Background: an optimization exercise with open tools, aiming at small area. Do not read the settings as production practice.
In this exercise RTL edits were held to simulation tests only and were not proved equivalent to the original.
The series may have gaps, and a smaller design here may also do less where the tests do not look.
No activity file was given, so power comes from the tool's default toggle rates.

**Run 1: supply voltage drop heat map**

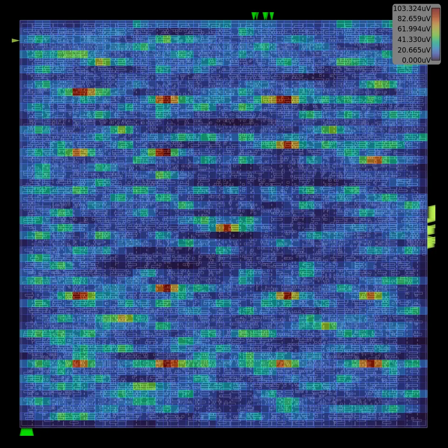
**Run 1: placement by cell class**

Bar = 200 um.
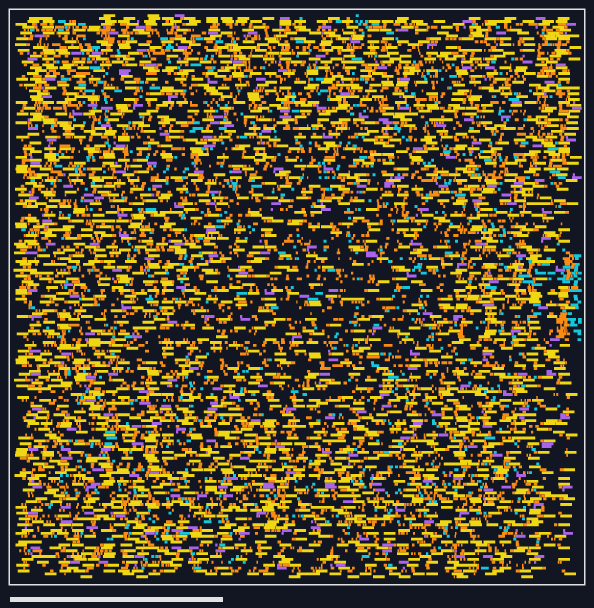
**Run 1: sequential cells coloured by netlist name**

Bar = 200 um.
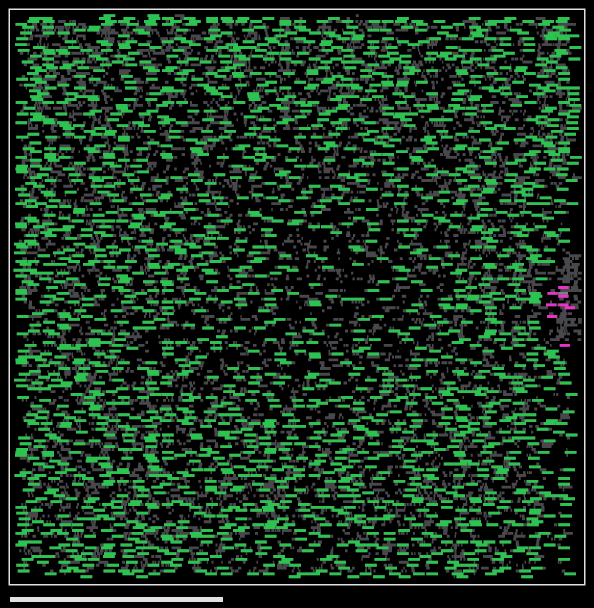
**Run 1: met2 routing**

Cells faint in the background.
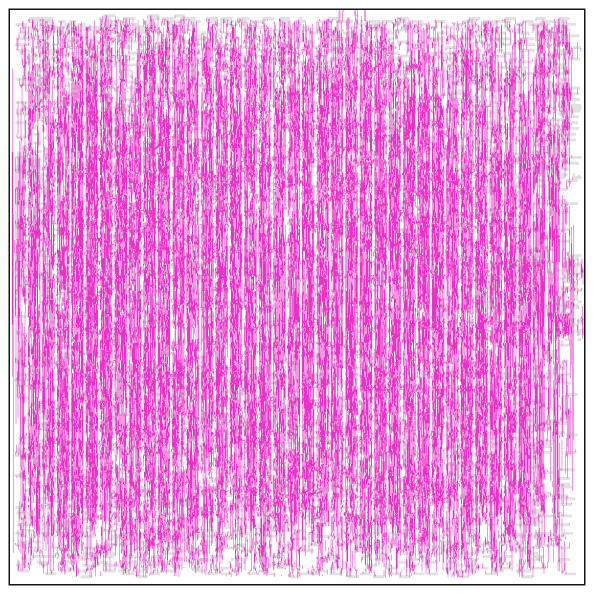
## design/flow/design.v

```verilog
module ospi_flash(
    input wire clk,
    output wire [7:0] OSPI_IO_out,
    output wire OSPI_IO_oe,
    input wire OSPI_CS,
    input wire reset_n,
    input wire write_enable,
    input wire read_enable,
    input wire erase_enable,
    input wire [7:0] data_in,
    input wire [23:0] address,
    output reg [7:0] data_out,
    input wire HOLD_N,
    input wire [1:0] mode 
);
    reg [7:0] memory [0:255];
    reg hold_active;  
    reg [7:0] ospi_io_out;  
    always @(posedge clk or negedge reset_n) begin
        if (!reset_n) begin
            data_out <= 8'hFF;  
            hold_active <= 1'b0;  
        end else begin
            if (!HOLD_N) begin
                hold_active <= 1'b1;  
            end else begin
                hold_active <= 1'b0;  
            end
            if (!hold_active) begin
                if (write_enable && !OSPI_CS) begin
                    memory[address[7:0]] <= data_in;  
                end
                if (read_enable && !OSPI_CS) begin
                    data_out <= memory[address[7:0]];  
                end
                if (erase_enable && !OSPI_CS) begin
                    memory[address[7:0]] <= 8'hFF;  
                end
            end
        end
    end
    always @(*) begin
        if (!hold_active && read_enable && !OSPI_CS) begin
            case (mode)
                2'b00: begin  
                    ospi_io_out = memory[address[7:0]];
                end
                2'b01: begin  
                    ospi_io_out[7:4] = memory[address[7:0]][3:0];  
                    ospi_io_out[3:0] = memory[address[7:0]][7:4];
                end
                2'b10: begin  
                    ospi_io_out[7:6] = memory[address[7:0]][1:0];  
                    ospi_io_out[5:4] = memory[address[7:0]][3:2];
                    ospi_io_out[3:2] = memory[address[7:0]][5:4];
                    ospi_io_out[1:0] = memory[address[7:0]][7:6];
                end
                2'b11: begin  
                    ospi_io_out = {memory[address[7:0]][0], memory[address[7:0]][1], memory[address[7:0]][2], memory[address[7:0]][3], memory[address[7:0]][4], memory[address[7:0]][5], memory[address[7:0]][6], memory[address[7:0]][7]};
                end
                default: begin
                    ospi_io_out = 8'h00;
                end
            endcase
        end else begin
            ospi_io_out = 8'h00;
        end
    end
    assign OSPI_IO_oe = !(OSPI_CS || hold_active) && !hold_active && read_enable && !OSPI_CS;
    assign OSPI_IO_out = ospi_io_out;
endmodule
```

## design/flow/run.sh

```bash
#!/bin/bash
# synth_recipe.tcl (not shown) runs the flow's synth.tcl, then flattens the netlist and writes it again
# the make line also repeats each setting of config.mk as NAME=value (left out here)
make -C /OpenROAD-flow-scripts/flow DESIGN_CONFIG=/design/flow/config.mk WORK_HOME=/design/flow/orfs CLKGATE_MAP_FILE= SYNTH_SCRIPT=/design/flow/synth_recipe.tcl finish
```

## design/flow/config.mk

```make
export PLATFORM = sky130hd
export DESIGN_NAME = ospi_flash
export DESIGN_NICKNAME = ospi_flash
export VERILOG_FILES = /design/flow/design.v
export SDC_FILE = /design/flow/constraint.sdc
export NUM_CORES = 8
export LEC_CHECK = 0
export CAP_MARGIN = 40
export CORE_MARGIN = 2
export CORE_UTILIZATION = 35
export SLEW_MARGIN = 40
```

## design/flow/constraint.sdc

```tcl
create_clock -name core_clock -period 14.0 [get_ports {clk}]
set_input_delay 2.8000 -clock core_clock [delete_from_list [all_inputs] [get_ports {clk}]]
set_output_delay 2.8000 -clock core_clock [all_outputs]
set_load 0.01 [all_outputs]
```

==> run_results.csv, run 1 <==
group,metric,value,unit
pwr,power-top-group,"registers",
clock_tree,cts_tree,"yes",
synthesis,synth_area_leaders,"edfxtp_1, a22o_1, a22oi_1",
global_route,grt-ovfl-total,0,
die,die_area,291000,sq um
clock_tree,cts.clk_slew.worst_paths,0.06,ns
routing,first_pass_iters,9,
finish,layout_common_cells,"edfxtp_1, a22o_1, nor2_1",
global_route,grt_antenna_before_repair,154,
clock_tree,clock_sinks,2057,
timing,timing.final.crit_period,11.97,ns
run_status,outcome,"timing/DRC/antenna clean",
global_route,grt_pass1_vias,83500,
timing,finalCritPeriodShare,0.855,
global_route,grt_max_degree,147,
die,io_pins,58,
worst_setup_path,crit_family,"simple AND/OR/NAND/NOR gates",
synthesis,yosys_warnings,2,
finish,num-nonclk-inverters,8,
synthesis,syn_inst,8460,
timing,setup_slack,2.03,ns
pwr,powerClk,6.53,mW
worst_hold_path,hp-class,"reg2reg",
finish,drive_gt1_frac,0.155,
clock_tree,cts_root_buf,"clkbuf_16",
finish,nNetsFinal,8701,
timing,tns,0,ns
routing,viasPerCell,7.77,
place,place.gp.congestion,1.14,
pwr,pwr-share-seq,0.480,
pwr,power.share.switching,0.278,
pwr,leakage,41.7,nW
synthesis,synth_seq_cells,2057,
clock_tree,insertion_delay,1.00,ns
finish,area_delta_synth_final,17.6,%
global_route,grt_pass1_wl,971,mm
worst_setup_path,critPathArrivalTime,9.17,ns
finish,multiInputGateArea,36700,sq um
synthesis,yosysSeqAreaShare,0.614,
synthesis,syn_nets,8501,
synthesis,synth.cell_area,100000,sq um
worst_setup_path,cp_max_fo,43,
pwr,ir_drop,113,uV
worst_setup_path,end_kind,"output port",
finish,seq_cell_count,2057,
worst_setup_path,crit_top_cell,"buf_4",
die,fp.coreArea,285000,sq um
routing,postRouteAntennaNets,0,
clock_tree,ctsHoldBuffers,0,
place,placed_cells,12200,
place,hpwl,566,mm
finish,final-instance-count-excl-fill,12800,
pwr,p_clk_frac,0.430,
timing,worstMarginPinSlew,1.18,ns
clock_tree,cts_max_level,4,
synthesis,yosysTopAreaCell,"edfxtp_1",
clock_tree,post_cts_buffers,0,
synthesis,async_flop_share,0.00438,
place,portBuffers,41,
worst_setup_path,slowest_stage,"or4_1",
timing,maxSlewHeadroom,0.204,
synthesis,avgSynthCellArea,11.9,sq um
finish,buffer_area_frac,0.0589,
timing,setup_violations,0,
clock_tree,ctsLongestPathBuffers,4,
routing,drc,0,
die,chipWidth,540,um
die,taps,3762,
finish,nClkBuffers,311,
worst_setup_path,required,11.20,ns
worst_setup_path,slowest_delay,0.82,ns
worst_setup_path,crit_chain,"buf_4, buf_4, or4b_2, buf_12, nor2_1, buf_4, a22oi_1, nand3_1, or4_1, nor4_1, nand4_1, buf_4, nor2_1, o22ai_1, clkdlybuf4s50_1",
## Picture notes: 'supply voltage drop heat map'
internal power: 11.0 mW
total power: 15.2 mW
pwr dens: 129 nW/um^2
switching pwr: 4.23 mW

## Picture notes: 'placement by cell class'
| class | colour | cells |
|---|---|---|
| clock drivers and dummy loads | purple | 452 |
| registers | yellow | 2057 |
| remaining logic cells | orange | 5593 |
| remaining buffers and delay cells | cyan | 764 |
fin area: 118000 sq um
site row count: 196

## Picture notes: 'sequential cells coloured by netlist name'
| signal | colour | placed flops | where |
|---|---|---|---|
| `data_out` | magenta | 8 | east |
| `memory` | green | 2048 | all over the die |
not coloured: 1
sequential cell area: 61700 sq um
Seq/total area: 0.522
Final Util: 0.414
Power Sequential: 7.30 mW

## Picture notes: 'met2 routing'
wire length on this layer: 300 mm
longest straight run: 318 um
main direction: vertical
met2 GRT Util: 0.679
Routed Wire Length: 783 mm
via count: 99300

==> run 1: sequential cells by signal, indices dropped and copies added (netlist names) <==
register / flops
data_out: 8
hold_active: 1
memory: 2048
==> run 1: through the flow <==
stage | utilization | area [sq um] | power [mW]
after floorplan | - | 100000 | 8.11
after global placement | 0.380 | 108000 | 8.62
after detailed placement | 0.385 | 110000 | 8.65
after CTS | 0.411 | 117000 | 15.0
after global routing | 0.413 | 118000 | 15.3
final | 0.414 | 118000 | 15.2
==> run 1: final timing paths <==
check | startpoint | to | cells after the start
setup / recovery | address[6] | OSPI_IO_out[0] | 15
hold / removal | data_out[7] | data_out[7] | 2
setup reg to reg | memory[134][1] | data_out[1] | 9
hold reg to reg | data_out[7] | data_out[7] | 2
max in group asynchronous | reset_n | data_out[0] | 1
min in group asynchronous | reset_n | hold_active | 1
==> run 1: routing by layer <==
| layer | part of all wire | GRT usage | vias up |
|---|---|---|---|
| li1 | - | - | 34700 |
| met2 | 0.38 | 0.679 | 11500 |
| met1 | 0.34 | 0.610 | 50500 |
| met4 | 0.10 | 0.437 | 42 |
| met3 | 0.17 | 0.282 | 2637 |
| met5 | 0.00075 | 0.00575 | - |
==> run 1: kinds of logic after synthesis <==
group	after synthesis	share of synthesized area
DFF	2057	0.614
muxes	46	0.00496
AOI/OAI and AO/OA	3218	0.238
and+or+nand+nor	2321	0.108
buffers and inverters	818	0.0347
==> run 1: cells in the mapped netlist, types with 7 or more instances <==
cell type	count
a2111oi_0	20
a21oi_1	848
a221o_1	7
a221oi_1	23
a222oi_1	22
a22o_1	1384
a22oi_1	648
a2bb2oi_1	11
a31oi_1	11
a32o_1	12
a32oi_1	32
and2_1	10
and3_1	58
and4_1	12
and4b_1	14
buf_1	70
buf_2	145
buf_4	27
buf_6	18
clkbuf_1	550
dfstp_2	8
edfxtp_1	2048
mux2_2	30
mux2i_1	16
nand2_1	378
nand2b_1	10
nand3_1	166
nand3b_1	8
nand4_1	106
nand4bb_1	9
nor2_1	1072
nor2_2	8
nor2b_1	21
nor3_1	294
nor3b_1	12
nor4_1	54
nor4bb_1	14
o211ai_1	25
o21ai_0	20
o22a_1	7
o22ai_1	88
o2bb2ai_1	7
o32ai_1	13
or3_1	7
or4_1	13
--- run 2 (diff from run 1) ---
==> design/flow/design.v (replaced) <==
module ospi_flash(
    input wire clk,
    output wire [7:0] OSPI_IO_out,
    output wire OSPI_IO_oe,
    input wire OSPI_CS,
    input wire reset_n,
    input wire write_enable,
    input wire read_enable,
    input wire erase_enable,
    input wire [7:0] data_in,
    input wire [23:0] address,
    output reg [7:0] data_out,
    input wire HOLD_N,
    input wire [1:0] mode
);
    reg hold_active;
    reg ph;                        
    reg [7:0] st [0:255];          
    wire [7:0] a = address[7:0];
    wire act = !hold_active && !OSPI_CS;
    wire we  = reset_n && act && (write_enable || erase_enable);
    wire [7:0] wd = we ? ((erase_enable ? 8'hFF : data_in) ^ {8{ph}}) : 8'hFF;
    wire [15:0] pa, pb, pan, pbwn;
    genvar i, j, b;
    generate
        for (i = 0; i < 16; i = i + 1) begin : g_pre
            assign pa[i]   = (a[3:0] == i);
            assign pb[i]   = (a[7:4] == i);
            assign pan[i]  = ~pa[i];
            assign pbwn[i] = ~(we & pb[i]);
        end
    endgenerate
    wire [255:0] sn, w;
    wire [7:0] nx [0:255];
    wire [7:0] hit [0:127];
    generate
        for (j = 0; j < 16; j = j + 1) begin : g_hi
            for (i = 0; i < 16; i = i + 1) begin : g_lo
                localparam integer R = 16 * j + i;
                ospi_nand2 u_sn (.a(pa[i]), .b(pb[j]), .y(sn[R]));
                ospi_nor2  u_w  (.a(pan[i]), .b(pbwn[j]), .y(w[R]));
                for (b = 0; b < 8; b = b + 1) begin : g_bit
                    ospi_oai22 u_nx (.a1(st[R][b]), .a2(w[R]), .b1(wd[b]), .b2(sn[R]), .y(nx[R][b]));
                end
                always @(posedge clk)
                    st[R] <= nx[R];
            end
        end
        for (i = 0; i < 128; i = i + 1) begin : g_pair
            for (b = 0; b < 8; b = b + 1) begin : g_bit
                ospi_oai22 u_hit (.a1(st[2*i][b]), .a2(sn[2*i]), .b1(st[2*i+1][b]), .b2(sn[2*i+1]), .y(hit[i][b]));
            end
        end
    endgenerate
    wire [7:0] l2 [0:7];
    wire [7:0] sel;
    generate
        for (b = 0; b < 8; b = b + 1) begin : g_or
            for (i = 0; i < 8; i = i + 1) begin : g_l2
                ospi_or16 u (.x({hit[16*i+15][b], hit[16*i+14][b], hit[16*i+13][b], hit[16*i+12][b],
                                 hit[16*i+11][b], hit[16*i+10][b], hit[16*i+9][b],  hit[16*i+8][b],
                                 hit[16*i+7][b],  hit[16*i+6][b],  hit[16*i+5][b],  hit[16*i+4][b],
                                 hit[16*i+3][b],  hit[16*i+2][b],  hit[16*i+1][b],  hit[16*i][b]}),
                             .y(l2[i][b]));
            end
            ospi_or8 u_l3 (.x({l2[7][b], l2[6][b], l2[5][b], l2[4][b], l2[3][b], l2[2][b], l2[1][b], l2[0][b]}),
                           .y(sel[b]));
        end
    endgenerate
    wire [7:0] d = sel ^ {8{~ph}};
    always @(posedge clk)
        ph <= ~ph;
    always @(posedge clk or negedge reset_n) begin
        if (!reset_n) begin
            data_out <= 8'hFF;
            hold_active <= 1'b0;
        end else begin
            hold_active <= !HOLD_N;
            if (act && read_enable)
                data_out <= d;
        end
    end
    assign OSPI_IO_oe = act && read_enable;
    reg [7:0] perm;
    always @(*) begin
        case (mode)
            2'b00: perm = d;
            2'b01: perm = {d[3:0], d[7:4]};
            2'b10: perm = {d[1:0], d[3:2], d[5:4], d[7:6]};
            default: perm = {d[0], d[1], d[2], d[3], d[4], d[5], d[6], d[7]};
        endcase
    end
    assign OSPI_IO_out = OSPI_IO_oe ? perm : 8'h00;
endmodule
module ospi_oai22(input wire a1, input wire a2, input wire b1, input wire b2, output wire y);
    assign y = ~((a1 | a2) & (b1 | b2));
endmodule
module ospi_nand2(input wire a, input wire b, output wire y);
    assign y = ~(a & b);
endmodule
module ospi_nor2(input wire a, input wire b, output wire y);
    assign y = ~(a | b);
endmodule
module ospi_or16(input wire [15:0] x, output wire y);
    assign y = |x;
endmodule
module ospi_or8(input wire [7:0] x, output wire y);
    assign y = |x;
endmodule
--- a/design/flow/config.mk
+++ b/design/flow/config.mk
@@ -8,4 +8,6 @@
 export CAP_MARGIN = 40
 export CORE_MARGIN = 2
-export CORE_UTILIZATION = 35
+export CORE_UTILIZATION = 60
 export SLEW_MARGIN = 40
+export SYNTH_HIERARCHICAL = 1
+export SYNTH_MINIMUM_KEEP_SIZE = 0
**Run 2: supply voltage drop heat map**

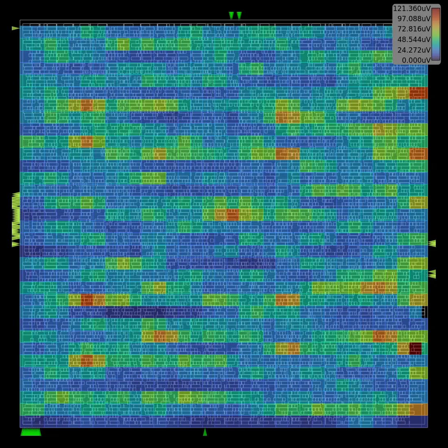
total power: 11.7 mW
pwr dens: 155 nW/um^2
internal power: 9.24 mW
switching pwr: 2.49 mW

**Run 2: placement by cell class**

Bar = 100 um.
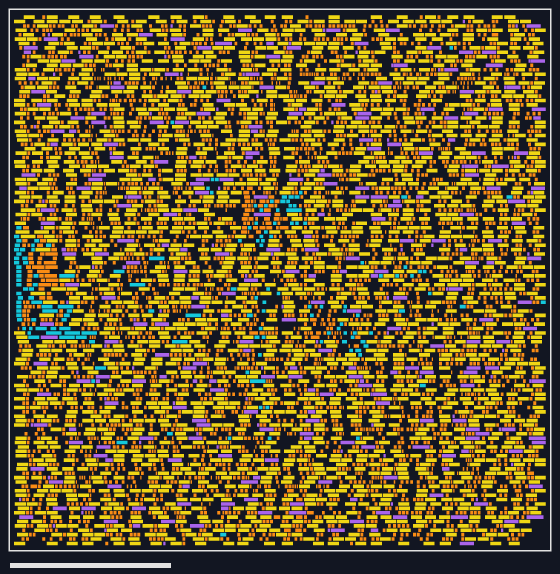
Final Util: 0.698
Seq/total area: 0.543
fin area: 75900 sq um
site row count: 121
core area: 109000 sq um

==> run 2 against run 1 <==
  * Final cell count fell by 37%
  * Hold slack got worse by 0.086 ns
  * Die area fell by 62%
  * First-iteration DRC count fell by 69%
  * Clock power fell by 18%
  * Core utilization rose by 28 points
  * Synthesized cell count fell by 27%
  * Highest routed layer unchanged
  * Critical path type unchanged
  * Via count fell by 40%
  * Worst setup slack improved by 0.46 ns
  * Cell area fell by 36%
==> run_results.csv, run 2 <==
group,metric,value,unit
finish,area_delta_synth_final,15.5,%
routing,viasPerCell,7.34,
routing,wl_met2,95.6,mm
timing,maxSlewHeadroom,0.384,
clock_tree,ctsHoldBuffers,0,
synthesis,netlist_top_cells_count,"o22ai_1, dfxtp_1, nor2_1, nand2_1, nor4_1",
run_status,outcome,"timing/DRC/antenna clean",
place,portBuffers,41,
synthesis,synth.cell_area,65700,sq um
routing,postRouteAntennaNets,0,
finish,layout_common_cells,"o22ai_1, dfxtp_1, nand2_1, nor2_1, nor4_1",
worst_setup_path,cp_max_fo,16,
global_route,grt_pass1_wl,330,mm
synthesis,async_flop_share,0.00437,
die,io_pins,58,
synthesis,syn_inst,6161,
timing,timing.final.crit_period,11.51,ns
synthesis,synth_xor_area_frac,0.00107,
synthesis,synth_compound_area_frac,0.294,
finish,nNetsFinal,6527,
worst_setup_path,required,11.20,ns
timing,tns,0,ns
pwr,ir_drop,132,uV
worst_setup_path,slowest_delay,0.92,ns
pwr,pwr-share-seq,0.512,
global_route,grt_max_degree,145,
timing,setup_slack,2.49,ns
synthesis,synth_area_leaders,"dfxtp_1, o22ai_1, nor4_1",
finish,drive_gt1_frac,0.0726,
clock_tree,cts_max_level,4,
die,chipWidth,335,um
routing,drc,0,
worst_setup_path,slowest_stage,"clkdlybuf4s50_1",
timing,worstMarginPinSlew,0.922,ns
synthesis,synth_top_family_by_area,"compound AO/OA/AOI/OAI gates",
routing,routed_wl,223,mm
synthesis,yosysSeqAreaShare,0.628,
pwr,power.share.switching,0.212,
synthesis,avgSynthCellArea,10.7,sq um
clock_tree,cts.clk_slew.worst_paths,0.06,ns
synthesis,synthSimpleGateAreaFrac,0.0696,
**Run 2: sequential cells coloured by netlist name**

Bar = 100 um.
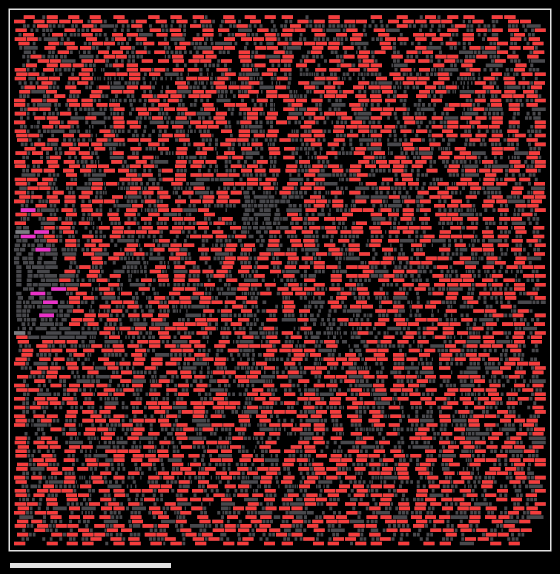
| signal | colour | placed flops | where |
|---|---|---|---|
| `data_out` | magenta | 8 | west |
| `st` | red | 2048 | all over the die |
Power Sequential: 6.01 mW
sequential cell area: 41300 sq um

run 2: final cells by class:
class	count	area [sq um]
Timing Repair Buffer	151	1670
Tap cell	1414	1770
Antenna cell	5	12.5
Clock buffer	297	5890
Clock inverter	56	652
Sequential cell	2058	41300
Inverter	4	15.0
Fill cell	8287	32800
Multi-Input combinational cell	4077	24600
run 2: path summary, 6_finish.rpt:
| path | cells after the start | to | slack (ns) | startpoint |
|---|---|---|---|---|
| worst min-delay path | 1 | st[217][7] | 0.44 | st[217][7] |
| max in group asynchronous | 1 | data_out[3] | 11.30 | reset_n |
| worst min register to register | 1 | st[217][7] | 0.44 | st[217][7] |
| worst max register to register | 8 | data_out[3] | 10.94 | st[86][3] |
| min in group asynchronous | 1 | hold_active | 2.35 | reset_n |
| worst max-delay path | 14 | OSPI_IO_out[5] | 2.49 | address[2] |
run 2: through the flow:
step	std cells	power, mW	utilization	hold slack, ns
floorplan	6161	6.32	-	0.422
global placement	7669	6.48	0.632	0.430
detailed placement	7702	6.50	0.637	0.438
CTS	8055	11.8	0.697	0.445
global route	8059	12.0	0.698	0.450
finish	8062	11.7	0.698	0.441
run 2: power groups by stage:
stage	Clock [mW]	Combinational [mW]	Sequential (mW)
after floorplan	0	0.190	6.13
after global placement	0	0.354	6.13
after detailed placement	0	0.365	6.13
after CTS	5.38	0.367	6.01
after global routing	5.62	0.391	6.01
final	5.35	0.383	6.01
run 2: cell families (layout without fill, tap and decap cells):
logic type,Yosys count,in the layout
multiplexers,24,24
buffers and inverters,26,508
flip-flops,2058,2058
XOR/XNOR,8,8
AO/OA/AOI/OAI,3089,3089
other,0,5
AND/OR/NAND/NOR,956,956
run 2: per-module statistics from Yosys, one instance, submodules excluded:
module	cells inside	times used	flip-flops and latches	area (sq um)
ospi_nand2	1	256	0	3.75
ospi_nor2	1	256	0	3.75
ospi_oai22	1	3072	0	6.26
ospi_flash	2233	1	2058	42400
ospi_or16	5	64	0	31.3
ospi_or8	3	8	0	16.3
run 2: layer usage:
layer | track usage | vias up
met4 | 0.197 | 8
met1 | 0.528 | 28700
met5 | 0 | -
li1 | - | 26800
met3 | 0.0884 | 629
met2 | 0.556 | 3064
--- run 3 (diff from run 2) ---
--- a/design/flow/config.mk
+++ b/design/flow/config.mk
@@ -8,5 +8,6 @@
 export CAP_MARGIN = 40
 export CORE_MARGIN = 2
-export CORE_UTILIZATION = 60
+export CORE_UTILIZATION = 75
+export PLACE_DENSITY = 0.85
 export SLEW_MARGIN = 40
 export SYNTH_HIERARCHICAL = 1
**Run 3: sequential cells coloured by netlist name**

Bar = 100 um.
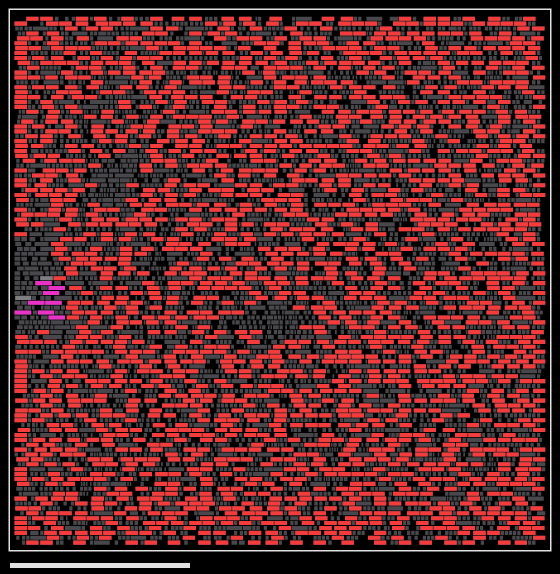
| signal | colour | placed flops | where |
|---|---|---|---|
| `st` | red | 2048 | all over the die |
| `data_out` | magenta | 8 | west |
Seq/total area: 0.550
Final Util: 0.865

**Run 3: pin placement**

Pins as bars across the die edge, other pins in grey.
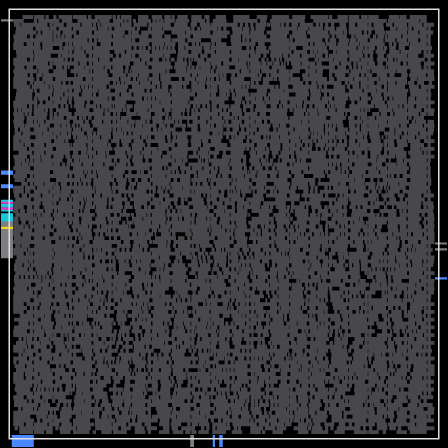
| port | colour | pins | direction | edge |
|---|---|---|---|---|
| `read_enable` | yellow | 1 | input | west |
| `OSPI_IO_out` | cyan | 8 | output | west |
| `mode` | magenta | 2 | input | west |
| `address` | blue | 24 | input | 19 south, 4 west, 1 east |
all pins by edge: 34 west, 21 south, 3 east

==> run 3 against run 2 <==
  * Hold slack improved by 0.0018 ns
  * Flip-flop and latch count stayed put
  * Final cell count down 3.5%
  * First-iteration DRC count rose by 32%
  * Fmax decreased by 4.5%
  * Clock skew down 0.0065 ns
  * Clock power down 3%
  * Non-clock buffer count shrank 13
  * Largest power group unchanged
  * Via count is 5.1% higher
  * Register-to-register slack got worse by 0.46 ns
==> run_results.csv, run 3 <==
group,metric,value,unit
timing,final_max_slew_viol_count,0,
timing,maxSlewHeadroom,0.347,
timing,setup_slack,1.96,ns
pwr,power_density,154,nW/um^2
timing,setup_violations,0,
worst_setup_path,crit_end,"OSPI_IO_out[1]",
flow_run,max_cap_viol_count,0,
timing,hold_slack,0.443,ns
place,place_area,68600,sq um
global_route,grt-ovfl-total,0,
worst_setup_path,critPathArrivalTime,9.24,ns
finish,nNetsFinal,6505,
worst_setup_path,r2r_cells,7,
timing,tns,0,ns
finish,final_area,75000,sq um
run_status,outcome,"timing/DRC/antenna clean",
global_route,grt_use_total,0.474,
timing,timing.final.crit_period,12.04,ns
die,fp.coreArea,86800,sq um
synthesis,yosys_warnings,9,
synthesis,synth_most_common_cell,"o22ai_1",
clock_tree,ctsHoldBuffers,0,
clock_tree,insertion_delay,0.79,ns
worst_setup_path,criticalPathCategory,"in2out",
synthesis,synth_seq_cells,2058,
timing,rsz0062_at_grt,"false",
synthesis,netlist.area_leader.share,0.624,
synthesis,synth-edff-count,0,
clock_tree,ctsLongestPathBuffers,3,
synthesis,yosysSeqAreaShare,0.628,
worst_setup_path,crit_path_start_kind,"input pin",
synthesis,synth_top_flop_cell,"dfxtp_1",
clock_tree,cts_max_level,4,
routing,first_pass_iters,9,
routing,drc,0,
synthesis,ys_types,28,
place,placed_cells,7429,
global_route,grt_pass1_vias,57700,
worst_setup_path,worstReg2RegStart,"st[117][6]",
clock_tree,cts_tree,"yes",
clock_tree,cts.clk_slew.worst_paths,0.06,ns
die,chipWidth,300,um
clock_tree,clock_sinks,2058,
clock_tree,cts_root_buf,"clkbuf_16",
synthesis,netlist_top_cells_count,"o22ai_1, dfxtp_1, nor2_1, nand2_1, nor4_1",
clock_tree,post_cts_buffers,0,
worst_setup_path,end_kind,"output port",
pwr,p_total,11.6,mW
finish,largest_register_ffs,2048,
routing,viasPerCell,7.99,
global_route,grt_pass1_wl,334,mm
worst_hold_path,hold_depth,1,
timing,fmax,83.0,MHz
worst_setup_path,required,11.20,ns
synthesis,syn_inst,6161,
synthesis,avgSynthCellArea,10.7,sq um
worst_setup_path,r2r_end,"data_out[6]",
synthesis,yosysTopAreaCell,"dfxtp_1",
synthesis,synth.cell_area,65700,sq um
routing,postRouteAntennaNets,0,
synthesis,async_flop_share,0.00437,
finish,area_delta_synth_final,14.2,%
die,io_pins,58,
timing,finalHoldViolCount,0,
synthesis,synth_area_leaders,"dfxtp_1, o22ai_1, nor4_1",
timing,worstMarginPinSlew,0.970,ns
finish,layout_commonest_cell,"o22ai_1",
die,initial_core_util,0.757,
finish,final-instance-count-excl-fill,7777,
place,place.gp.congestion,0.940,
die,fp-row-count,108,
worst_setup_path,crit_start,"address[2]",
place,dp_slack,2.51,ns
finish,drive_gt1_frac,0.0679,
place,portBuffers,41,
timing,finalCritPeriodShare,0.860,
global_route,grt_max_degree,179,
global_route,grt_antenna_before_repair,14,
routing,route.detailed.wl_per_inst,28.7,um
timing,skew,0.0151,ns
clock_tree,cts_buffers,185,
pwr,leakage,28.4,nW
die,die_area,90000,sq um
finish,layout_common_cells,"o22ai_1, dfxtp_1, nand2_1",
place,hpwl,131,mm
routing,vias,62100,
routing,drt_iter0_markers,9329,
worst_setup_path,reg2reg_slack,10.48,ns
worst_setup_path,cp_max_fo,16,
worst_hold_path,hp-class,"reg2reg",
synthesis,syn_nets,6202,
routing,routed_wl,223,mm
die,die_y,300,um
clock_tree,cts_resized,0,
pwr,ir_drop,171,uV
**Run 3: placement by cell class**

Bar = 100 um.
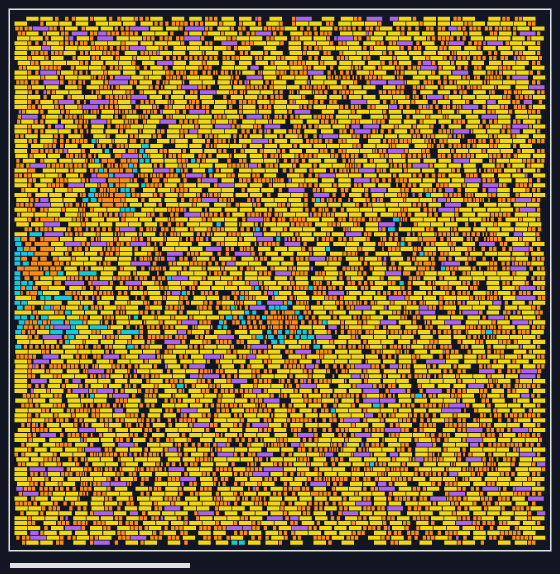
| class | colour | cells |
|---|---|---|
| clock drivers and dummy loads | purple | 334 |
| remaining logic cells | orange | 4081 |
| remaining buffers and delay cells | cyan | 138 |
| registers | yellow | 2058 |

==> run 3: cell types whose count changed in the layout (fill, tap and decap cells not counted), sizes merged <==
cell      change
clkinv       -14
diode         +6
buf          -13
inv           -1
clkbuf        -7
clkinvlp      +3
==> run 3: how the worst min path moves through the flow <==
| stage | from | endpoint | slack (ns) |
|---|---|---|---|
| 6_report | st[88][7] | st[88][7] | 0.44 |
| 5_1_grt | st[98][5] | st[98][5] | 0.45 |
| 4_1_cts | st[145][3] | st[145][3] | 0.45 |
| 3_5_place_dp | st[127][3] | st[127][3] | 0.44 |
| 3_3_place_gp | st[145][1] | st[145][1] | 0.43 |
| 2_1_floorplan | st[101][0] | st[101][0] | 0.42 |
==> run 3: modules after synthesis, one instance, submodules excluded <==
module      cells  flip-flops and latches  area, sq um  copies in the design
ospi_nand2      1                       0         3.75                   256
ospi_or8        3                       0         16.3                     8
ospi_or16       5                       0         31.3                    64
ospi_oai22      1                       0         6.26                  3072
ospi_nor2       1                       0         3.75                   256
ospi_flash   2233                    2058        42400                     1
==> run 3: layout make-up <==
type | count | area [sq um]
Multi-Input combinational cell | 4077 | 24600
Clock buffer | 290 | 5690
Antenna cell | 11 | 27.5
Fill cell | 4471 | 11700
Inverter | 4 | 15.0
Clock inverter | 44 | 594
Tap cell | 1155 | 1450
Sequential cell | 2058 | 41300
Timing Repair Buffer | 138 | 1330
==> run 3: critical path: stages <==
cell	delay, ns
clkdlybuf4s50_1	0.98
nand2b_1	0.45
nor2_4	0.19
buf_4	0.32
nand2_1	0.49
o22ai_1	0.21
nor4_1	0.72
nand4_1	0.45
nor4_2	0.81
nand2_1	0.44
mux4_2	0.60
mux2i_1	0.18
clkdlybuf4s50_1	0.56
==> run 3: cells by family after synthesis <==
kind of cell | synth area share
AOI/OAI and AO/OA | 0.294
DFF | 0.628
and+or+nand+nor | 0.0696
buffers and inverters | 0.00173
muxes | 0.00533
xor gates and xnor gates | 0.00107
==> run 3: report_power, final <==
group	internal [mW]	switching (mW)	leakage (nW)
clock	3.04	2.16	3.10
sequential	5.96	0.0542	18.8
combinational	0.135	0.247	6.44
==> run 3: per-layer routing <==
metal / track usage / wire [um] / part of all wire
met1: 0.607 / 78700 / 0.35
met2: 0.691 / 94600 / 0.42
met3: 0.140 / 31900 / 0.14
met4: 0.334 / 17900 / 0.080
met5: 0 / 109 / 0.00049
--- run 4 (diff from run 3) ---
--- a/design/flow/config.mk
+++ b/design/flow/config.mk
@@ -9,4 +9,5 @@
 export CORE_MARGIN = 2
 export CORE_UTILIZATION = 75
+export CTS_BUF_LIST = sky130_fd_sc_hd__clkbuf_4 sky130_fd_sc_hd__clkbuf_8
 export PLACE_DENSITY = 0.85
 export SLEW_MARGIN = 40
**Run 4: pin placement**

Pins as bars across the die edge, other pins in grey.
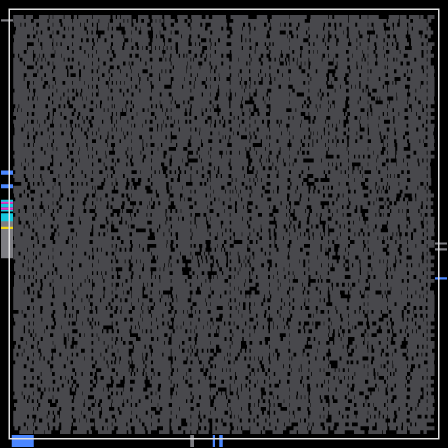
| port | colour | pins | direction | edge |
|---|---|---|---|---|
| `address` | blue | 24 | input | 19 south, 4 west, 1 east |
| `read_enable` | yellow | 1 | input | west |
| `mode` | magenta | 2 | input | west |
| `OSPI_IO_out` | cyan | 8 | output | west |
all pins by edge: 34 west, 21 south, 3 east
port bufs: 41
Die Ht: 300 um
Die X: 300 um

**Run 4: placement by cell class**

Bar = 100 um.
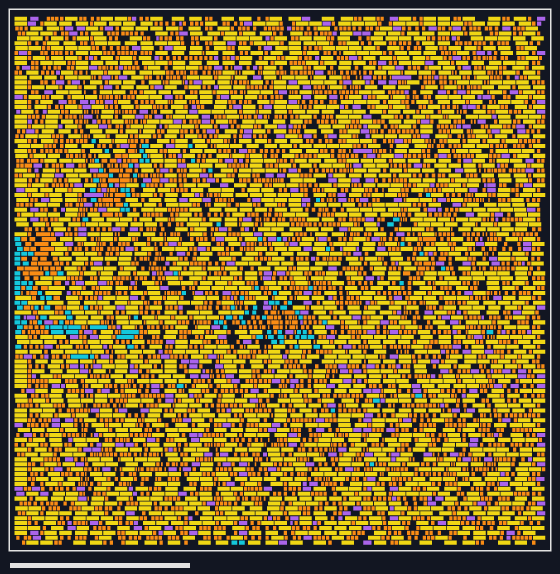
fin area: 75100 sq um
core area: 86800 sq um
Final Util: 0.866
site row count: 108

==> run 4 against run 3 <==
  * Synthesized area stayed put
  * Clock-buffer cell count is 206 higher
  * Sequential power hardly changed
  * Clock power is 3% lower
  * Critical path depth stayed put
  * Sequential share of layout area is 0.071 points lower
  * Largest cell class unchanged
  * Highest routed layer unchanged
==> run_results.csv, run 4 <==
group,metric,value,unit
timing,finalCritPeriodShare,0.855,
clock_tree,ctsHoldBuffers,0,
worst_setup_path,required,11.20,ns
global_route,grt_pass1_vias,57900,
synthesis,synth_compound_area_frac,0.294,
worst_hold_path,hp-class,"reg2reg",
synthesis,synth-edff-count,0,
worst_setup_path,critPathArrivalTime,9.17,ns
synthesis,yosys_warnings,9,
clock_tree,cts_max_level,5,
global_route,grt_use_total,0.470,
global_route,grt_antenna_before_repair,15,
routing,routed_wl,221,mm
timing,worstMarginPinSlew,1.02,ns
global_route,grt_pass1_wl,332,mm
routing,first_pass_iters,14,
finish,layout_common_cells,"o22ai_1, dfxtp_1, clkbuf_8",
timing,final_max_slew_viol_count,0,
synthesis,synth_xor_area_frac,0.00107,
pwr,leakage,28.7,nW
synthesis,synth_seq_cells,2058,
synthesis,synth_fa_ha_area_frac,0,
routing,viasPerCell,7.82,
clock_tree,cts_buffers,313,
worst_setup_path,slowest_delay,0.97,ns
timing,tns,0,ns
place,placed_cells,7429,
synthesis,synth_top_family_by_area,"compound AO/OA/AOI/OAI gates",
synthesis,netlist.area_leader.share,0.624,
pwr,power_density,152,nW/um^2
timing,rsz0062_at_grt,"false",
place,hpwl,131,mm
worst_setup_path,path_buf_inv,3,
routing,drc,0,
worst_setup_path,criticalPathCategory,"in2out",
clock_tree,cts_root_buf,"clkbuf_8",
synthesis,synth_most_common_cell,"o22ai_1",
synthesis,avgSynthCellArea,10.7,sq um
synthesis,synth_area_leaders,"dfxtp_1, o22ai_1, nor4_1",
flow_run,max_cap_viol_count,0,
finish,layout_commonest_cell,"o22ai_1",
synthesis,syn_inst,6161,
pwr,ir_drop,191,uV
synthesis,netlist_top_cells_count,"o22ai_1, dfxtp_1, nor2_1, nand2_1, nor4_1",
timing,fmax,83.6,MHz
place,place.gp.congestion,0.940,
synthesis,async_flop_share,0.00437,
synthesis,synthSimpleGateAreaFrac,0.0696,
synthesis,yosysTopAreaCell,"dfxtp_1",
finish,nNetsFinal,6632,
timing,hold_slack,0.443,ns
die,die_area,90000,sq um
synthesis,yosysSeqAreaShare,0.628,
clock_tree,ctsLongestPathBuffers,4,
clock_tree,cts_tree,"yes",
routing,route.detailed.wl_per_inst,27.7,um
synthesis,ys_types,28,
timing,maxSlewHeadroom,0.318,
worst_setup_path,slowest_stage,"clkdlybuf4s50_1",
clock_tree,insertion_delay,0.95,ns
finish,final-instance-count-excl-fill,7969,
finish,largest_register_ffs,2048,
die,io_pins,58,
timing,setup_violations,0,
die,initial_core_util,0.757,
worst_setup_path,cp_max_fo,16,
synthesis,synth_top_flop_cell,"dfxtp_1",
finish,area_delta_synth_final,14.3,%
synthesis,syn_nets,6202,
routing,postRouteAntennaNets,0,
routing,drt_iter0_markers,8756,
timing,timing.final.crit_period,11.97,ns
timing,skew,0.0292,ns
clock_tree,cts.clk_slew.worst_paths,0.06,ns
global_route,grt-ovfl-total,0,
worst_setup_path,end_kind,"output port",
clock_tree,clock_sinks,2058,
routing,vias,62300,
worst_setup_path,crit_family,"simple AND/OR/NAND/NOR gates",
synthesis,synth_mux_area_frac,0.00533,
timing,finalHoldViolCount,0,
finish,drive_gt1_frac,0.101,
worst_setup_path,crit_chain,"clkdlybuf4s50_1, nand2b_1, nor2_4, buf_4, nand2_1, o22ai_1, nor4_1, nand4_1, nor4_2, nand2_1, mux4_2, mux2i_1, clkdlybuf4s50_1",
run_status,outcome,"timing/DRC/antenna clean",
synthesis,synth.cell_area,65700,sq um
place,place_area,68600,sq um
global_route,grt_max_degree,179,
clock_tree,post_cts_buffers,0,
clock_tree,cts_resized,0,
worst_setup_path,crit_path_start_kind,"input pin",
**Run 4: sequential cells coloured by netlist name**

Bar = 100 um.
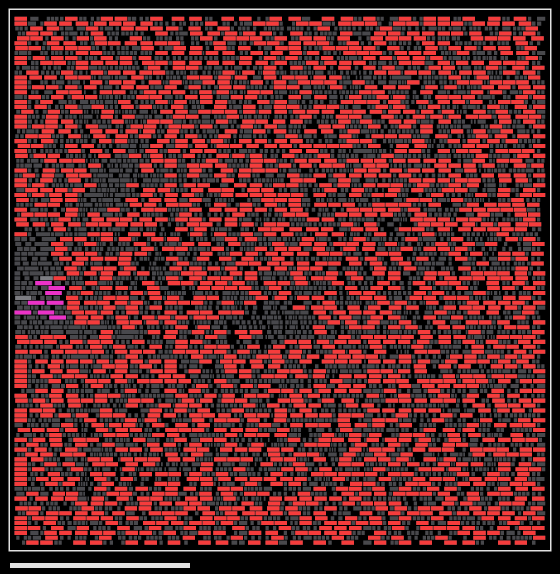
Seq/total area: 0.549

[run 4: cell families after synthesis]
logic type             count (synthesis)
AND/OR/NAND/NOR                      956
AO/OA/AOI/OAI                       3089
multiplexers                          24
buffers and inverters                 26
XOR/XNOR                               8
flip-flops                          2058
[run 4: per-module statistics from Yosys, one instance, submodules excluded]
module / cells inside / flops+latches / area, sq um / copies in the design
ospi_nand2: 1 / 0 / 3.75 / 256
ospi_nor2: 1 / 0 / 3.75 / 256
ospi_or16: 5 / 0 / 31.3 / 64
ospi_oai22: 1 / 0 / 6.26 / 3072
ospi_flash: 2233 / 2058 / 42400 / 1
ospi_or8: 3 / 0 / 16.3 / 8
[run 4: power breakdown]
part / leakage [nW] / internal (mW) / switching [mW]
sequential: 18.8 / 5.96 / 0.0533
combinational: 6.42 / 0.135 / 0.244
clock: 3.43 / 2.83 / 2.22
[run 4: final cells by class]
type	count	area, sq um
repair buffers	137	1310
clock buffers	496	6160
clock inverters	33	264
well taps	1155	1450
inverters	4	15.0
flip-flops and latches	2058	41300
multi-input cells	4077	24600
diodes	9	22.5
fillers	4525	11600
[run 4: path summary, 6_finish.rpt]
check / from / end / slack [ns] / cells after the start
min reg2reg: st[115][6] / st[115][6] / 0.44 / 1
max in group asynchronous: reset_n / data_out[1] / 11.53 / 1
max reg2reg: st[214][7] / data_out[7] / 10.45 / 7
min: st[115][6] / st[115][6] / 0.44 / 1
max: address[2] / OSPI_IO_out[0] / 2.03 / 13
min in group asynchronous: reset_n / hold_active / 2.15 / 1
[run 4: metrics by stage]
step                      worst slack, ns  total power, mW
after global routing                 2.12             11.7
after detailed placement             2.51             6.49
after floorplan                      1.33             6.32
after CTS                            2.48             11.4
after global placement               2.32             6.46
final                                2.03             11.4
[run 4: routing by layer]
layer,routed length (um),vias up,track usage
met5,118,-,0
met3,30600,1166,0.144
met2,93500,4644,0.679
met1,79400,29500,0.602
li1,-,27000,-
met4,17500,18,0.335
--- run 5 (diff from run 4) ---
--- a/design/flow/config.mk
+++ b/design/flow/config.mk
@@ -9,5 +9,7 @@
 export CORE_MARGIN = 2
 export CORE_UTILIZATION = 75
-export CTS_BUF_LIST = sky130_fd_sc_hd__clkbuf_4 sky130_fd_sc_hd__clkbuf_8
+export CTS_BUF_LIST = sky130_fd_sc_hd__clkbuf_8
+export CTS_CLUSTER_DIAMETER = 60
+export CTS_CLUSTER_SIZE = 20
 export PLACE_DENSITY = 0.85
 export SLEW_MARGIN = 40
**Run 5: pin placement**

Pins as bars across the die edge, other pins in grey.
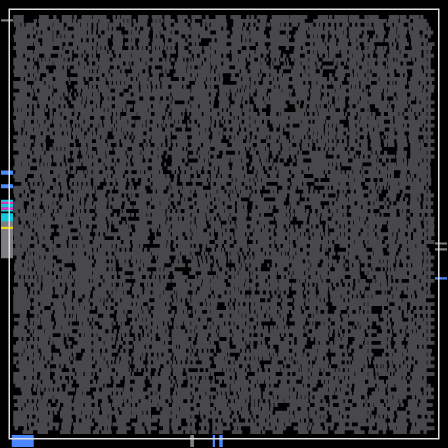
| port | colour | pins | direction | edge |
|---|---|---|---|---|
| `OSPI_IO_out` | cyan | 8 | output | west |
| `read_enable` | yellow | 1 | input | west |
| `address` | blue | 24 | input | 19 south, 4 west, 1 east |
| `mode` | magenta | 2 | input | west |
all pins by edge: 34 west, 21 south, 3 east

**Run 5: placement by cell class**

Bar = 100 um.
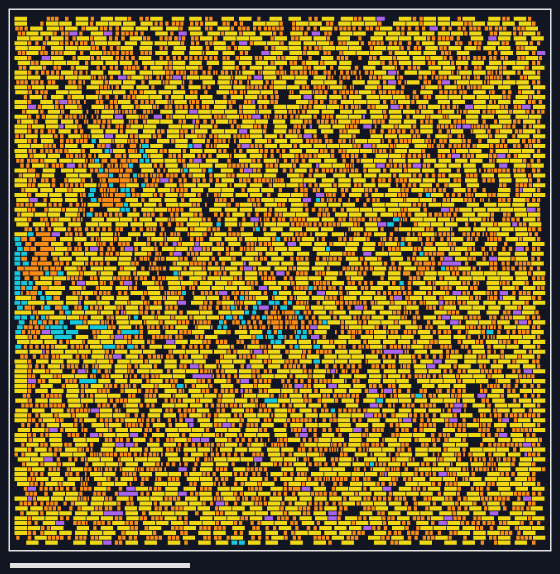
Final Util: 0.817
fin area: 70900 sq um
Seq/total area: 0.582

==> run 5 against run 4 <==
  * Cell area decreased by 5.6%
  * Flip-flop and latch count unchanged
  * Critical path type unchanged
  * Synthesized cell count did not move
  * First-iteration DRC count decreased by 5.5%
  * Core utilization shrank 4.8 points
  * Sequential power hardly changed
  * Critical endpoint unchanged
  * Largest cell class unchanged
  * Routed wire length decreased by 5.3%
  * Still clean
  * Largest power group unchanged
  * Via count fell by 4.5%
==> run_results.csv, run 5 <==
group,metric,value,unit
timing,setup_slack,2.03,ns
finish,drive_gt1_frac,0.0501,
worst_setup_path,crit_chain,"clkdlybuf4s50_1, nand2b_1, nor2_4, buf_4, nand2_1, o22ai_1, nor4_1, nand4_1, nor4_2, nand2_1, mux4_2, mux2i_1, clkdlybuf4s50_1",
global_route,grt_use_total,0.445,
clock_tree,insertion_delay,0.86,ns
worst_setup_path,cp_max_fo,16,
worst_setup_path,crit_start,"address[2]",
timing,worstMarginPinSlew,0.976,ns
routing,postRouteAntennaNets,0,
run_status,outcome,"timing/DRC/antenna clean",
die,chipWidth,300,um
timing,finalCritPeriodShare,0.855,
worst_hold_path,hold_path_startpoint,"st[75][6]",
worst_setup_path,criticalPathCategory,"in2out",
synthesis,synth_area_leaders,"dfxtp_1, o22ai_1, nor4_1",
worst_hold_path,whs_endpoint,"st[75][6]",
clock_tree,cts_buffers,120,
synthesis,synth_most_common_cell,"o22ai_1",
routing,drt_iter0_markers,8271,
routing,route.detailed.wl_per_inst,27.5,um
routing,routed_wl,209,mm
flow_run,max_cap_viol_count,0,
timing,setup_violations,0,
clock_tree,ctsHoldBuffers,0,
clock_tree,cts_root_buf,"clkbuf_8",
worst_hold_path,hp-class,"reg2reg",
die,io_pins,58,
worst_setup_path,slowest_stage,"clkdlybuf4s50_1",
synthesis,yosysSeqAreaShare,0.628,
place,portBuffers,41,
finish,layout_common_cells,"o22ai_1, dfxtp_1, nand2_1",
global_route,grt_antenna_before_repair,10,
timing,maxSlewHeadroom,0.344,
finish,regArea,41300,sq um
routing,vias,59500,
place,placed_cells,7429,
global_route,grt_pass1_wl,314,mm
die,fp-row-count,108,
synthesis,synth.cell_area,65700,sq um
synthesis,syn_nets,6202,
synthesis,yosysTopAreaCell,"dfxtp_1",
worst_setup_path,crit_path_start_kind,"input pin",
global_route,grt_pass1_vias,54100,
worst_setup_path,critPathArrivalTime,9.17,ns
synthesis,yosys_warnings,9,
timing,finalHoldViolCount,0,
clock_tree,ctsLongestPathBuffers,3,
clock_tree,cts_tree,"yes",
timing,rsz0062_at_grt,"false",
die,fp.coreArea,86800,sq um
timing,skew,0.0313,ns
synthesis,syn_inst,6161,
worst_setup_path,r2r_cells,7,
die,die_area,90000,sq um
finish,area_delta_synth_final,7.92,%
routing,viasPerCell,7.82,
worst_setup_path,crit_family,"simple AND/OR/NAND/NOR gates",
synthesis,synth_top_flop_cell,"dfxtp_1",
clock_tree,clock_sinks,2058,
synthesis,netlist.area_leader.share,0.624,
clock_tree,post_cts_buffers,0,
worst_setup_path,end_kind,"output port",
finish,nNetsFinal,6441,
finish,layout_commonest_cell,"o22ai_1",
finish,largest_register_ffs,2048,
die,initial_core_util,0.757,
finish,fillers,5348,
finish,multiInputGateArea,24600,sq um
worst_setup_path,path_buf_inv,3,
worst_setup_path,required,11.20,ns
worst_setup_path,slowest_delay,0.97,ns
place,hpwl,131,mm
worst_setup_path,r2r_end,"data_out[6]",
routing,first_pass_iters,9,
timing,tns,0,ns
finish,final-instance-count-excl-fill,7608,
place,dp_slack,2.51,ns
pwr,ir_drop,114,uV
routing,drc,0,
place,place_area,68600,sq um
global_route,grt-ovfl-total,0,
synthesis,avgSynthCellArea,10.7,sq um
timing,final_max_slew_viol_count,0,
synthesis,synth-edff-count,0,
timing,fmax,83.6,MHz
worst_setup_path,reg2reg_slack,10.48,ns
timing,timing.final.crit_period,11.97,ns
synthesis,async_flop_share,0.00437,
**Run 5: supply voltage drop heat map**

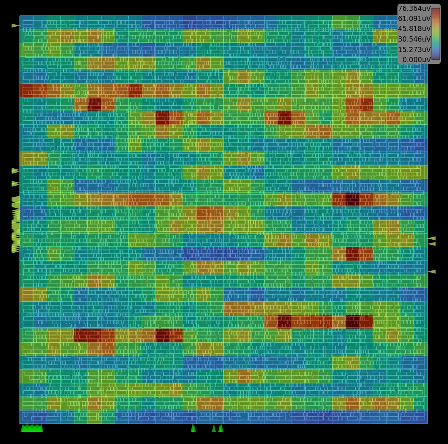
total power: 9.14 mW
pwr dens: 129 nW/um^2
switching pwr: 2.07 mW
internal power: 7.07 mW

run 5: worst max-delay path by stage:
stage,end,slack (ns),depth (start not counted)
floorplan,st[0][0],1.33,5
global placement,OSPI_IO_out[1],2.32,13
detailed placement,OSPI_IO_out[0],2.51,13
CTS,OSPI_IO_out[0],2.49,13
global route,OSPI_IO_out[0],2.10,13
finish,OSPI_IO_out[0],2.03,13
run 5: kinds of logic (layout without fill, tap and decap cells):
| logic type | count (synthesis) | in the layout | synth area share |
|---|---|---|---|
| mux | 24 | 24 | 0.00533 |
| xor+xnor | 8 | 8 | 0.00107 |
| simple gates | 956 | 956 | 0.0696 |
| other cells | 0 | 3 | 0 |
| compound gates | 3089 | 3089 | 0.294 |
| buf+inv | 26 | 315 | 0.00173 |
| flops | 2058 | 2058 | 0.628 |
run 5: metal layers:
metal  global-route usage  up-vias  wire length (um)
li1                     -    26400                 -
met1                0.595    28200             77700
met2                0.650     3958             88800
met3                0.119      915             27800
met4                0.267        6             15000
met5                    0        -                46
run 5: power by group:
| group | switching [mW] | internal, mW |
|---|---|---|
| Sequential | 0.0514 | 5.95 |
| Combinational | 0.239 | 0.134 |
| Clock | 1.78 | 0.978 |
run 5: worst reg2reg max path, delay by kind of cell (launching register included):
kind	cells	cell delay (ns)
mux	1	0.27
compound gates	1	0.10
flops	1	0.36
simple gates	4	2.48
xor+xnor	1	0.24
run 5: final cells by class:
class / instances / share of cell area
Clock buffer: 135 / 0.0262
Multi-Input combinational cell: 4077 / 0.347
Tap cell: 1155 / 0.0204
Antenna cell: 3 / 0.000106
Timing Repair Buffer: 139 / 0.0190
Clock inverter: 37 / 0.00506
Sequential cell: 2058 / 0.582
Inverter: 4 / 0.000212
run 5: Yosys stat by module, one instance, submodules excluded:
module | cell area [sq um] | cells | flops+latches | copies in the design
ospi_flash | 42400 | 2233 | 2058 | 1
ospi_or8 | 16.3 | 3 | 0 | 8
ospi_or16 | 31.3 | 5 | 0 | 64
ospi_nand2 | 3.75 | 1 | 0 | 256
ospi_nor2 | 3.75 | 1 | 0 | 256
ospi_oai22 | 6.26 | 1 | 0 | 3072
--- run 6 (diff from run 5) ---
--- a/design/flow/config.mk
+++ b/design/flow/config.mk
@@ -9,6 +9,6 @@
 export CORE_MARGIN = 2
 export CORE_UTILIZATION = 75
-export CTS_BUF_LIST = sky130_fd_sc_hd__clkbuf_8
-export CTS_CLUSTER_DIAMETER = 60
+export CTS_BUF_LIST = sky130_fd_sc_hd__clkbuf_16
+export CTS_CLUSTER_DIAMETER = 50
 export CTS_CLUSTER_SIZE = 20
 export PLACE_DENSITY = 0.85
**Run 6: met2 routing**

Cells faint in the background.
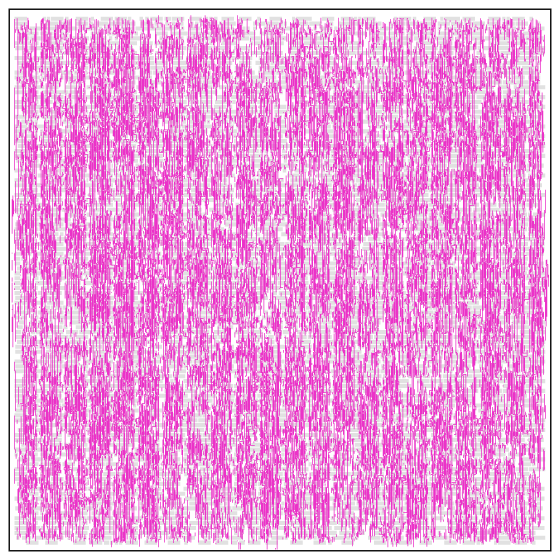
longest straight run: 99.1 um
main direction: vertical
nets with wire on the layer: 6172

**Run 6: placement by cell class**

Bar = 100 um.
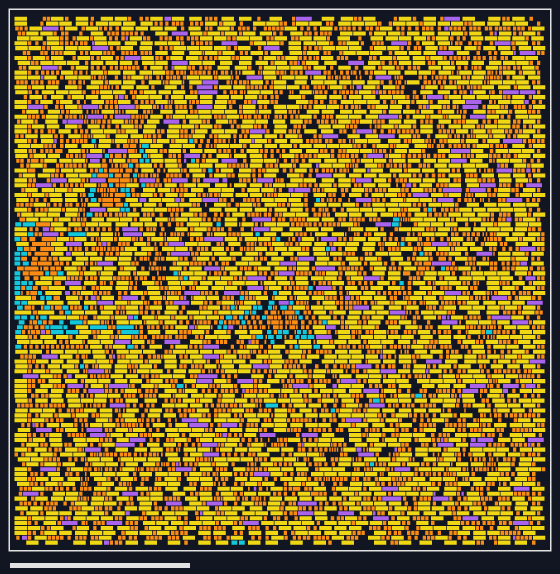
| class | colour | cells |
|---|---|---|
| clock drivers and dummy loads | purple | 255 |
| registers | yellow | 2058 |
| remaining logic cells | orange | 4081 |
| remaining buffers and delay cells | cyan | 139 |
Final Util: 0.850
Seq/total area: 0.559

==> run 6 against run 5 <==
  * Clock-buffer cell count increased by 20
  * Synthesized cell count unchanged
  * Sequential power barely moved
  * First-iteration DRC count grew 5.0%
  * Non-clock buffer count unchanged
  * Still clean
  * Die area unchanged
  * Flip-flop and latch count unchanged
  * Final cell count increased by 1.2%
  * Cell area up 4.0%
==> run_results.csv, run 6 <==
group,metric,value,unit
pwr,pwr-share-seq,0.551,
clock_tree,ctsHoldBuffers,0,
place,placed_cells,7429,
routing,postRouteAntennaNets,0,
synthesis,yosys_warnings,9,
pwr,combPwrFrac,0.035,
clock_tree,post_cts_buffers,0,
global_route,grt_pass1_vias,56200,
global_route,grt_pass1_wl,326,mm
pwr,power.internal,8.50,mW
finish,largest_register_ffs,2048,
timing,finalCritPeriodShare,0.855,
place,portBuffers,41,
synthesis,synth_most_common_cell,"o22ai_1",
clock_tree,cts_buffers,143,
clock_tree,insertion_delay,0.77,ns
worst_hold_path,hp-class,"reg2reg",
timing,setup_violations,0,
synthesis,synth_area_leaders,"dfxtp_1, o22ai_1, nor4_1",
routing,vias,61200,
die,chipWidth,300,um
pwr,ir_drop,152,uV
die,fp.coreArea,86800,sq um
die,initial_core_util,0.757,
synthesis,avgSynthCellArea,10.7,sq um
synthesis,syn_inst,6161,
clock_tree,clock_sinks,2058,
synthesis,synth_top_flop_cell,"dfxtp_1",
die,die_area,90000,sq um
finish,layout_commonest_cell,"o22ai_1",
timing,finalHoldViolCount,0,
run_status,outcome,"timing/DRC/antenna clean",
synthesis,netlist.area_leader.share,0.624,
clock_tree,ctsLongestPathBuffers,3,
routing,routed_wl,219,mm
worst_setup_path,cp_max_fo,16,
timing,skew,0.0178,ns
timing,rsz0062_at_grt,"false",
timing,final_max_slew_viol_count,0,
worst_setup_path,criticalPathCategory,"in2out",
die,io_pins,58,
place,hpwl,131,mm
finish,nNetsFinal,6464,
**Run 6: supply voltage drop heat map**

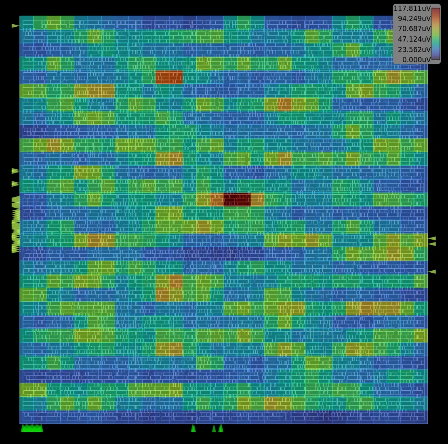
switching pwr: 2.41 mW
pwr dens: 148 nW/um^2
total power: 10.9 mW

run 6: cell types whose count changed in the layout (fill, tap and decap cells not counted), sizes merged:
cell,previous run,this run
bufinv,5,20
clkbuf,135,155
clkinv,12,38
clkinvlp,9,11
diode,3,10
inv,15,35
run 6: final timing paths:
path | cells past startpoint | endpoint | slack, ns | from
worst max-delay path | 13 | OSPI_IO_out[5] | 2.03 | address[2]
worst min-delay path | 1 | st[153][6] | 0.44 | st[153][6]
worst max register to register | 7 | data_out[2] | 10.57 | st[88][2]
worst min register to register | 1 | st[153][6] | 0.44 | st[153][6]
max in group asynchronous | 1 | data_out[1] | 11.35 | reset_n
min in group asynchronous | 1 | hold_active | 2.33 | reset_n
run 6: metal layers:
layer | vias up | part of all wire | GRT usage
li1 | 26600 | - | -
met3 | 1057 | 0.14 | 0.146
met2 | 4379 | 0.43 | 0.674
met1 | 29200 | 0.36 | 0.596
met5 | - | 0.00025 | 0
met4 | 8 | 0.077 | 0.309
run 6: area by class of cell:
cell class / instances / area (sq um)
Antenna cell: 10 / 25.0
Clock buffer: 155 / 3880
Clock inverter: 100 / 1160
Fill cell: 4773 / 13000
Inverter: 4 / 15.0
Multi-Input combinational cell: 4077 / 24600
Sequential cell: 2058 / 41300
Tap cell: 1155 / 1450
Timing Repair Buffer: 139 / 1350
run 6: cells by family after synthesis:
group	synth area share
compound gates	0.294
xor+xnor	0.00107
buf+inv	0.00173
mux	0.00533
flops	0.628
simple gates	0.0696
run 6: metrics by stage:
stage,hold slack [ns],power [mW],cell area [sq um],worst slack [ns]
after floorplan,0.422,6.32,65700,1.33
final,0.445,10.9,73800,2.03
after global routing,0.452,11.1,73800,2.11
after detailed placement,0.438,6.49,68600,2.51
after global placement,0.430,6.46,68300,2.32
after CTS,0.447,10.9,73600,2.48
run 6: worst max-delay path, stage by stage:
cell	delay, ns
clkdlybuf4s50_1	0.98
nand2b_1	0.43
nor2_4	0.19
buf_4	0.32
nand2_1	0.49
o22ai_1	0.22
nor4_1	0.67
nand4_1	0.43
nor4_2	0.82
nand2_1	0.43
mux4_2	0.59
mux2i_1	0.19
clkdlybuf4s50_1	0.58
run 6: modules after synthesis, one instance, submodules excluded:
module	copies in the design	area [sq um]	flip-flops and latches
ospi_nor2	256	3.75	0
ospi_or16	64	31.3	0
ospi_oai22	3072	6.26	0
ospi_flash	1	42400	2058
ospi_nand2	256	3.75	0
ospi_or8	8	16.3	0
--- run 7 (diff from run 6) ---
--- a/design/flow/config.mk
+++ b/design/flow/config.mk
@@ -11,5 +11,5 @@
 export CTS_BUF_LIST = sky130_fd_sc_hd__clkbuf_16
 export CTS_CLUSTER_DIAMETER = 50
-export CTS_CLUSTER_SIZE = 20
+export CTS_CLUSTER_SIZE = 30
 export PLACE_DENSITY = 0.85
 export SLEW_MARGIN = 40
**Run 7: placement by cell class**

Bar = 100 um.
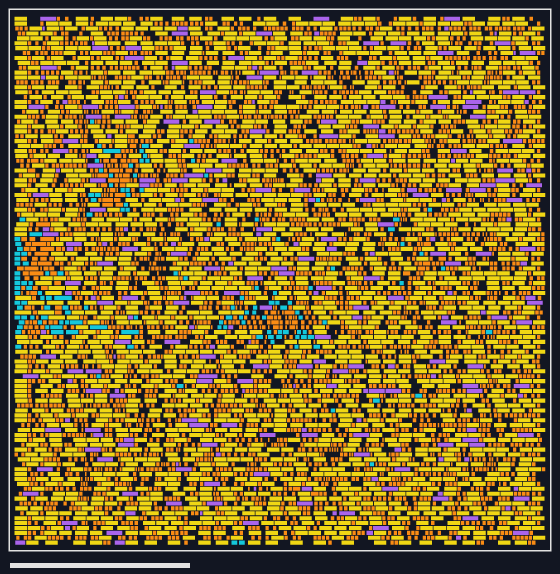
| class | colour | cells |
|---|---|---|
| clock drivers and dummy loads | purple | 264 |
| remaining buffers and delay cells | cyan | 138 |
| remaining logic cells | orange | 4081 |
| registers | yellow | 2058 |

**Run 7: pin placement**

Pins as bars across the die edge, other pins in grey.
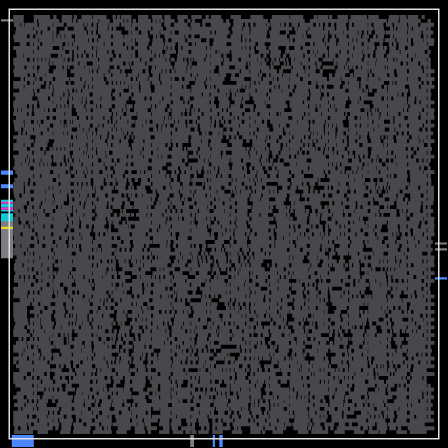

==> run 7 against run 6 <==
  * Synthesized cell count unchanged
  * Die area unchanged
  * Hold slack better by 0.00054 ns
  * Flip-flop and latch count unchanged
  * Cell area about the same
  * Non-clock buffer count down 1
  * Critical path depth unchanged
  * Fmax up 0.66%
  * Sequential share of layout area about the same
  * Clock-buffer cell count down 2
  * Final cell count up 0.14%
  * Sequential power about the same
==> run_results.csv, run 7 <==
group,metric,value,unit
timing,final_max_slew_viol_count,0,
worst_setup_path,crit_chain,"clkdlybuf4s50_1, nand2b_1, nor2_4, buf_4, nand2_1, o22ai_1, nor4_1, nand4_1, nor4_2, nand2_1, mux4_2, mux2i_1, clkdlybuf4s50_1",
die,die_y,300,um
worst_setup_path,criticalPathCategory,"in2out",
synthesis,syn_nets,6202,
die,initial_core_util,0.757,
synthesis,avgSynthCellArea,10.7,sq um
routing,viasPerCell,7.96,
run_status,outcome,"timing/DRC/antenna clean",
global_route,grt_antenna_before_repair,10,
finish,drive_gt1_frac,0.0634,
timing,setup_violations,0,
routing,first_pass_iters,9,
worst_setup_path,slowest_delay,0.97,ns
synthesis,synth_most_common_cell,"o22ai_1",
synthesis,synth_top_flop_cell,"dfxtp_1",
die,fp-row-count,108,
die,io_pins,58,
synthesis,yosysTopAreaCell,"dfxtp_1",
worst_setup_path,critPathArrivalTime,9.09,ns
global_route,grt_max_degree,179,
pwr,p_total,10.9,mW
synthesis,synth.cell_area,65700,sq um
synthesis,synth_area_leaders,"dfxtp_1, o22ai_1, nor4_1",
pwr,power_density,147,nW/um^2
clock_tree,ctsLongestPathBuffers,3,
worst_setup_path,worstReg2RegStart,"st[214][7]",
timing,fmax,84.1,MHz
clock_tree,insertion_delay,0.79,ns
finish,layout_commonest_cell,"o22ai_1",
timing,skew,0.0251,ns
clock_tree,cts_root_buf,"clkbuf_16",
routing,routed_wl,219,mm
worst_setup_path,crit_path_start_kind,"input pin",
finish,largest_register_ffs,2048,
synthesis,ys_types,28,
routing,postRouteAntennaNets,0,
synthesis,yosys_warnings,9,
worst_hold_path,whs_endpoint,"st[178][0]",
synthesis,async_flop_share,0.00437,
pwr,ir_drop,158,uV
worst_setup_path,crit_start,"address[2]",
place,hpwl,131,mm
die,fp.coreArea,86800,sq um
worst_setup_path,reg2reg_slack,10.58,ns
clock_tree,ctsHoldBuffers,0,
global_route,grt_pass1_wl,327,mm
synthesis,syn_inst,6161,
clock_tree,cts_tree,"yes",
timing,maxSlewHeadroom,0.361,
place,place.gp.congestion,0.940,
synthesis,yosysSeqAreaShare,0.628,
global_route,grt-ovfl-total,0,
worst_setup_path,r2r_end,"data_out[7]",
die,chipWidth,300,um
timing,rsz0062_at_grt,"false",
pwr,leakage,27.8,nW
clock_tree,clock_sinks,2058,
flow_run,max_cap_viol_count,0,
timing,finalHoldViolCount,0,
worst_hold_path,hold_path_startpoint,"st[178][0]",
clock_tree,cts_buffers,142,
timing,worstMarginPinSlew,0.950,ns
die,die_area,90000,sq um
timing,finalCritPeriodShare,0.850,
routing,vias,61400,
worst_setup_path,crit_end,"OSPI_IO_out[4]",
timing,setup_slack,2.11,ns
worst_hold_path,hold_depth,1,
global_route,grt_pass1_vias,55900,
finish,fillers,4768,
finish,nNetsFinal,6462,
global_route,grt_use_total,0.464,
synthesis,synth-edff-count,0,
synthesis,synth_seq_cells,2058,
clock_tree,post_cts_buffers,0,
place,dp_slack,2.51,ns
worst_setup_path,slowest_stage,"clkdlybuf4s50_1",
routing,drc,0,
routing,route.detailed.wl_per_inst,28.4,um
worst_hold_path,hp-class,"reg2reg",
finish,final_area,73800,sq um
clock_tree,cts_max_level,4,
worst_setup_path,cp_max_fo,16,
worst_setup_path,r2r_cells,7,
place,portBuffers,41,
synthesis,netlist.area_leader.share,0.624,
place,place_area,68600,sq um
**Run 7: sequential cells coloured by netlist name**

Bar = 100 um.
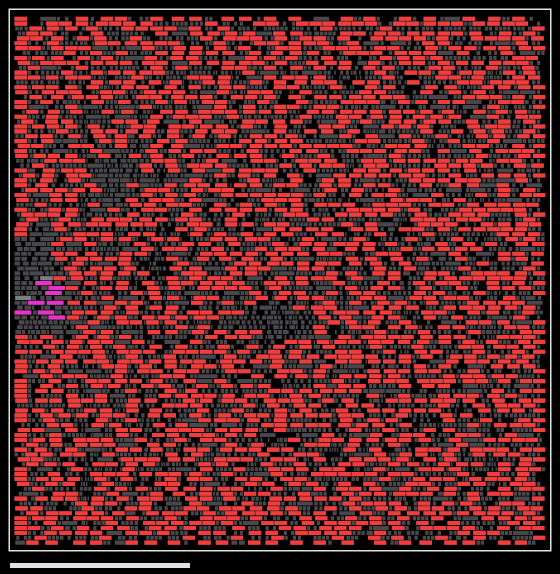
| signal | colour | placed flops | where |
|---|---|---|---|
| `data_out` | magenta | 8 | west |
| `st` | red | 2048 | all over the die |

[run 7: kinds of logic (layout without fill, tap and decap cells)]
kind of cell    Yosys count  after routing  share of synthesized area
mux                      24             24                    0.00533
compound gates         3089           3089                      0.294
flops                  2058           2058                      0.628
xor+xnor                  8              8                    0.00107
simple gates            956            956                     0.0696
buf+inv                  26            406                    0.00173
other cells               0             13                          0
[run 7: area by class of cell]
| type | instances | area, sq um | area share |
|---|---|---|---|
| Timing Repair Buffer | 138 | 1330 | 0.0181 |
| Clock buffer | 153 | 3830 | 0.0519 |
| Clock inverter | 111 | 1250 | 0.0169 |
| Tap cell | 1155 | 1450 | 0.0196 |
| Multi-Input combinational cell | 4077 | 24600 | 0.334 |
| Sequential cell | 2058 | 41300 | 0.559 |
| Inverter | 4 | 15.0 | 0.000203 |
| Antenna cell | 13 | 32.5 | 0.000441 |
[run 7: layer usage]
metal / wire length [um] / part of all wire / global-route usage
met1: 79100 / 0.36 / 0.603
met2: 93400 / 0.43 / 0.679
met3: 29400 / 0.13 / 0.134
met4: 16800 / 0.077 / 0.307
met5: 92 / 0.00042 / 0
[run 7: modules after synthesis (local to each module, per instance)]
module | cell area (sq um) | flip-flops and latches | cells inside | times used
ospi_flash | 42400 | 2058 | 2233 | 1
ospi_or16 | 31.3 | 0 | 5 | 64
ospi_or8 | 16.3 | 0 | 3 | 8
ospi_oai22 | 6.26 | 0 | 1 | 3072
ospi_nand2 | 3.75 | 0 | 1 | 256
ospi_nor2 | 3.75 | 0 | 1 | 256
[run 7: critical path, delay by kind of cell]
family	cells	cell delay [ns]
mux	2	0.75
buf+inv	3	1.87
compound gates	1	0.23
simple gates	7	3.41
[run 7: report_power, final]
part / total, mW / switching (mW) / internal (mW)
sequential: 6.00 / 0.0533 / 5.95
clock: 4.49 / 2.23 / 2.26
combinational: 0.380 / 0.245 / 0.134
[run 7: per-stage QoR]
stage	instances	hold WS, ns	utilization
floorplan	6161	0.422	-
global placement	7410	0.430	0.787
detailed placement	7429	0.438	0.791
CTS	7693	0.447	0.849
global route	7699	0.453	0.850
finish	7709	0.445	0.851
--- run 8 (diff from run 7) ---
--- a/design/flow/config.mk
+++ b/design/flow/config.mk
@@ -10,6 +10,6 @@
 export CORE_UTILIZATION = 75
 export CTS_BUF_LIST = sky130_fd_sc_hd__clkbuf_16
-export CTS_CLUSTER_DIAMETER = 50
-export CTS_CLUSTER_SIZE = 30
+export CTS_CLUSTER_DIAMETER = 60
+export CTS_CLUSTER_SIZE = 40
 export PLACE_DENSITY = 0.85
 export SLEW_MARGIN = 40
**Run 8: sequential cells coloured by netlist name**

Bar = 100 um.
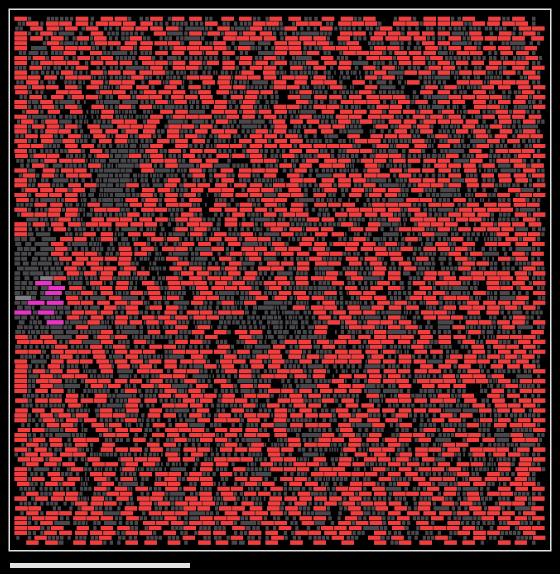
| signal | colour | placed flops | where |
|---|---|---|---|
| `data_out` | magenta | 8 | west |
| `st` | red | 2048 | all over the die |
not coloured: 2

**Run 8: pin placement**

Pins as bars across the die edge, other pins in grey.
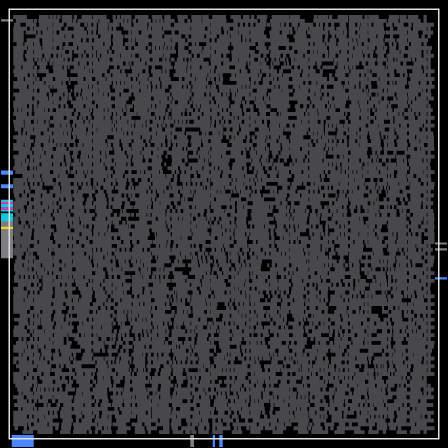
| port | colour | pins | direction | edge |
|---|---|---|---|---|
| `read_enable` | yellow | 1 | input | west |
| `address` | blue | 24 | input | 19 south, 4 west, 1 east |
| `OSPI_IO_out` | cyan | 8 | output | west |
| `mode` | magenta | 2 | input | west |
all pins by edge: 34 west, 21 south, 3 east

==> run 8 against run 7 <==
  * Still clean
  * Flip-flop and latch count unchanged
  * Clock skew is 0.0013 ns higher
  * Global-route usage shrank 0.49 points
  * Final cell count is 0.70% lower
  * Clock power fell by 8.7%
  * Critical endpoint is now OSPI_IO_out[0]
  * Hold slack better by 0.0033 ns
==> run_results.csv, run 8 <==
group,metric,value,unit
run_status,outcome,"timing/DRC/antenna clean",
worst_setup_path,critPathArrivalTime,9.09,ns
clock_tree,cts_root_buf,"clkbuf_16",
clock_tree,cts_tree,"yes",
place,portBuffers,41,
pwr,ir_drop,147,uV
place,hpwl,131,mm
synthesis,synth_top_flop_cell,"dfxtp_1",
clock_tree,ctsLongestPathBuffers,3,
synthesis,syn_nets,6202,
pwr,power_density,143,nW/um^2
place,placed_cells,7429,
synthesis,avgSynthCellArea,10.7,sq um
worst_setup_path,end_kind,"output port",
worst_hold_path,hp-class,"reg2reg",
clock_tree,post_cts_buffers,0,
die,io_pins,58,
pwr,p_total,10.5,mW
global_route,grt-ovfl-total,0,
die,fp.coreArea,86800,sq um
synthesis,yosysTopAreaCell,"dfxtp_1",
timing,fmax,84.1,MHz
global_route,grt_pass1_vias,55500,
timing,worstMarginPinSlew,0.964,ns
clock_tree,clock_sinks,2058,
pwr,leakage,27.4,nW
global_route,grt_use_total,0.459,
timing,setup_violations,0,
synthesis,synth.cell_area,65700,sq um
synthesis,synthSimpleGateAreaFrac,0.0696,
synthesis,async_flop_share,0.00437,
synthesis,syn_inst,6161,
die,initial_core_util,0.757,
die,chipWidth,300,um
synthesis,synth_most_common_cell,"o22ai_1",
synthesis,synth_top_family_by_area,"compound AO/OA/AOI/OAI gates",
finish,largest_register_ffs,2048,
routing,vias,60900,
finish,layout_common_cells,"o22ai_1, dfxtp_1, nand2_1",
routing,route.detailed.wl_per_inst,28.4,um
synthesis,synth_area_leaders,"dfxtp_1, o22ai_1, nor4_1",
synthesis,synth_xor_area_frac,0.00107,
finish,nNetsFinal,6432,
timing,finalCritPeriodShare,0.850,
finish,fillers,4863,
finish,area_delta_synth_final,11.3,%
routing,drc,0,
timing,rsz0062_at_grt,"false",
synthesis,synth_mux_area_frac,0.00533,
timing,tns,0,ns
timing,setup_slack,2.11,ns
finish,final-instance-count-excl-fill,7655,
global_route,grt_antenna_before_repair,8,
synthesis,netlist.area_leader.share,0.624,
clock_tree,cts_buffers,111,
worst_setup_path,r2r_cells,7,
synthesis,synth-edff-count,0,
finish,drive_gt1_frac,0.0570,
place,place.gp.congestion,0.940,
global_route,grt_pass1_wl,324,mm
worst_setup_path,required,11.20,ns
clock_tree,insertion_delay,0.76,ns
synthesis,ys_types,28,
worst_setup_path,cp_max_fo,16,
routing,postRouteAntennaNets,0,
synthesis,synth_fa_ha_area_frac,0,
timing,maxSlewHeadroom,0.352,
finish,layout_commonest_cell,"o22ai_1",
timing,final_max_slew_viol_count,0,
die,die_area,90000,sq um
synthesis,yosysSeqAreaShare,0.628,
synthesis,netlist_top_cells_count,"o22ai_1, dfxtp_1, nor2_1, nand2_1, nor4_1",
worst_setup_path,crit_path_start_kind,"input pin",
worst_hold_path,hold_depth,1,
place,place_area,68600,sq um
die,fp-row-count,108,
routing,viasPerCell,7.96,
routing,drt_iter0_markers,8694,
synthesis,synth_compound_area_frac,0.294,
routing,routed_wl,217,mm
die,die_y,300,um
clock_tree,cts_resized,0,
clock_tree,ctsHoldBuffers,0,
place,dp_slack,2.51,ns
timing,hold_slack,0.448,ns
timing,timing.final.crit_period,11.89,ns
flow_run,max_cap_viol_count,0,
timing,finalHoldViolCount,0,
finish,regArea,41300,sq um
timing,skew,0.0264,ns
worst_setup_path,criticalPathCategory,"in2out",
clock_tree,cts_max_level,3,
global_route,grt_max_degree,179,
finish,multiInputGateArea,24600,sq um
clock_tree,cts.clk_slew.worst_paths,0.09,ns
synthesis,yosys_warnings,9,
routing,first_pass_iters,9,
synthesis,synth_seq_cells,2058,
**Run 8: placement by cell class**

Bar = 100 um.
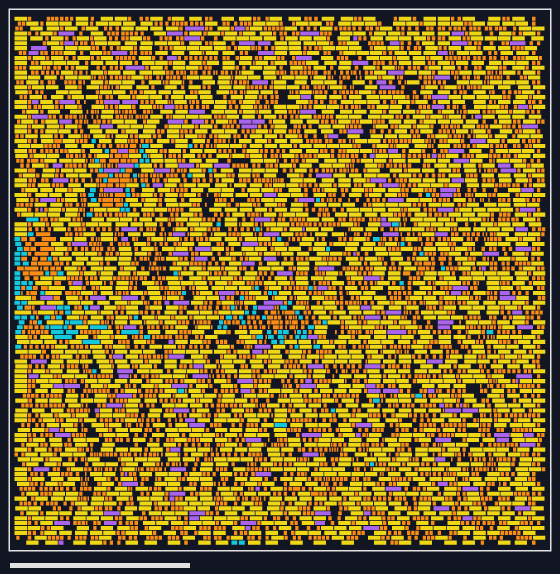
| class | colour | cells |
|---|---|---|
| remaining logic cells | orange | 4081 |
| registers | yellow | 2058 |
| remaining buffers and delay cells | cyan | 139 |
| clock drivers and dummy loads | purple | 212 |
Seq/total area: 0.564
Final Util: 0.843
fin area: 73100 sq um

==> run 8: final timing paths <==
| kind | start | endpoint | slack [ns] |
|---|---|---|---|
| hold reg to reg | st[39][2] | st[39][2] | 0.45 |
| hold / removal | st[39][2] | st[39][2] | 0.45 |
| min in group asynchronous | reset_n | hold_active | 2.34 |
| setup / recovery | address[3] | OSPI_IO_out[0] | 2.11 |
| setup reg to reg | st[215][7] | data_out[7] | 10.52 |
| max in group asynchronous | reset_n | data_out[2] | 11.33 |
==> run 8: cell families after synthesis <==
| family | Yosys count |
|---|---|
| muxes | 24 |
| DFF | 2058 |
| AOI/OAI and AO/OA | 3089 |
| and+or+nand+nor | 956 |
| xor gates and xnor gates | 8 |
| buffers and inverters | 26 |
==> run 8: worst max-delay path, cell delays in order <==
cell,delay (ns)
clkdlybuf4s50_1,0.98
nand2b_1,0.41
nor2_4,0.04
buf_4,0.33
nand2_1,0.50
o22ai_1,0.23
nor4_1,0.74
nand4_1,0.35
nor4_2,0.91
nand2_1,0.41
mux4_2,0.60
mux2i_1,0.20
clkdlybuf4s50_1,0.56
==> run 8: modules after synthesis (local to each module, per instance) <==
module | flip-flops and latches | times used | area [sq um] | cells inside
ospi_flash | 2058 | 1 | 42400 | 2233
ospi_or16 | 0 | 64 | 31.3 | 5
ospi_or8 | 0 | 8 | 16.3 | 3
ospi_oai22 | 0 | 3072 | 6.26 | 1
ospi_nand2 | 0 | 256 | 3.75 | 1
ospi_nor2 | 0 | 256 | 3.75 | 1
==> run 8: metal layers <==
metal | global-route usage | up-vias | wire (um)
li1 | - | 26500 | -
met1 | 0.605 | 29000 | 78800
met2 | 0.671 | 4326 | 92300
met3 | 0.124 | 1038 | 28900
met4 | 0.299 | 4 | 17100
met5 | 0 | - | 26
==> run 8: layout make-up <==
type | count | share of cell area
flip-flops and latches | 2058 | 0.564
well taps | 1155 | 0.0198
inverters | 4 | 0.000205
multi-input cells | 4077 | 0.337
repair buffers | 139 | 0.0185
diodes | 10 | 0.000342
clock inverters | 100 | 0.0219
clock buffers | 112 | 0.0383
==> run 8: report_power, final <==
group	leakage (nW)	total [mW]	switching [mW]	internal (mW)
clock	2.11	4.10	2.35	1.75
sequential	18.8	6.01	0.0533	5.95
combinational	6.44	0.378	0.243	0.135
--- run 9 (diff from run 8) ---
--- a/design/flow/config.mk
+++ b/design/flow/config.mk
@@ -10,6 +10,6 @@
 export CORE_UTILIZATION = 75
 export CTS_BUF_LIST = sky130_fd_sc_hd__clkbuf_16
-export CTS_CLUSTER_DIAMETER = 60
-export CTS_CLUSTER_SIZE = 40
+export CTS_CLUSTER_DIAMETER = 40
+export CTS_CLUSTER_SIZE = 25
 export PLACE_DENSITY = 0.85
 export SLEW_MARGIN = 40
**Run 9: met2 routing**

Cells faint in the background.
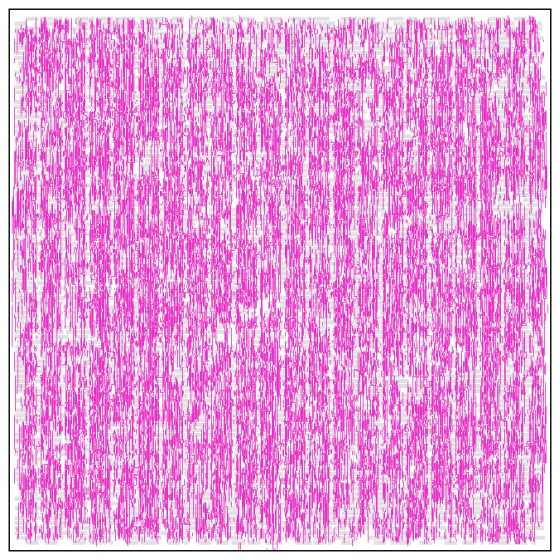
share of all routed wire: 43%
longest straight run: 86.5 um
nets with wire on the layer: 6222
main direction: vertical
wire length on this layer: 94.1 mm

**Run 9: supply voltage drop heat map**

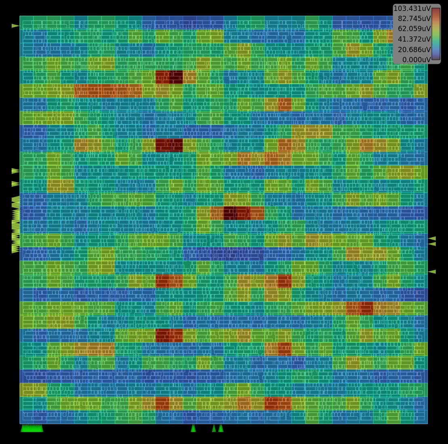
switching pwr: 2.69 mW
pwr dens: 152 nW/um^2
total power: 11.4 mW

==> run 9 against run 8 <==
  * Still clean on timing, DRC and antenna
  * Fmax is 0.24% lower
  * Sequential power hardly changed
  * Clock skew is 0.0041 ns higher
  * Total power is 8.6% higher
  * Final cell count is 1.6% higher
  * Largest power group unchanged
==> run_results.csv, run 9 <==
group,metric,value,unit
global_route,grt_max_degree,179,
die,chipWidth,300,um
timing,worstMarginPinSlew,0.958,ns
global_route,grt-ovfl-total,0,
finish,final_area,74700,sq um
place,place.gp.congestion,0.940,
synthesis,synth_top_flop_cell,"dfxtp_1",
synthesis,synth.cell_area,65700,sq um
routing,routed_wl,221,mm
synthesis,syn_nets,6202,
synthesis,synth-edff-count,0,
clock_tree,ctsLongestPathBuffers,3,
global_route,grt_use_total,0.470,
worst_setup_path,required,11.20,ns
pwr,power.internal,8.69,mW
clock_tree,cts_max_level,4,
timing,tns,0,ns
routing,drc,0,
place,hpwl,131,mm
synthesis,yosys_warnings,9,
global_route,grt_antenna_before_repair,13,
die,initial_core_util,0.757,
worst_setup_path,cp_max_fo,16,
timing,final_max_slew_viol_count,0,
synthesis,synth_area_leaders,"dfxtp_1, o22ai_1, nor4_1",
synthesis,netlist_top_cells_count,"o22ai_1, dfxtp_1, nor2_1, nand2_1, nor4_1",
routing,drt_iter0_markers,8973,
synthesis,yosysTopAreaCell,"dfxtp_1",
timing,skew,0.0304,ns
clock_tree,cts_buffers,174,
global_route,grt_pass1_vias,56400,
clock_tree,cts_tree,"yes",
finish,layout_common_cells,"o22ai_1, dfxtp_1, nand2_1",
synthesis,syn_inst,6161,
worst_hold_path,hp-class,"reg2reg",
die,die_area,90000,sq um
routing,vias,61700,
finish,drive_gt1_frac,0.0702,
routing,route.detailed.wl_per_inst,28.4,um
global_route,grt_pass1_wl,331,mm
die,fp-row-count,108,
timing,finalHoldViolCount,0,
worst_setup_path,criticalPathCategory,"in2out",
timing,setup_violations,0,
clock_tree,cts_resized,0,
finish,nNetsFinal,6495,
run_status,outcome,"timing/DRC/antenna clean",
die,die_y,300,um
synthesis,synth_most_common_cell,"o22ai_1",
finish,final-instance-count-excl-fill,7774,
routing,postRouteAntennaNets,0,
synthesis,synth_seq_cells,2058,
flow_run,max_cap_viol_count,0,
pwr,pwr-share-seq,0.528,
timing,maxSlewHeadroom,0.356,
place,place_area,68600,sq um
timing,timing.final.crit_period,11.92,ns
place,placed_cells,7429,
clock_tree,ctsHoldBuffers,0,
pwr,leakage,28.2,nW
timing,finalCritPeriodShare,0.852,
routing,viasPerCell,7.94,
clock_tree,post_cts_buffers,0,
timing,hold_slack,0.444,ns
clock_tree,cts_root_buf,"clkbuf_16",
clock_tree,clock_sinks,2058,
synthesis,netlist.area_leader.share,0.624,
pwr,p_clk_frac,0.439,
finish,layout_commonest_cell,"o22ai_1",
**Run 9: sequential cells coloured by netlist name**

Bar = 100 um.
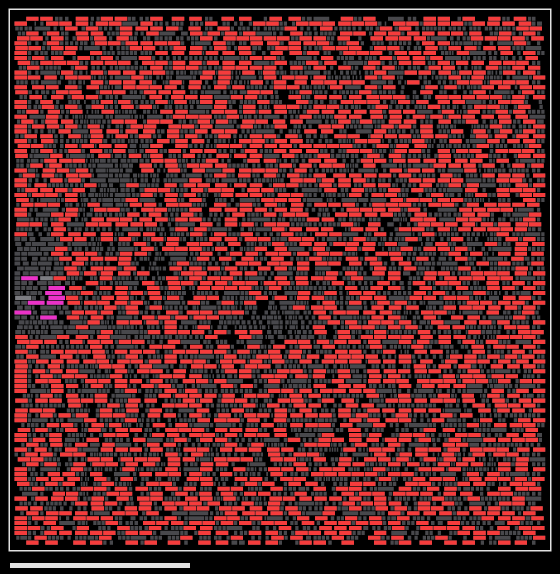
| signal | colour | placed flops | where |
|---|---|---|---|
| `st` | red | 2048 | all over the die |
| `data_out` | magenta | 8 | west |
Power Sequential: 6.00 mW
Final Util: 0.861
Seq/total area: 0.552

run 9: layout make-up:
| cell class | instances | area, sq um | share of cell area |
|---|---|---|---|
| flip-flops and latches | 2058 | 41300 | 0.552 |
| multi-input cells | 4077 | 24600 | 0.330 |
| clock buffers | 175 | 4380 | 0.0586 |
| clock inverters | 155 | 1600 | 0.0214 |
| well taps | 1155 | 1450 | 0.0193 |
| repair buffers | 139 | 1350 | 0.0181 |
| diodes | 11 | 27.5 | 0.000369 |
| inverters | 4 | 15.0 | 0.000201 |
run 9: worst paths after layout:
path | from | end | slack [ns] | depth (start not counted)
max in group asynchronous | reset_n | data_out[7] | 11.34 | 1
worst min-delay path | st[153][6] | st[153][6] | 0.44 | 1
min in group asynchronous | reset_n | hold_active | 2.33 | 1
worst max-delay path | address[2] | OSPI_IO_out[0] | 2.08 | 13
worst min register to register | st[153][6] | st[153][6] | 0.44 | 1
worst max register to register | st[105][6] | data_out[6] | 10.47 | 7
run 9: modules after synthesis (local to each module, per instance):
module / times used / area, sq um / flip-flops and latches
ospi_oai22: 3072 / 6.26 / 0
ospi_nand2: 256 / 3.75 / 0
ospi_flash: 1 / 42400 / 2058
ospi_or16: 64 / 31.3 / 0
ospi_or8: 8 / 16.3 / 0
ospi_nor2: 256 / 3.75 / 0
run 9: cell families (layout without fill, tap and decap cells):
kind of cell / Yosys count / in the layout / share of synthesized area
flip-flops: 2058 / 2058 / 0.628
other: 0 / 11 / 0
AO/OA/AOI/OAI: 3089 / 3089 / 0.294
XOR/XNOR: 8 / 8 / 0.00107
multiplexers: 24 / 24 / 0.00533
AND/OR/NAND/NOR: 956 / 956 / 0.0696
buffers and inverters: 26 / 473 / 0.00173
run 9: per-layer routing:
metal | global-route usage | up-vias | routed length (um)
li1 | - | 26700 | -
met1 | 0.608 | 29200 | 79400
met2 | 0.685 | 4642 | 94100
met3 | 0.139 | 1100 | 30400
met4 | 0.318 | 12 | 17100
met5 | 0 | - | 85
run 9: worst max-delay path, cell delays in order:
cell and delay [ns]:
clkdlybuf4s50_1 0.98, nand2b_1 0.43, nor2_4 0.19, buf_4 0.31, nand2_1 0.49, o22ai_1 0.22, nor4_1 0.62, nand4_1 0.43
nor4_2 0.82, nand2_1 0.45, mux4_2 0.58, mux2i_1 0.20, clkdlybuf4s50_1 0.56
--- run 10 (diff from run 9) ---
--- a/design/flow/config.mk
+++ b/design/flow/config.mk
@@ -10,6 +10,7 @@
 export CORE_UTILIZATION = 75
 export CTS_BUF_LIST = sky130_fd_sc_hd__clkbuf_16
-export CTS_CLUSTER_DIAMETER = 40
-export CTS_CLUSTER_SIZE = 25
+export CTS_CLUSTER_DIAMETER = 80
+export CTS_CLUSTER_SIZE = 30
+export GPL_TIMING_DRIVEN = 0
 export PLACE_DENSITY = 0.85
 export SLEW_MARGIN = 40
**Run 10: pin placement**

Pins as bars across the die edge, other pins in grey.
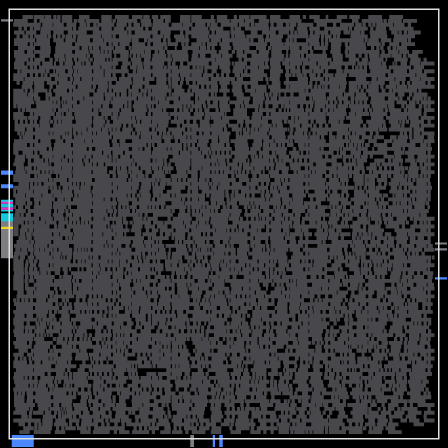
| port | colour | pins | direction | edge |
|---|---|---|---|---|
| `mode` | magenta | 2 | input | west |
| `read_enable` | yellow | 1 | input | west |
| `OSPI_IO_out` | cyan | 8 | output | west |
| `address` | blue | 24 | input | 19 south, 4 west, 1 east |
all pins by edge: 34 west, 21 south, 3 east

**Run 10: placement by cell class**

Bar = 100 um.
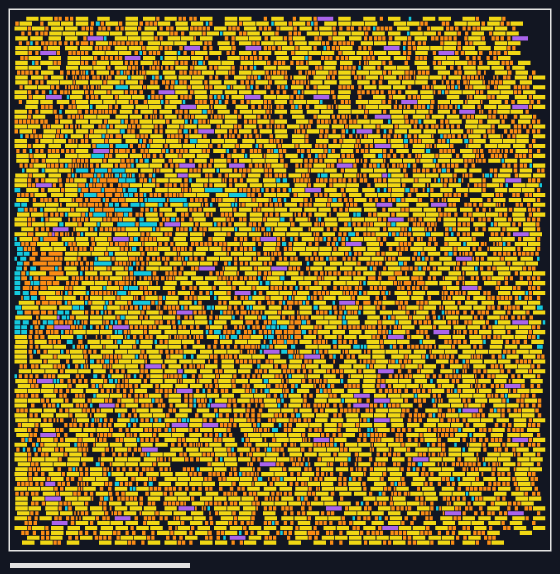
| class | colour | cells |
|---|---|---|
| clock drivers and dummy loads | purple | 87 |
| registers | yellow | 2058 |
| remaining buffers and delay cells | cyan | 521 |
| remaining logic cells | orange | 4081 |
fin area: 73000 sq um
Final Util: 0.842
Seq/total area: 0.565

==> run 10 against run 9 <==
  * Cell area down 2.2%
  * Hold slack better by 0.0045 ns
  * Critical path type unchanged
  * Register-to-register slack got worse by 0.81 ns
  * Flip-flop and latch count did not move
  * Highest routed layer unchanged
  * Sequential share of layout area grew 1.2 points
  * Clock skew is 0.010 ns lower
  * Routed wire length is 1.9% higher
  * Combinational power rose by 7.9%
==> run_results.csv, run 10 <==
group,metric,value,unit
run_status,outcome,"timing/DRC/antenna clean",
die,die_area,90000,sq um
routing,drt_iter0_markers,9375,
timing,worstMarginPinSlew,1.04,ns
synthesis,synth_seq_cells,2058,
worst_setup_path,reg2reg_slack,9.66,ns
timing,tns,0,ns
synthesis,synth-edff-count,0,
synthesis,yosysTopAreaCell,"dfxtp_1",
finish,layout_commonest_cell,"o22ai_1",
timing,timing.final.crit_period,12.32,ns
synthesis,syn_nets,6202,
synthesis,syn_inst,6161,
die,die_y,300,um
synthesis,yosys_warnings,9,
routing,route.detailed.wl_per_inst,28.5,um
clock_tree,cts_tree,"yes",
worst_setup_path,required,11.20,ns
die,chipWidth,300,um
timing,maxSlewHeadroom,0.298,
pwr,power_density,126,nW/um^2
flow_run,max_cap_viol_count,0,
clock_tree,ctsHoldBuffers,0,
clock_tree,cts_max_level,3,
die,fp-row-count,108,
global_route,grt_antenna_before_repair,13,
synthesis,synth_compound_area_frac,0.294,
synthesis,synth_top_flop_cell,"dfxtp_1",
synthesis,synth_xor_area_frac,0.00107,
finish,layout_common_cells,"o22ai_1, dfxtp_1, buf_2",
timing,skew,0.0205,ns
routing,routed_wl,225,mm
clock_tree,clock_sinks,2058,
clock_tree,cts_root_buf,"clkbuf_16",
die,initial_core_util,0.757,
synthesis,netlist.area_leader.share,0.624,
finish,nNetsFinal,6781,
synthesis,synth_most_common_cell,"o22ai_1",
timing,finalCritPeriodShare,0.880,
place,hpwl,156,mm
clock_tree,cts_resized,0,
pwr,leakage,27.4,nW
**Run 10: met2 routing**

Cells faint in the background.
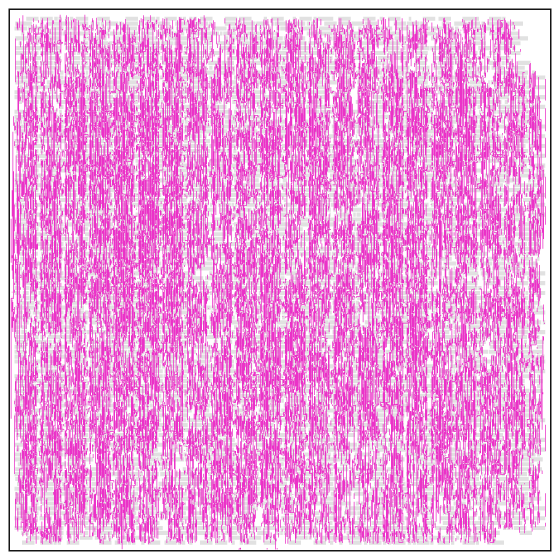
share of all routed wire: 42%
wire length on this layer: 94.0 mm
nets with wire on the layer: 6471
main direction: vertical

-- run 10: cell counts after synthesis --
No cell type changed its count.
-- run 10: per-module statistics from Yosys, one instance, submodules excluded --
module      cell area (sq um)  flip-flops and latches
ospi_or8                 16.3                       0
ospi_oai22               6.26                       0
ospi_nor2                3.75                       0
ospi_nand2               3.75                       0
ospi_flash              42400                    2058
ospi_or16                31.3                       0
-- run 10: final timing paths --
path,startpoint,end,depth (start not counted)
max,address[1],OSPI_IO_out[1],15
min,st[18][4],st[18][4],1
min in group asynchronous,reset_n,hold_active,1
max in group asynchronous,reset_n,hold_active,1
min reg2reg,st[18][4],st[18][4],1
max reg2reg,hold_active,st[213][5],14
-- run 10: cell families after synthesis --
kind of cell | Yosys count
compound gates | 3089
flops | 2058
simple gates | 956
mux | 24
xor+xnor | 8
buf+inv | 26
-- run 10: worst max-delay path, cell delays in order --
cell and delay, ns:
clkdlybuf4s50_1 0.63, clkbuf_1 0.71, nor3_2 0.31, buf_4 0.26, buf_2 0.17, buf_4 0.19
nand2_1 0.40, o22ai_1 0.18, nor4_1 0.60, nand4_1 0.39, nor4_2 0.98, nand2_1 0.46
mux4_2 0.62, mux2i_1 0.21, clkdlybuf4s50_1 0.58
-- run 10: power breakdown --
group	total, mW	switching (mW)	internal (mW)	leakage, nW
sequential	6.01	0.0537	5.95	18.8
combinational	0.412	0.264	0.148	7.56
clock	2.79	1.74	1.04	1.02
-- run 10: layout make-up --
class / count / area share
tap: 1155 / 0.0198
sequential: 2058 / 0.565
timing repair buffer: 499 / 0.0462
multi-input combinational: 4077 / 0.339
inverter: 4 / 0.000274
antenna: 19 / 0.000651
clock inverter: 7 / 0.000908
clock buffer: 80 / 0.0274
buffer: 22 / 0.00137
-- run 10: per-stage QoR --
step / cell area, sq um / hold WS [ns] / cells / total power [mW] / setup WS [ns]
floorplan: 65700 / 0.422 / 6161 / 6.32 / 1.33
global placement: 67500 / 0.430 / 7354 / 6.47 / -7.26
detailed placement: 70900 / 0.438 / 7815 / 6.51 / 2.29
CTS: 73000 / 0.451 / 7902 / 9.13 / 2.21
global route: 73000 / 0.458 / 7906 / 9.39 / 1.87
finish: 73000 / 0.449 / 7921 / 9.20 / 1.68
-- run 10: per-layer routing --
metal	track usage	wire length, um
met1	0.615	79900
met4	0.319	18800
met2	0.693	94000
met5	0.00476	101
met3	0.165	32600
--- run 11 (diff from run 10) ---
--- a/design/flow/config.mk
+++ b/design/flow/config.mk
@@ -12,5 +12,4 @@
 export CTS_CLUSTER_DIAMETER = 80
 export CTS_CLUSTER_SIZE = 30
-export GPL_TIMING_DRIVEN = 0
 export PLACE_DENSITY = 0.85
 export SLEW_MARGIN = 40
**Run 11: met2 routing**

Cells faint in the background.
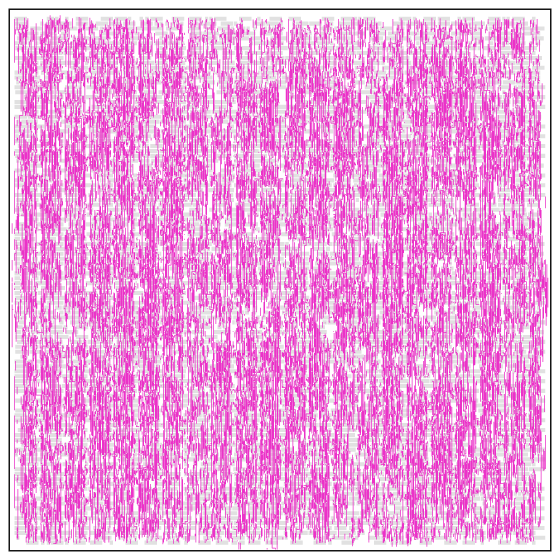
met2 GRT Util: 0.651
Routed Wire Length: 210 mm
via count: 59600

**Run 11: supply voltage drop heat map**

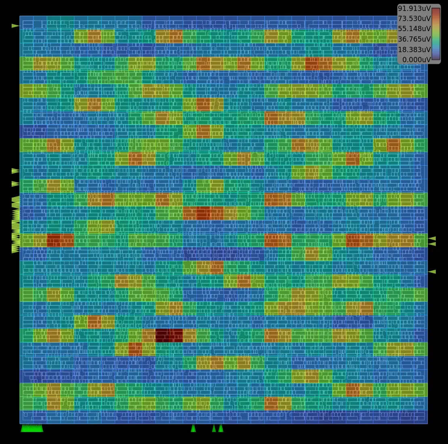
pwr dens: 129 nW/um^2
total power: 9.15 mW
switching pwr: 2.02 mW
internal power: 7.13 mW

==> run 11 against run 10 <==
  * Non-clock buffer count decreased by 384
  * Via count decreased by 4.8%
  * Final cell count decreased by 5.0%
  * Critical endpoint unchanged
  * Highest routed layer unchanged
==> run_results.csv, run 11 <==
group,metric,value,unit
run_status,outcome,"timing/DRC/antenna clean",
worst_setup_path,r2r_cells,7,
worst_setup_path,slowest_delay,0.99,ns
global_route,grt_antenna_before_repair,9,
clock_tree,cts_resized,0,
worst_setup_path,slowest_stage,"clkdlybuf4s50_1",
synthesis,syn_nets,6202,
synthesis,synth_compound_area_frac,0.294,
timing,finalCritPeriodShare,0.852,
worst_setup_path,crit_path_start_kind,"input pin",
timing,worstMarginPinSlew,0.925,ns
timing,maxSlewHeadroom,0.378,
synthesis,yosysTopAreaCell,"dfxtp_1",
die,chipWidth,300,um
timing,skew,0.0303,ns
timing,setup_slack,2.07,ns
synthesis,netlist.area_leader.share,0.624,
flow_run,max_cap_viol_count,0,
worst_setup_path,path_buf_inv,3,
place,place_area,68600,sq um
global_route,grt_pass1_wl,315,mm
synthesis,ys_types,28,
timing,tns,0,ns
synthesis,synth_seq_cells,2058,
finish,nNetsFinal,6397,
routing,route.detailed.wl_per_inst,27.9,um
worst_setup_path,crit_start,"address[2]",
worst_setup_path,crit_end,"OSPI_IO_out[1]",
finish,final-instance-count-excl-fill,7527,
worst_setup_path,r2r_end,"data_out[3]",
clock_tree,cts_root_buf,"clkbuf_16",
clock_tree,cts_buffers,78,
finish,final_util,0.816,
finish,final_area,70800,sq um
finish,layout_commonest_cell,"o22ai_1",
worst_setup_path,critPathArrivalTime,9.13,ns
place,hpwl,131,mm
synthesis,synth_most_common_cell,"o22ai_1",
die,initial_core_util,0.757,
clock_tree,ctsHoldBuffers,0,
place,dp_slack,2.51,ns
clock_tree,clock_sinks,2058,
worst_setup_path,crit_chain,"clkdlybuf4s50_1, nand2b_1, nor2_4, buf_4, nand2_1, o22ai_1, nor4_1, nand4_1, nor4_2, nand2_1, mux4_2, mux2i_1, clkdlybuf4s50_1",
finish,layout_common_cells,"o22ai_1, dfxtp_1, nand2_1",
place,placed_cells,7429,
timing,timing.final.crit_period,11.93,ns
routing,drt_iter0_markers,8001,
finish,area_delta_synth_final,7.69,%
clock_tree,cts_max_level,3,
pwr,leakage,26.3,nW
global_route,grt_max_degree,179,
synthesis,syn_inst,6161,
die,fp-row-count,108,
worst_setup_path,reg2reg_slack,10.60,ns
synthesis,synth_top_flop_cell,"dfxtp_1",
clock_tree,cts.clk_slew.worst_paths,0.10,ns
synthesis,synth_xor_area_frac,0.00107,
worst_setup_path,worstSetupPathDepth,13,
timing,hold_slack,0.449,ns
worst_setup_path,worstReg2RegStart,"st[214][3]",
**Run 11: placement by cell class**

Bar = 100 um.
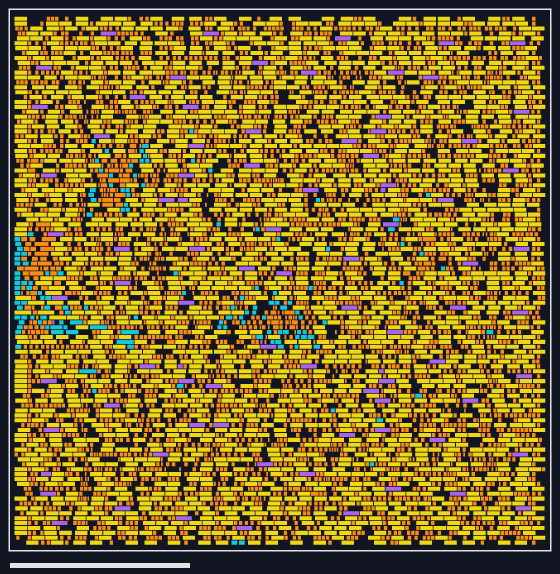
| class | colour | cells |
|---|---|---|
| remaining logic cells | orange | 4081 |
| remaining buffers and delay cells | cyan | 137 |
| registers | yellow | 2058 |
| clock drivers and dummy loads | purple | 87 |

[run 11: worst min path at each step]
| stage | slack, ns | to | startpoint | cells after the start |
|---|---|---|---|---|
| floorplan | 0.42 | st[101][0] | st[101][0] | 1 |
| global placement | 0.43 | st[145][1] | st[145][1] | 1 |
| detailed placement | 0.44 | st[127][3] | st[127][3] | 1 |
| CTS | 0.45 | st[145][3] | st[145][3] | 1 |
| global route | 0.46 | st[98][5] | st[98][5] | 1 |
| finish | 0.45 | st[163][0] | st[163][0] | 1 |
[run 11: worst reg2reg max path, delay by kind of cell (launching register included)]
family	cells	cell delay (ns)
simple gates	4	2.34
flops	1	0.36
mux	1	0.30
xor+xnor	1	0.24
compound gates	1	0.12
[run 11: layer usage]
| layer | track usage | vias to the layer above | routed length [um] |
|---|---|---|---|
| met5 | 0 | - | 37 |
| met4 | 0.270 | 6 | 14600 |
| met3 | 0.123 | 875 | 27900 |
| met2 | 0.651 | 3952 | 89800 |
| met1 | 0.595 | 28400 | 77900 |
| li1 | - | 26400 | - |
[run 11: cells by family after synthesis]
| kind of cell | Yosys count |
|---|---|
| DFF | 2058 |
| AOI/OAI and AO/OA | 3089 |
| and+or+nand+nor | 956 |
| muxes | 24 |
| xor gates and xnor gates | 8 |
| buffers and inverters | 26 |
[run 11: final cells by class]
type                            count  area share
Sequential cell                  2058       0.583
Timing Repair Buffer              137      0.0186
Multi-Input combinational cell   4077       0.348
Clock inverter                      7    0.000937
Tap cell                         1155      0.0204
Clock buffer                       80      0.0283
Inverter                            4    0.000212
Antenna cell                        9    0.000318
[run 11: where the power goes]
group | internal (mW) | switching, mW | leakage [nW] | total, mW
logic | 0.135 | 0.240 | 6.43 | 0.375
registers | 5.95 | 0.0519 | 18.8 | 6.01
clock network | 1.04 | 1.73 | 1.02 | 2.77
total | 7.13 | 2.02 | 26.3 | 9.15
[run 11: modules after synthesis, one instance, submodules excluded]
module	area [sq um]	flops+latches	times used
ospi_oai22	6.26	0	3072
ospi_nor2	3.75	0	256
ospi_nand2	3.75	0	256
ospi_flash	42400	2058	1
ospi_or8	16.3	0	8
ospi_or16	31.3	0	64
--- run 12 (diff from run 11) ---
--- a/design/flow/config.mk
+++ b/design/flow/config.mk
@@ -6,5 +6,5 @@
 export NUM_CORES = 8
 export LEC_CHECK = 0
-export CAP_MARGIN = 40
+export CAP_MARGIN = 25
 export CORE_MARGIN = 2
 export CORE_UTILIZATION = 75
@@ -13,5 +13,5 @@
 export CTS_CLUSTER_SIZE = 30
 export PLACE_DENSITY = 0.85
-export SLEW_MARGIN = 40
+export SLEW_MARGIN = 25
 export SYNTH_HIERARCHICAL = 1
 export SYNTH_MINIMUM_KEEP_SIZE = 0
**Run 12: pin placement**

Pins as bars across the die edge, other pins in grey.
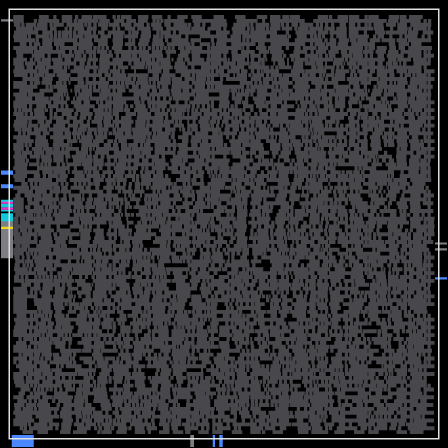
| port | colour | pins | direction | edge |
|---|---|---|---|---|
| `read_enable` | yellow | 1 | input | west |
| `mode` | magenta | 2 | input | west |
| `address` | blue | 24 | input | 19 south, 4 west, 1 east |
| `OSPI_IO_out` | cyan | 8 | output | west |

**Run 12: placement by cell class**

Bar = 100 um.
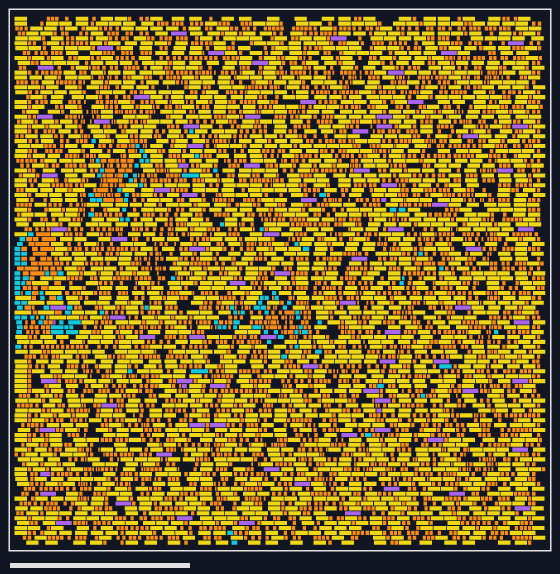
Seq/total area: 0.585
fin area: 70600 sq um
Final Util: 0.813

==> run 12 against run 11 <==
  * Sequential share of layout area rose by 0.17 points
  * Routed wire length barely moved
  * Total power barely moved
  * Combinational power barely moved
  * Critical path type unchanged
  * Global-route usage fell by 0.065 points
  * Highest routed layer unchanged
  * Non-clock buffer count fell by 10
  * Core utilization fell by 0.24 points
  * Die area did not move
  * Clock power barely moved
  * Critical path depth did not move
  * Largest cell class unchanged
  * Critical endpoint is now OSPI_IO_out[0]
  * Clock skew fell by 0.0049 ns
==> run_results.csv, run 12 <==
group,metric,value,unit
run_status,outcome,"timing/DRC/antenna clean",
routing,routed_wl,210,mm
synthesis,synth_area_leaders,"dfxtp_1, o22ai_1, nor4_1",
synthesis,synth-edff-count,0,
worst_setup_path,crit_start,"address[0]",
timing,skew,0.0253,ns
routing,drc,0,
synthesis,yosysTopAreaCell,"dfxtp_1",
synthesis,ys_types,28,
die,chipWidth,300,um
pwr,ir_drop,135,uV
clock_tree,ctsLongestPathBuffers,3,
synthesis,async_flop_share,0.00437,
die,die_y,300,um
clock_tree,cts_root_buf,"clkbuf_16",
clock_tree,insertion_delay,0.69,ns
synthesis,netlist.area_leader.share,0.624,
die,fp.coreArea,86800,sq um
die,io_pins,58,
finish,drive_gt1_frac,0.0357,
routing,drt_iter0_markers,8216,
timing,finalCritPeriodShare,0.843,
timing,worstMarginPinSlew,1.21,ns
timing,setup_violations,0,
worst_setup_path,end_kind,"output port",
synthesis,synth_seq_cells,2058,
synthesis,synth.cell_area,65700,sq um
synthesis,synth_most_common_cell,"o22ai_1",
finish,area_delta_synth_final,7.38,%
routing,viasPerCell,7.92,
clock_tree,cts_resized,0,
routing,route.detailed.wl_per_inst,28.0,um
clock_tree,cts_max_level,3,
timing,finalHoldViolCount,0,
worst_setup_path,crit_path_start_kind,"input pin",
finish,layout_commonest_cell,"o22ai_1",
global_route,grt_pass1_wl,314,mm
worst_setup_path,crit_end,"OSPI_IO_out[0]",
routing,vias,59500,
synthesis,synth_top_flop_cell,"dfxtp_1",
worst_setup_path,r2r_cells,7,
global_route,grt_pass1_vias,53800,
finish,nNetsFinal,6387,
pwr,leakage,26.2,nW
place,portBuffers,41,
clock_tree,clock_sinks,2058,
timing,timing.final.crit_period,11.81,ns
worst_setup_path,required,11.20,ns
worst_setup_path,criticalPathCategory,"in2out",
timing,maxSlewHeadroom,0.191,
die,die_area,90000,sq um
place,placed_cells,7414,
synthesis,syn_inst,6161,
worst_setup_path,r2r_end,"data_out[7]",
finish,layout_common_cells,"o22ai_1, dfxtp_1, nand2_1",
finish,final-instance-count-excl-fill,7513,
timing,rsz0062_at_grt,"false",
place,hpwl,130,mm
worst_hold_path,hp-class,"reg2reg",
timing,final_max_slew_viol_count,0,
synthesis,netlist_top_cells_count,"o22ai_1, dfxtp_1, nor2_1, nand2_1, nor4_1",
die,fp-row-count,108,
worst_setup_path,critPathArrivalTime,9.01,ns
clock_tree,cts_buffers,78,
synthesis,avgSynthCellArea,10.7,sq um
timing,tns,0,ns
global_route,grt-ovfl-total,0,
clock_tree,ctsHoldBuffers,0,
finish,largest_register_ffs,2048,
worst_setup_path,worstReg2RegStart,"st[214][7]",
clock_tree,cts_tree,"yes",
global_route,grt_max_degree,197,
place,place.gp.congestion,0.940,
timing,fmax,84.7,MHz
synthesis,syn_nets,6202,
global_route,grt_antenna_before_repair,10,
worst_setup_path,cp_max_fo,16,
routing,postRouteAntennaNets,0,
worst_setup_path,reg2reg_slack,10.56,ns
routing,first_pass_iters,8,
die,initial_core_util,0.757,
global_route,grt_use_total,0.445,
flow_run,max_cap_viol_count,0,
clock_tree,post_cts_buffers,0,
synthesis,yosysSeqAreaShare,0.628,
synthesis,yosys_warnings,9,
clock_tree,cts.clk_slew.worst_paths,0.10,ns
**Run 12: supply voltage drop heat map**

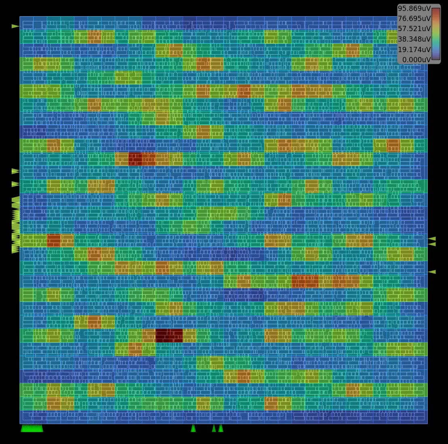
total power: 9.15 mW
pwr dens: 130 nW/um^2
switching pwr: 2.02 mW

==> run 12: worst min path at each step <==
stage,startpoint,to,slack [ns],cells after the start
final,st[153][6],st[153][6],0.45,1
after global routing,st[140][3],st[140][3],0.46,1
after CTS,st[145][3],st[145][3],0.45,1
after detailed placement,st[127][3],st[127][3],0.44,1
after global placement,st[145][1],st[145][1],0.43,1
after floorplan,st[101][0],st[101][0],0.42,1
==> run 12: power by group <==
| group | leakage (nW) | switching (mW) | total (mW) | internal (mW) |
|---|---|---|---|---|
| sequential | 18.8 | 0.0515 | 6.00 | 5.95 |
| combinational | 6.33 | 0.239 | 0.373 | 0.134 |
| clock | 1.02 | 1.73 | 2.77 | 1.04 |
==> run 12: metal layers <==
| layer | routed length [um] | global-route usage |
|---|---|---|
| met5 | 95 | 0 |
| met4 | 14400 | 0.268 |
| met3 | 27800 | 0.114 |
| met2 | 89600 | 0.649 |
| met1 | 78200 | 0.600 |
==> run 12: worst max-delay path: stages <==
cell	delay, ns
clkdlybuf4s50_1	0.90
nand2b_1	0.43
nor2_4	0.07
buf_4	0.33
nand2_1	0.50
o22ai_1	0.23
nor4_1	0.73
nand4_1	0.35
nor4_2	0.87
nand2_1	0.41
mux4_2	0.59
mux2i_1	0.20
clkdlybuf4s50_1	0.57
==> run 12: cell type report <==
type | instances | area (sq um)
flip-flops and latches | 2058 | 41300
multi-input cells | 4077 | 24600
fillers | 5405 | 16200
clock buffers | 80 | 2000
well taps | 1155 | 1450
repair buffers | 127 | 1190
clock inverters | 6 | 62.6
inverters | 4 | 15.0
diodes | 6 | 15.0
==> run 12: logic make-up after synthesis <==
logic type | synth area share
flip-flops | 0.628
AND/OR/NAND/NOR | 0.0696
multiplexers | 0.00533
XOR/XNOR | 0.00107
AO/OA/AOI/OAI | 0.294
buffers and inverters | 0.00173
==> run 12: Yosys stat by module, one instance, submodules excluded <==
module	area, sq um	copies in the design
ospi_nor2	3.75	256
ospi_or8	16.3	8
ospi_nand2	3.75	256
ospi_oai22	6.26	3072
ospi_flash	42400	1
ospi_or16	31.3	64
==> run 12: per-stage QoR <==
stage	hold WS (ns)	setup slack (ns)	instance area, sq um	util
2_1_floorplan	0.422	1.33	65700	-
3_3_place_gp	0.430	2.32	68300	0.787
3_5_place_dp	0.438	2.31	68300	0.788
4_1_cts	0.451	2.31	70400	0.812
5_1_grt	0.458	2.11	70500	0.813
6_report	0.449	2.19	70600	0.813
--- run 13 (diff from run 12) ---
==> design/flow/config.mk (replaced) <==
export PLATFORM = sky130hd
export DESIGN_NAME = ospi_flash
export DESIGN_NICKNAME = ospi_flash
export VERILOG_FILES = /design/flow/design.v
export SDC_FILE = /design/flow/constraint.sdc
export NUM_CORES = 8
export LEC_CHECK = 0
export CAP_MARGIN = 40
export CORE_MARGIN = 2
export CORE_UTILIZATION = 75
export CTS_BUF_LIST = sky130_fd_sc_hd__clkbuf_8
export CTS_CLUSTER_DIAMETER = 60
export CTS_CLUSTER_SIZE = 16
export PLACE_DENSITY = 0.85
export SLEW_MARGIN = 40
export SYNTH_HIERARCHICAL = 1
export SYNTH_MINIMUM_KEEP_SIZE = 0
**Run 13: met2 routing**

Cells faint in the background.
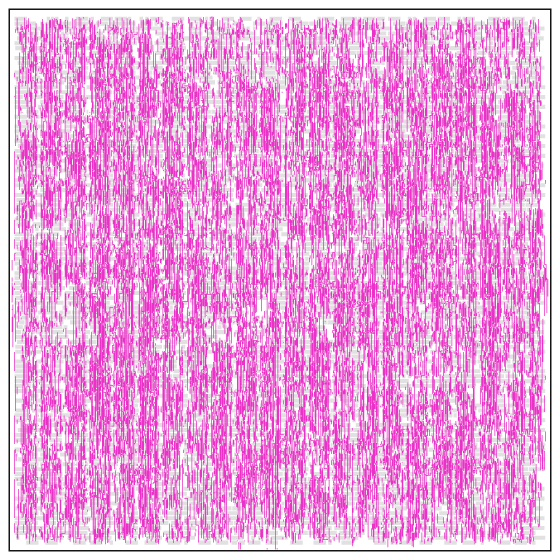
wire length on this layer: 90.1 mm
share of all routed wire: 43%
Routed Wire Length: 211 mm
via count: 59800
met2 GRT Util: 0.649

**Run 13: sequential cells coloured by netlist name**

Bar = 100 um.
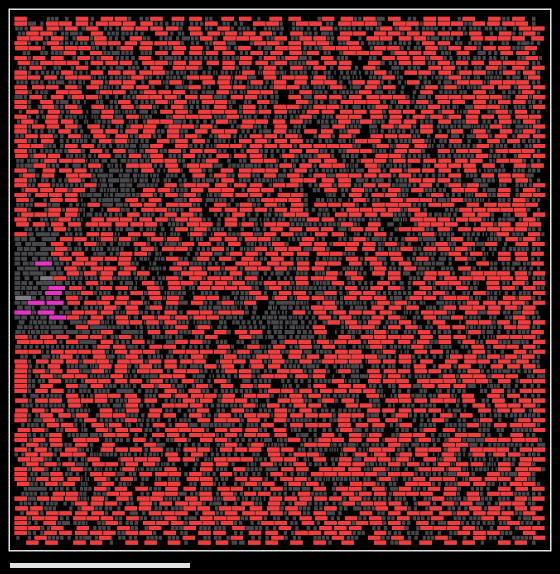
| signal | colour | placed flops | where |
|---|---|---|---|
| `data_out` | magenta | 8 | west |
| `st` | red | 2048 | all over the die |
not coloured: 2

==> run 13 against run 12 <==
  * Worst setup slack worse by 0.11 ns
  * Non-clock buffer count up 11
  * Via count up 0.62%
  * Total power up 0.72%
  * Hold slack worse by 0.0013 ns
  * Still clean
  * Synthesized cell count unchanged
  * Synthesized area unchanged
  * Register-to-register slack worse by 0.03 ns
  * Sequential share of layout area down 0.37 points
  * Flip-flop and latch count unchanged
  * Clock power up 3%
  * Die area unchanged
  * Critical endpoint unchanged
==> run_results.csv, run 13 <==
group,metric,value,unit
finish,fillers,5337,
worst_setup_path,critPathArrivalTime,9.12,ns
die,chipWidth,300,um
worst_setup_path,crit_family,"simple AND/OR/NAND/NOR gates",
pwr,power_density,130,nW/um^2
die,die_area,90000,sq um
timing,final_max_slew_viol_count,0,
worst_hold_path,hp-class,"reg2reg",
routing,route.detailed.wl_per_inst,27.7,um
synthesis,netlist.area_leader.share,0.624,
synthesis,syn_nets,6202,
synthesis,yosysTopAreaCell,"dfxtp_1",
worst_setup_path,required,11.20,ns
timing,hold_slack,0.447,ns
routing,first_pass_iters,9,
synthesis,synth_seq_cells,2058,
place,hpwl,131,mm
worst_setup_path,slowest_stage,"clkdlybuf4s50_1",
synthesis,synth-edff-count,0,
synthesis,netlist_top_cells_count,"o22ai_1, dfxtp_1, nor2_1, nand2_1, nor4_1",
die,fp.coreArea,86800,sq um
global_route,grt_max_degree,179,
clock_tree,cts_root_buf,"clkbuf_8",
global_route,grt_pass1_vias,53900,
synthesis,synth.cell_area,65700,sq um
worst_setup_path,slowest_delay,0.98,ns
clock_tree,clock_sinks,2058,
global_route,grt_pass1_wl,314,mm
finish,drive_gt1_frac,0.0498,
finish,layout_common_cells,"o22ai_1, dfxtp_1, nand2_1",
timing,finalHoldViolCount,0,
worst_hold_path,whs_endpoint,"st[179][5]",
clock_tree,cts_buffers,147,
worst_setup_path,path_buf_inv,3,
finish,layout_commonest_cell,"o22ai_1",
synthesis,avgSynthCellArea,10.7,sq um
global_route,grt.met3_usage,0.122,
die,initial_core_util,0.757,
routing,drt_iter0_markers,8221,
worst_setup_path,crit_path_start_kind,"input pin",
clock_tree,post_cts_buffers,0,
die,fp-row-count,108,
synthesis,yosysSeqAreaShare,0.628,
clock_tree,cts_resized,0,
synthesis,ys_types,28,
worst_hold_path,hold_path_startpoint,"st[179][5]",
place,portBuffers,41,
synthesis,syn_inst,6161,
worst_hold_path,hold_depth,1,
timing,fmax,83.9,MHz
flow_run,max_cap_viol_count,0,
worst_setup_path,crit_chain,"clkdlybuf4s50_1, nand2b_1, nor2_4, buf_4, nand2_1, o22ai_1, nor4_1, nand4_1, nor4_2, nand2_1, mux4_2, mux2i_1, clkdlybuf4s50_1",
routing,viasPerCell,7.86,
clock_tree,cts_tree,"yes",
global_route,grt_use_total,0.446,
worst_setup_path,criticalPathCategory,"in2out",
pwr,ir_drop,128,uV
timing,rsz0062_at_grt,"false",
worst_setup_path,worstReg2RegStart,"st[214][3]",
global_route,grt-ovfl-total,0,
timing,timing.final.crit_period,11.92,ns
global_route,grt_antenna_before_repair,13,
worst_setup_path,cp_max_fo,16,
synthesis,async_flop_share,0.00437,
worst_setup_path,end_kind,"output port",
clock_tree,cts_max_level,4,
timing,setup_violations,0,
place,place_area,68600,sq um
timing,worstMarginPinSlew,0.950,ns
pwr,p_total,9.21,mW
synthesis,synth_area_leaders,"dfxtp_1, o22ai_1, nor4_1",
synthesis,synth_top_flop_cell,"dfxtp_1",
finish,nNetsFinal,6467,
synthesis,synth_most_common_cell,"o22ai_1",
worst_setup_path,reg2reg_slack,10.53,ns
timing,finalCritPeriodShare,0.851,
clock_tree,cts.clk_slew.worst_paths,0.09,ns
worst_setup_path,worstSetupPathDepth,13,
place,place.gp.congestion,0.940,
routing,drc,0,
die,die_y,300,um
clock_tree,insertion_delay,0.89,ns
timing,tns,0,ns
worst_setup_path,r2r_end,"data_out[3]",
synthesis,yosys_warnings,9,
clock_tree,ctsLongestPathBuffers,3,
pwr,leakage,26.5,nW
global_route,busiest_layer,"met2",
run_status,outcome,"timing/DRC/antenna clean",
finish,largest_register_ffs,2048,
finish,area_delta_synth_final,8.06,%
worst_setup_path,r2r_cells,7,
timing,maxSlewHeadroom,0.361,
global_route,grt_use_met1,0.595,
die,io_pins,58,
routing,postRouteAntennaNets,0,
timing,skew,0.0307,ns
clock_tree,ctsHoldBuffers,0,
finish,final_area,71000,sq um
**Run 13: pin placement**

Pins as bars across the die edge, other pins in grey.
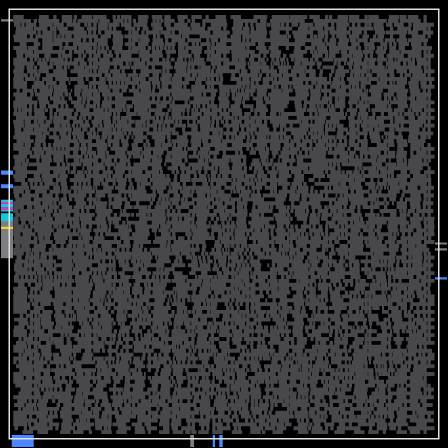
| port | colour | pins | direction | edge |
|---|---|---|---|---|
| `OSPI_IO_out` | cyan | 8 | output | west |
| `read_enable` | yellow | 1 | input | west |
| `address` | blue | 24 | input | 19 south, 4 west, 1 east |
| `mode` | magenta | 2 | input | west |

[run 13: worst max path at each step]
stage,to,slack [ns],start
5_1_grt,OSPI_IO_out[0],2.09,address[2]
3_3_place_gp,OSPI_IO_out[1],2.32,address[2]
3_5_place_dp,OSPI_IO_out[0],2.51,address[2]
2_1_floorplan,st[0][0],1.33,erase_enable
6_report,OSPI_IO_out[0],2.08,address[2]
4_1_cts,OSPI_IO_out[0],2.46,address[3]
[run 13: per-module statistics from Yosys (local to each module, per instance)]
module,times used,cell area [sq um],cells inside
ospi_or8,8,16.3,3
ospi_nor2,256,3.75,1
ospi_oai22,3072,6.26,1
ospi_or16,64,31.3,5
ospi_nand2,256,3.75,1
ospi_flash,1,42400,2233
[run 13: power breakdown]
group	total, mW	switching (mW)	internal [mW]
Clock	2.84	1.77	1.06
Sequential	6.00	0.0514	5.95
Combinational	0.375	0.240	0.135
Total	9.21	2.06	7.15
[run 13: through the flow]
stage          cells  setup slack (ns)  utilization
2_1_floorplan   6161              1.33            -
3_3_place_gp    7410              2.32        0.787
3_5_place_dp    7429              2.51        0.791
4_1_cts         7597              2.46        0.817
5_1_grt         7603              2.09        0.818
6_report        7612              2.08        0.818
[run 13: area by class of cell]
type / instances / area, sq um / area share
repair buffers: 138 / 1330 / 0.0188
clock buffers: 157 / 2160 / 0.0304
well taps: 1155 / 1450 / 0.0204
clock inverters: 11 / 133 / 0.00187
diodes: 12 / 30.0 / 0.000423
inverters: 4 / 15.0 / 0.000211
flip-flops and latches: 2058 / 41300 / 0.581
multi-input cells: 4077 / 24600 / 0.347
[run 13: metal layers]
metal,routed length (um),vias to the layer above
met1,78900,28500
li1,-,26500
met5,55,-
met3,27200,887
met2,90100,3991
met4,14300,8
[run 13: logic make-up (layout without fill, tap and decap cells)]
kind of cell / Yosys count / after routing / share of synthesized area
other cells: 0 / 12 / 0
xor+xnor: 8 / 8 / 0.00107
buf+inv: 26 / 310 / 0.00173
mux: 24 / 24 / 0.00533
flops: 2058 / 2058 / 0.628
simple gates: 956 / 956 / 0.0696
compound gates: 3089 / 3089 / 0.294
--- run 14 (diff from run 13) ---
==> design/flow/flow/run.sh (new file) <==
#!/bin/bash
# The standard layout, with two changes: port buffers use the smallest
# buffer cell, and clock tree synthesis inserts no dummy loads.
set -euo pipefail
export BUFFER_PORTS_ARGS="-buffer_cell sky130_fd_sc_hd__buf_1"
export CTS_ARGS="-sink_clustering_enable -repair_clock_nets -dont_use_dummy_load -buf_list sky130_fd_sc_hd__clkbuf_16 -sink_clustering_size 30 -sink_clustering_max_diameter 60"
bash standard.sh > standard.log 2>&1
==> design/flow/standard.sh (new file) <==
#!/bin/bash
# synth_recipe.tcl (not shown) runs the flow's synth.tcl, then flattens the netlist and writes it again
# the make line also repeats each setting of config.mk as NAME=value (left out here)
make -C /OpenROAD-flow-scripts/flow DESIGN_CONFIG=/design/flow/config.mk WORK_HOME=/design/flow/orfs CLKGATE_MAP_FILE= SYNTH_SCRIPT=/design/flow/synth_recipe.tcl "${@:-finish}"
--- a/design/flow/config.mk
+++ b/design/flow/config.mk
@@ -9,7 +9,7 @@
 export CORE_MARGIN = 2
 export CORE_UTILIZATION = 75
-export CTS_BUF_LIST = sky130_fd_sc_hd__clkbuf_8
-export CTS_CLUSTER_DIAMETER = 60
-export CTS_CLUSTER_SIZE = 16
+export CTS_BUF_LIST = sky130_fd_sc_hd__clkbuf_16
+export CTS_CLUSTER_DIAMETER = 80
+export CTS_CLUSTER_SIZE = 30
 export PLACE_DENSITY = 0.85
 export SLEW_MARGIN = 40
removed: design/flow/run.sh
**Run 14: supply voltage drop heat map**

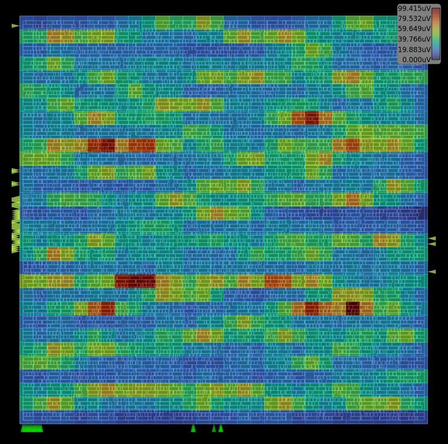
internal power: 7.45 mW
pwr dens: 134 nW/um^2
switching pwr: 2.06 mW
total power: 9.51 mW

**Run 14: met2 routing**

Cells faint in the background.
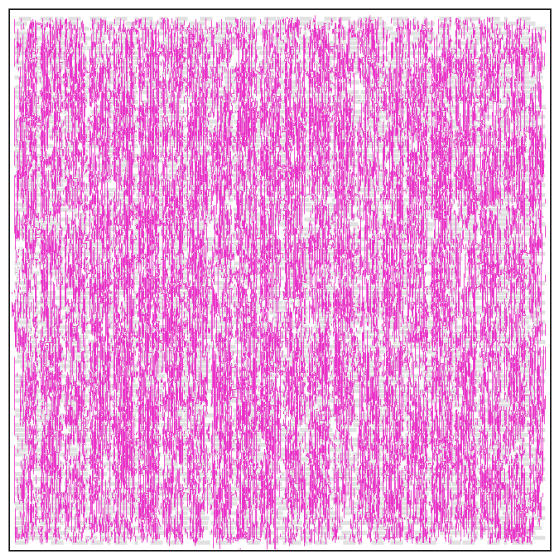
main direction: vertical
wire length on this layer: 91.5 mm
share of all routed wire: 43%

==> run 14 against run 13 <==
  * Clock power up 11%
  * Still clean on timing, DRC and antenna
  * Highest routed layer unchanged
  * Largest power group unchanged
  * Synthesized cell count stayed put
  * Worst setup slack improved by 0.91 ns
  * Cell area rose by 0.31%
==> run_results.csv, run 14 <==
group,metric,value,unit
timing,skew,0.0644,ns
timing,maxSlewHeadroom,0.284,
worst_setup_path,criticalPathCategory,"in2out",
routing,postRouteAntennaNets,0,
pwr,pwr-share-seq,0.631,
global_route,grt.met3_usage,0.117,
pwr,leakage,26.5,nW
synthesis,netlist_top_cells_count,"o22ai_1, dfxtp_1, nor2_1, nand2_1, nor4_1",
die,chipWidth,300,um
synthesis,synth_mux_area_frac,0.00533,
worst_setup_path,path_buf_inv,3,
clock_tree,cts_tree,"yes",
die,die_y,300,um
die,fp-row-count,108,
synthesis,synth_most_common_cell,"o22ai_1",
synthesis,netlist.area_leader.share,0.624,
synthesis,synth_seq_cells,2058,
worst_setup_path,r2r_end,"st[197][4]",
worst_hold_path,hp-class,"reg2reg",
finish,layout_commonest_cell,"o22ai_1",
global_route,grt_use_met1,0.594,
global_route,grt_max_degree,167,
timing,rsz0062_at_grt,"false",
timing,timing.final.crit_period,11.01,ns
worst_setup_path,slowest_stage,"nor4_2",
synthesis,synth_top_flop_cell,"dfxtp_1",
clock_tree,cts_max_level,3,
synthesis,synthSimpleGateAreaFrac,0.0696,
synthesis,synth.cell_area,65700,sq um
finish,drive_gt1_frac,0.0423,
routing,drt_iter0_markers,8602,
synthesis,synth_top_family_by_area,"compound AO/OA/AOI/OAI gates",
clock_tree,cts_buffers,109,
finish,area_delta_synth_final,8.39,%
clock_tree,cts_root_buf,"clkbuf_16",
clock_tree,cts_resized,0,
run_status,outcome,"timing/DRC/antenna clean",
**Run 14: sequential cells coloured by netlist name**

Bar = 100 um.
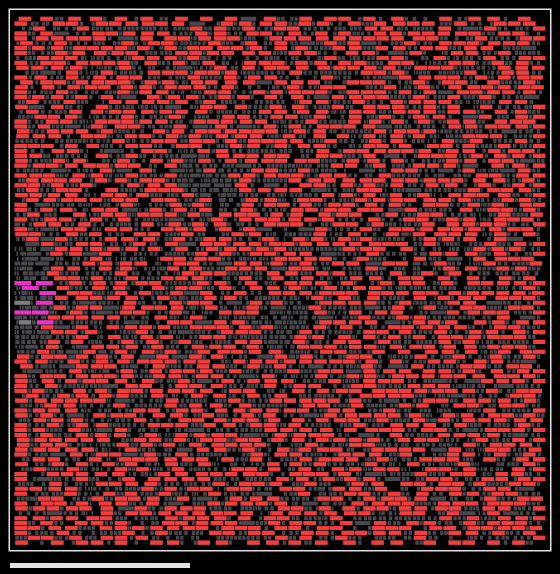
| signal | colour | placed flops | where |
|---|---|---|---|
| `st` | red | 2048 | all over the die |
| `data_out` | magenta | 8 | west |
not coloured: 2
Seq/total area: 0.579
Final Util: 0.821

## run 14: layout make-up
class / count / area [sq um]
diodes: 11 / 27.5
clock buffers: 109 / 2730
fillers: 5324 / 15500
inverters: 4 / 15.0
multi-input cells: 4077 / 24600
flip-flops and latches: 2058 / 41300
well taps: 1155 / 1450
repair buffers: 137 / 1120
## run 14: modules after synthesis, one instance, submodules excluded
module / flops+latches / copies in the design / cells inside
ospi_or8: 0 / 8 / 3
ospi_flash: 2058 / 1 / 2233
ospi_nor2: 0 / 256 / 1
ospi_or16: 0 / 64 / 5
ospi_oai22: 0 / 3072 / 1
ospi_nand2: 0 / 256 / 1
## run 14: kinds of logic after synthesis
group	Yosys count
compound gates	3089
flops	2058
simple gates	956
buf+inv	26
mux	24
xor+xnor	8
## run 14: worst reg2reg max path: cells and delay by family (launching register included)
family	cells	cell delay [ns]
simple gates	1	0.10
flops	1	0.37
buf+inv	4	2.47
compound gates	2	0.56
## run 14: through the flow
step / hold WS, ns / setup WS, ns / power (mW) / area (sq um)
floorplan: 0.422 / 1.33 / 6.32 / 65700
global placement: 0.429 / 3.03 / 6.45 / 67900
detailed placement: 0.438 / 3.11 / 6.47 / 68300
CTS: 0.446 / 3.10 / 9.47 / 71000
global route: 0.457 / 3.08 / 9.72 / 71200
finish: 0.444 / 2.99 / 9.51 / 71200
## run 14: worst max path at each step
stage	startpoint	end	slack, ns	cells past startpoint
floorplan	erase_enable	st[0][0]	1.33	5
global placement	address[0]	OSPI_IO_out[7]	3.03	13
detailed placement	address[2]	OSPI_IO_out[5]	3.11	13
CTS	address[2]	OSPI_IO_out[5]	3.10	13
global route	address[0]	OSPI_IO_out[4]	3.08	13
finish	address[0]	OSPI_IO_out[4]	2.99	13
## run 14: power by group through the flow
stage          sequential, mW  combinational [mW]  clock (mW)
2_1_floorplan            6.13               0.190           0
3_3_place_gp             6.13               0.319           0
3_5_place_dp             6.14               0.335           0
4_1_cts                  6.00               0.336        3.13
5_1_grt                  6.01               0.364        3.34
6_report                 6.00               0.360        3.15

-- separate check: timing with driven ports --
The results above use ideal ports. As a check the final layouts listed here were re-extracted and re-timed, cells and wires unchanged. Step 1 assumes that a clkbuf_16 drives the clock port and a buf_2 every other input. Step 2 times the ports against the registers' clock, not the clock port: input delays grow and output delays shrink by t, the midpoint of the rising clock arrivals with the driver on. Three values: ideal, step 1, step 2; two values: the first two.
| run | t (ns) | setup slack, ns |
|---|---|---|
| run 1 | 1.079 | 2.029 / 1.969 / 1.969 |
| run 2 | 0.858 | 2.492 / 2.388 / 2.388 |
| run 3 | 0.853 | 1.955 / 1.884 / 1.884 |
| run 4 | 1.012 | 2.034 / 1.958 / 1.958 |
| run 5 | 0.909 | 2.034 / 1.953 / 1.953 |
| run 6 | 0.845 | 2.028 / 1.963 / 1.963 |
| run 7 | 0.842 | 2.107 / 2.033 / 2.033 |
| run 8 | 0.817 | 2.107 / 2.027 / 2.027 |
| run 9 | 0.859 | 2.078 / 2.010 / 2.010 |
| run 10 | 0.762 | 1.679 / 1.646 / 1.646 |
| run 11 | 0.768 | 2.067 / 1.989 / 1.989 |
| run 12 | 0.752 | 2.194 / 2.122 / 2.122 |
| run 13 | 0.946 | 2.082 / 1.994 / 1.994 |
| run 14 | 0.762 | 2.992 / 2.876 / 2.876 |
After both steps every run listed still meets setup and hold.
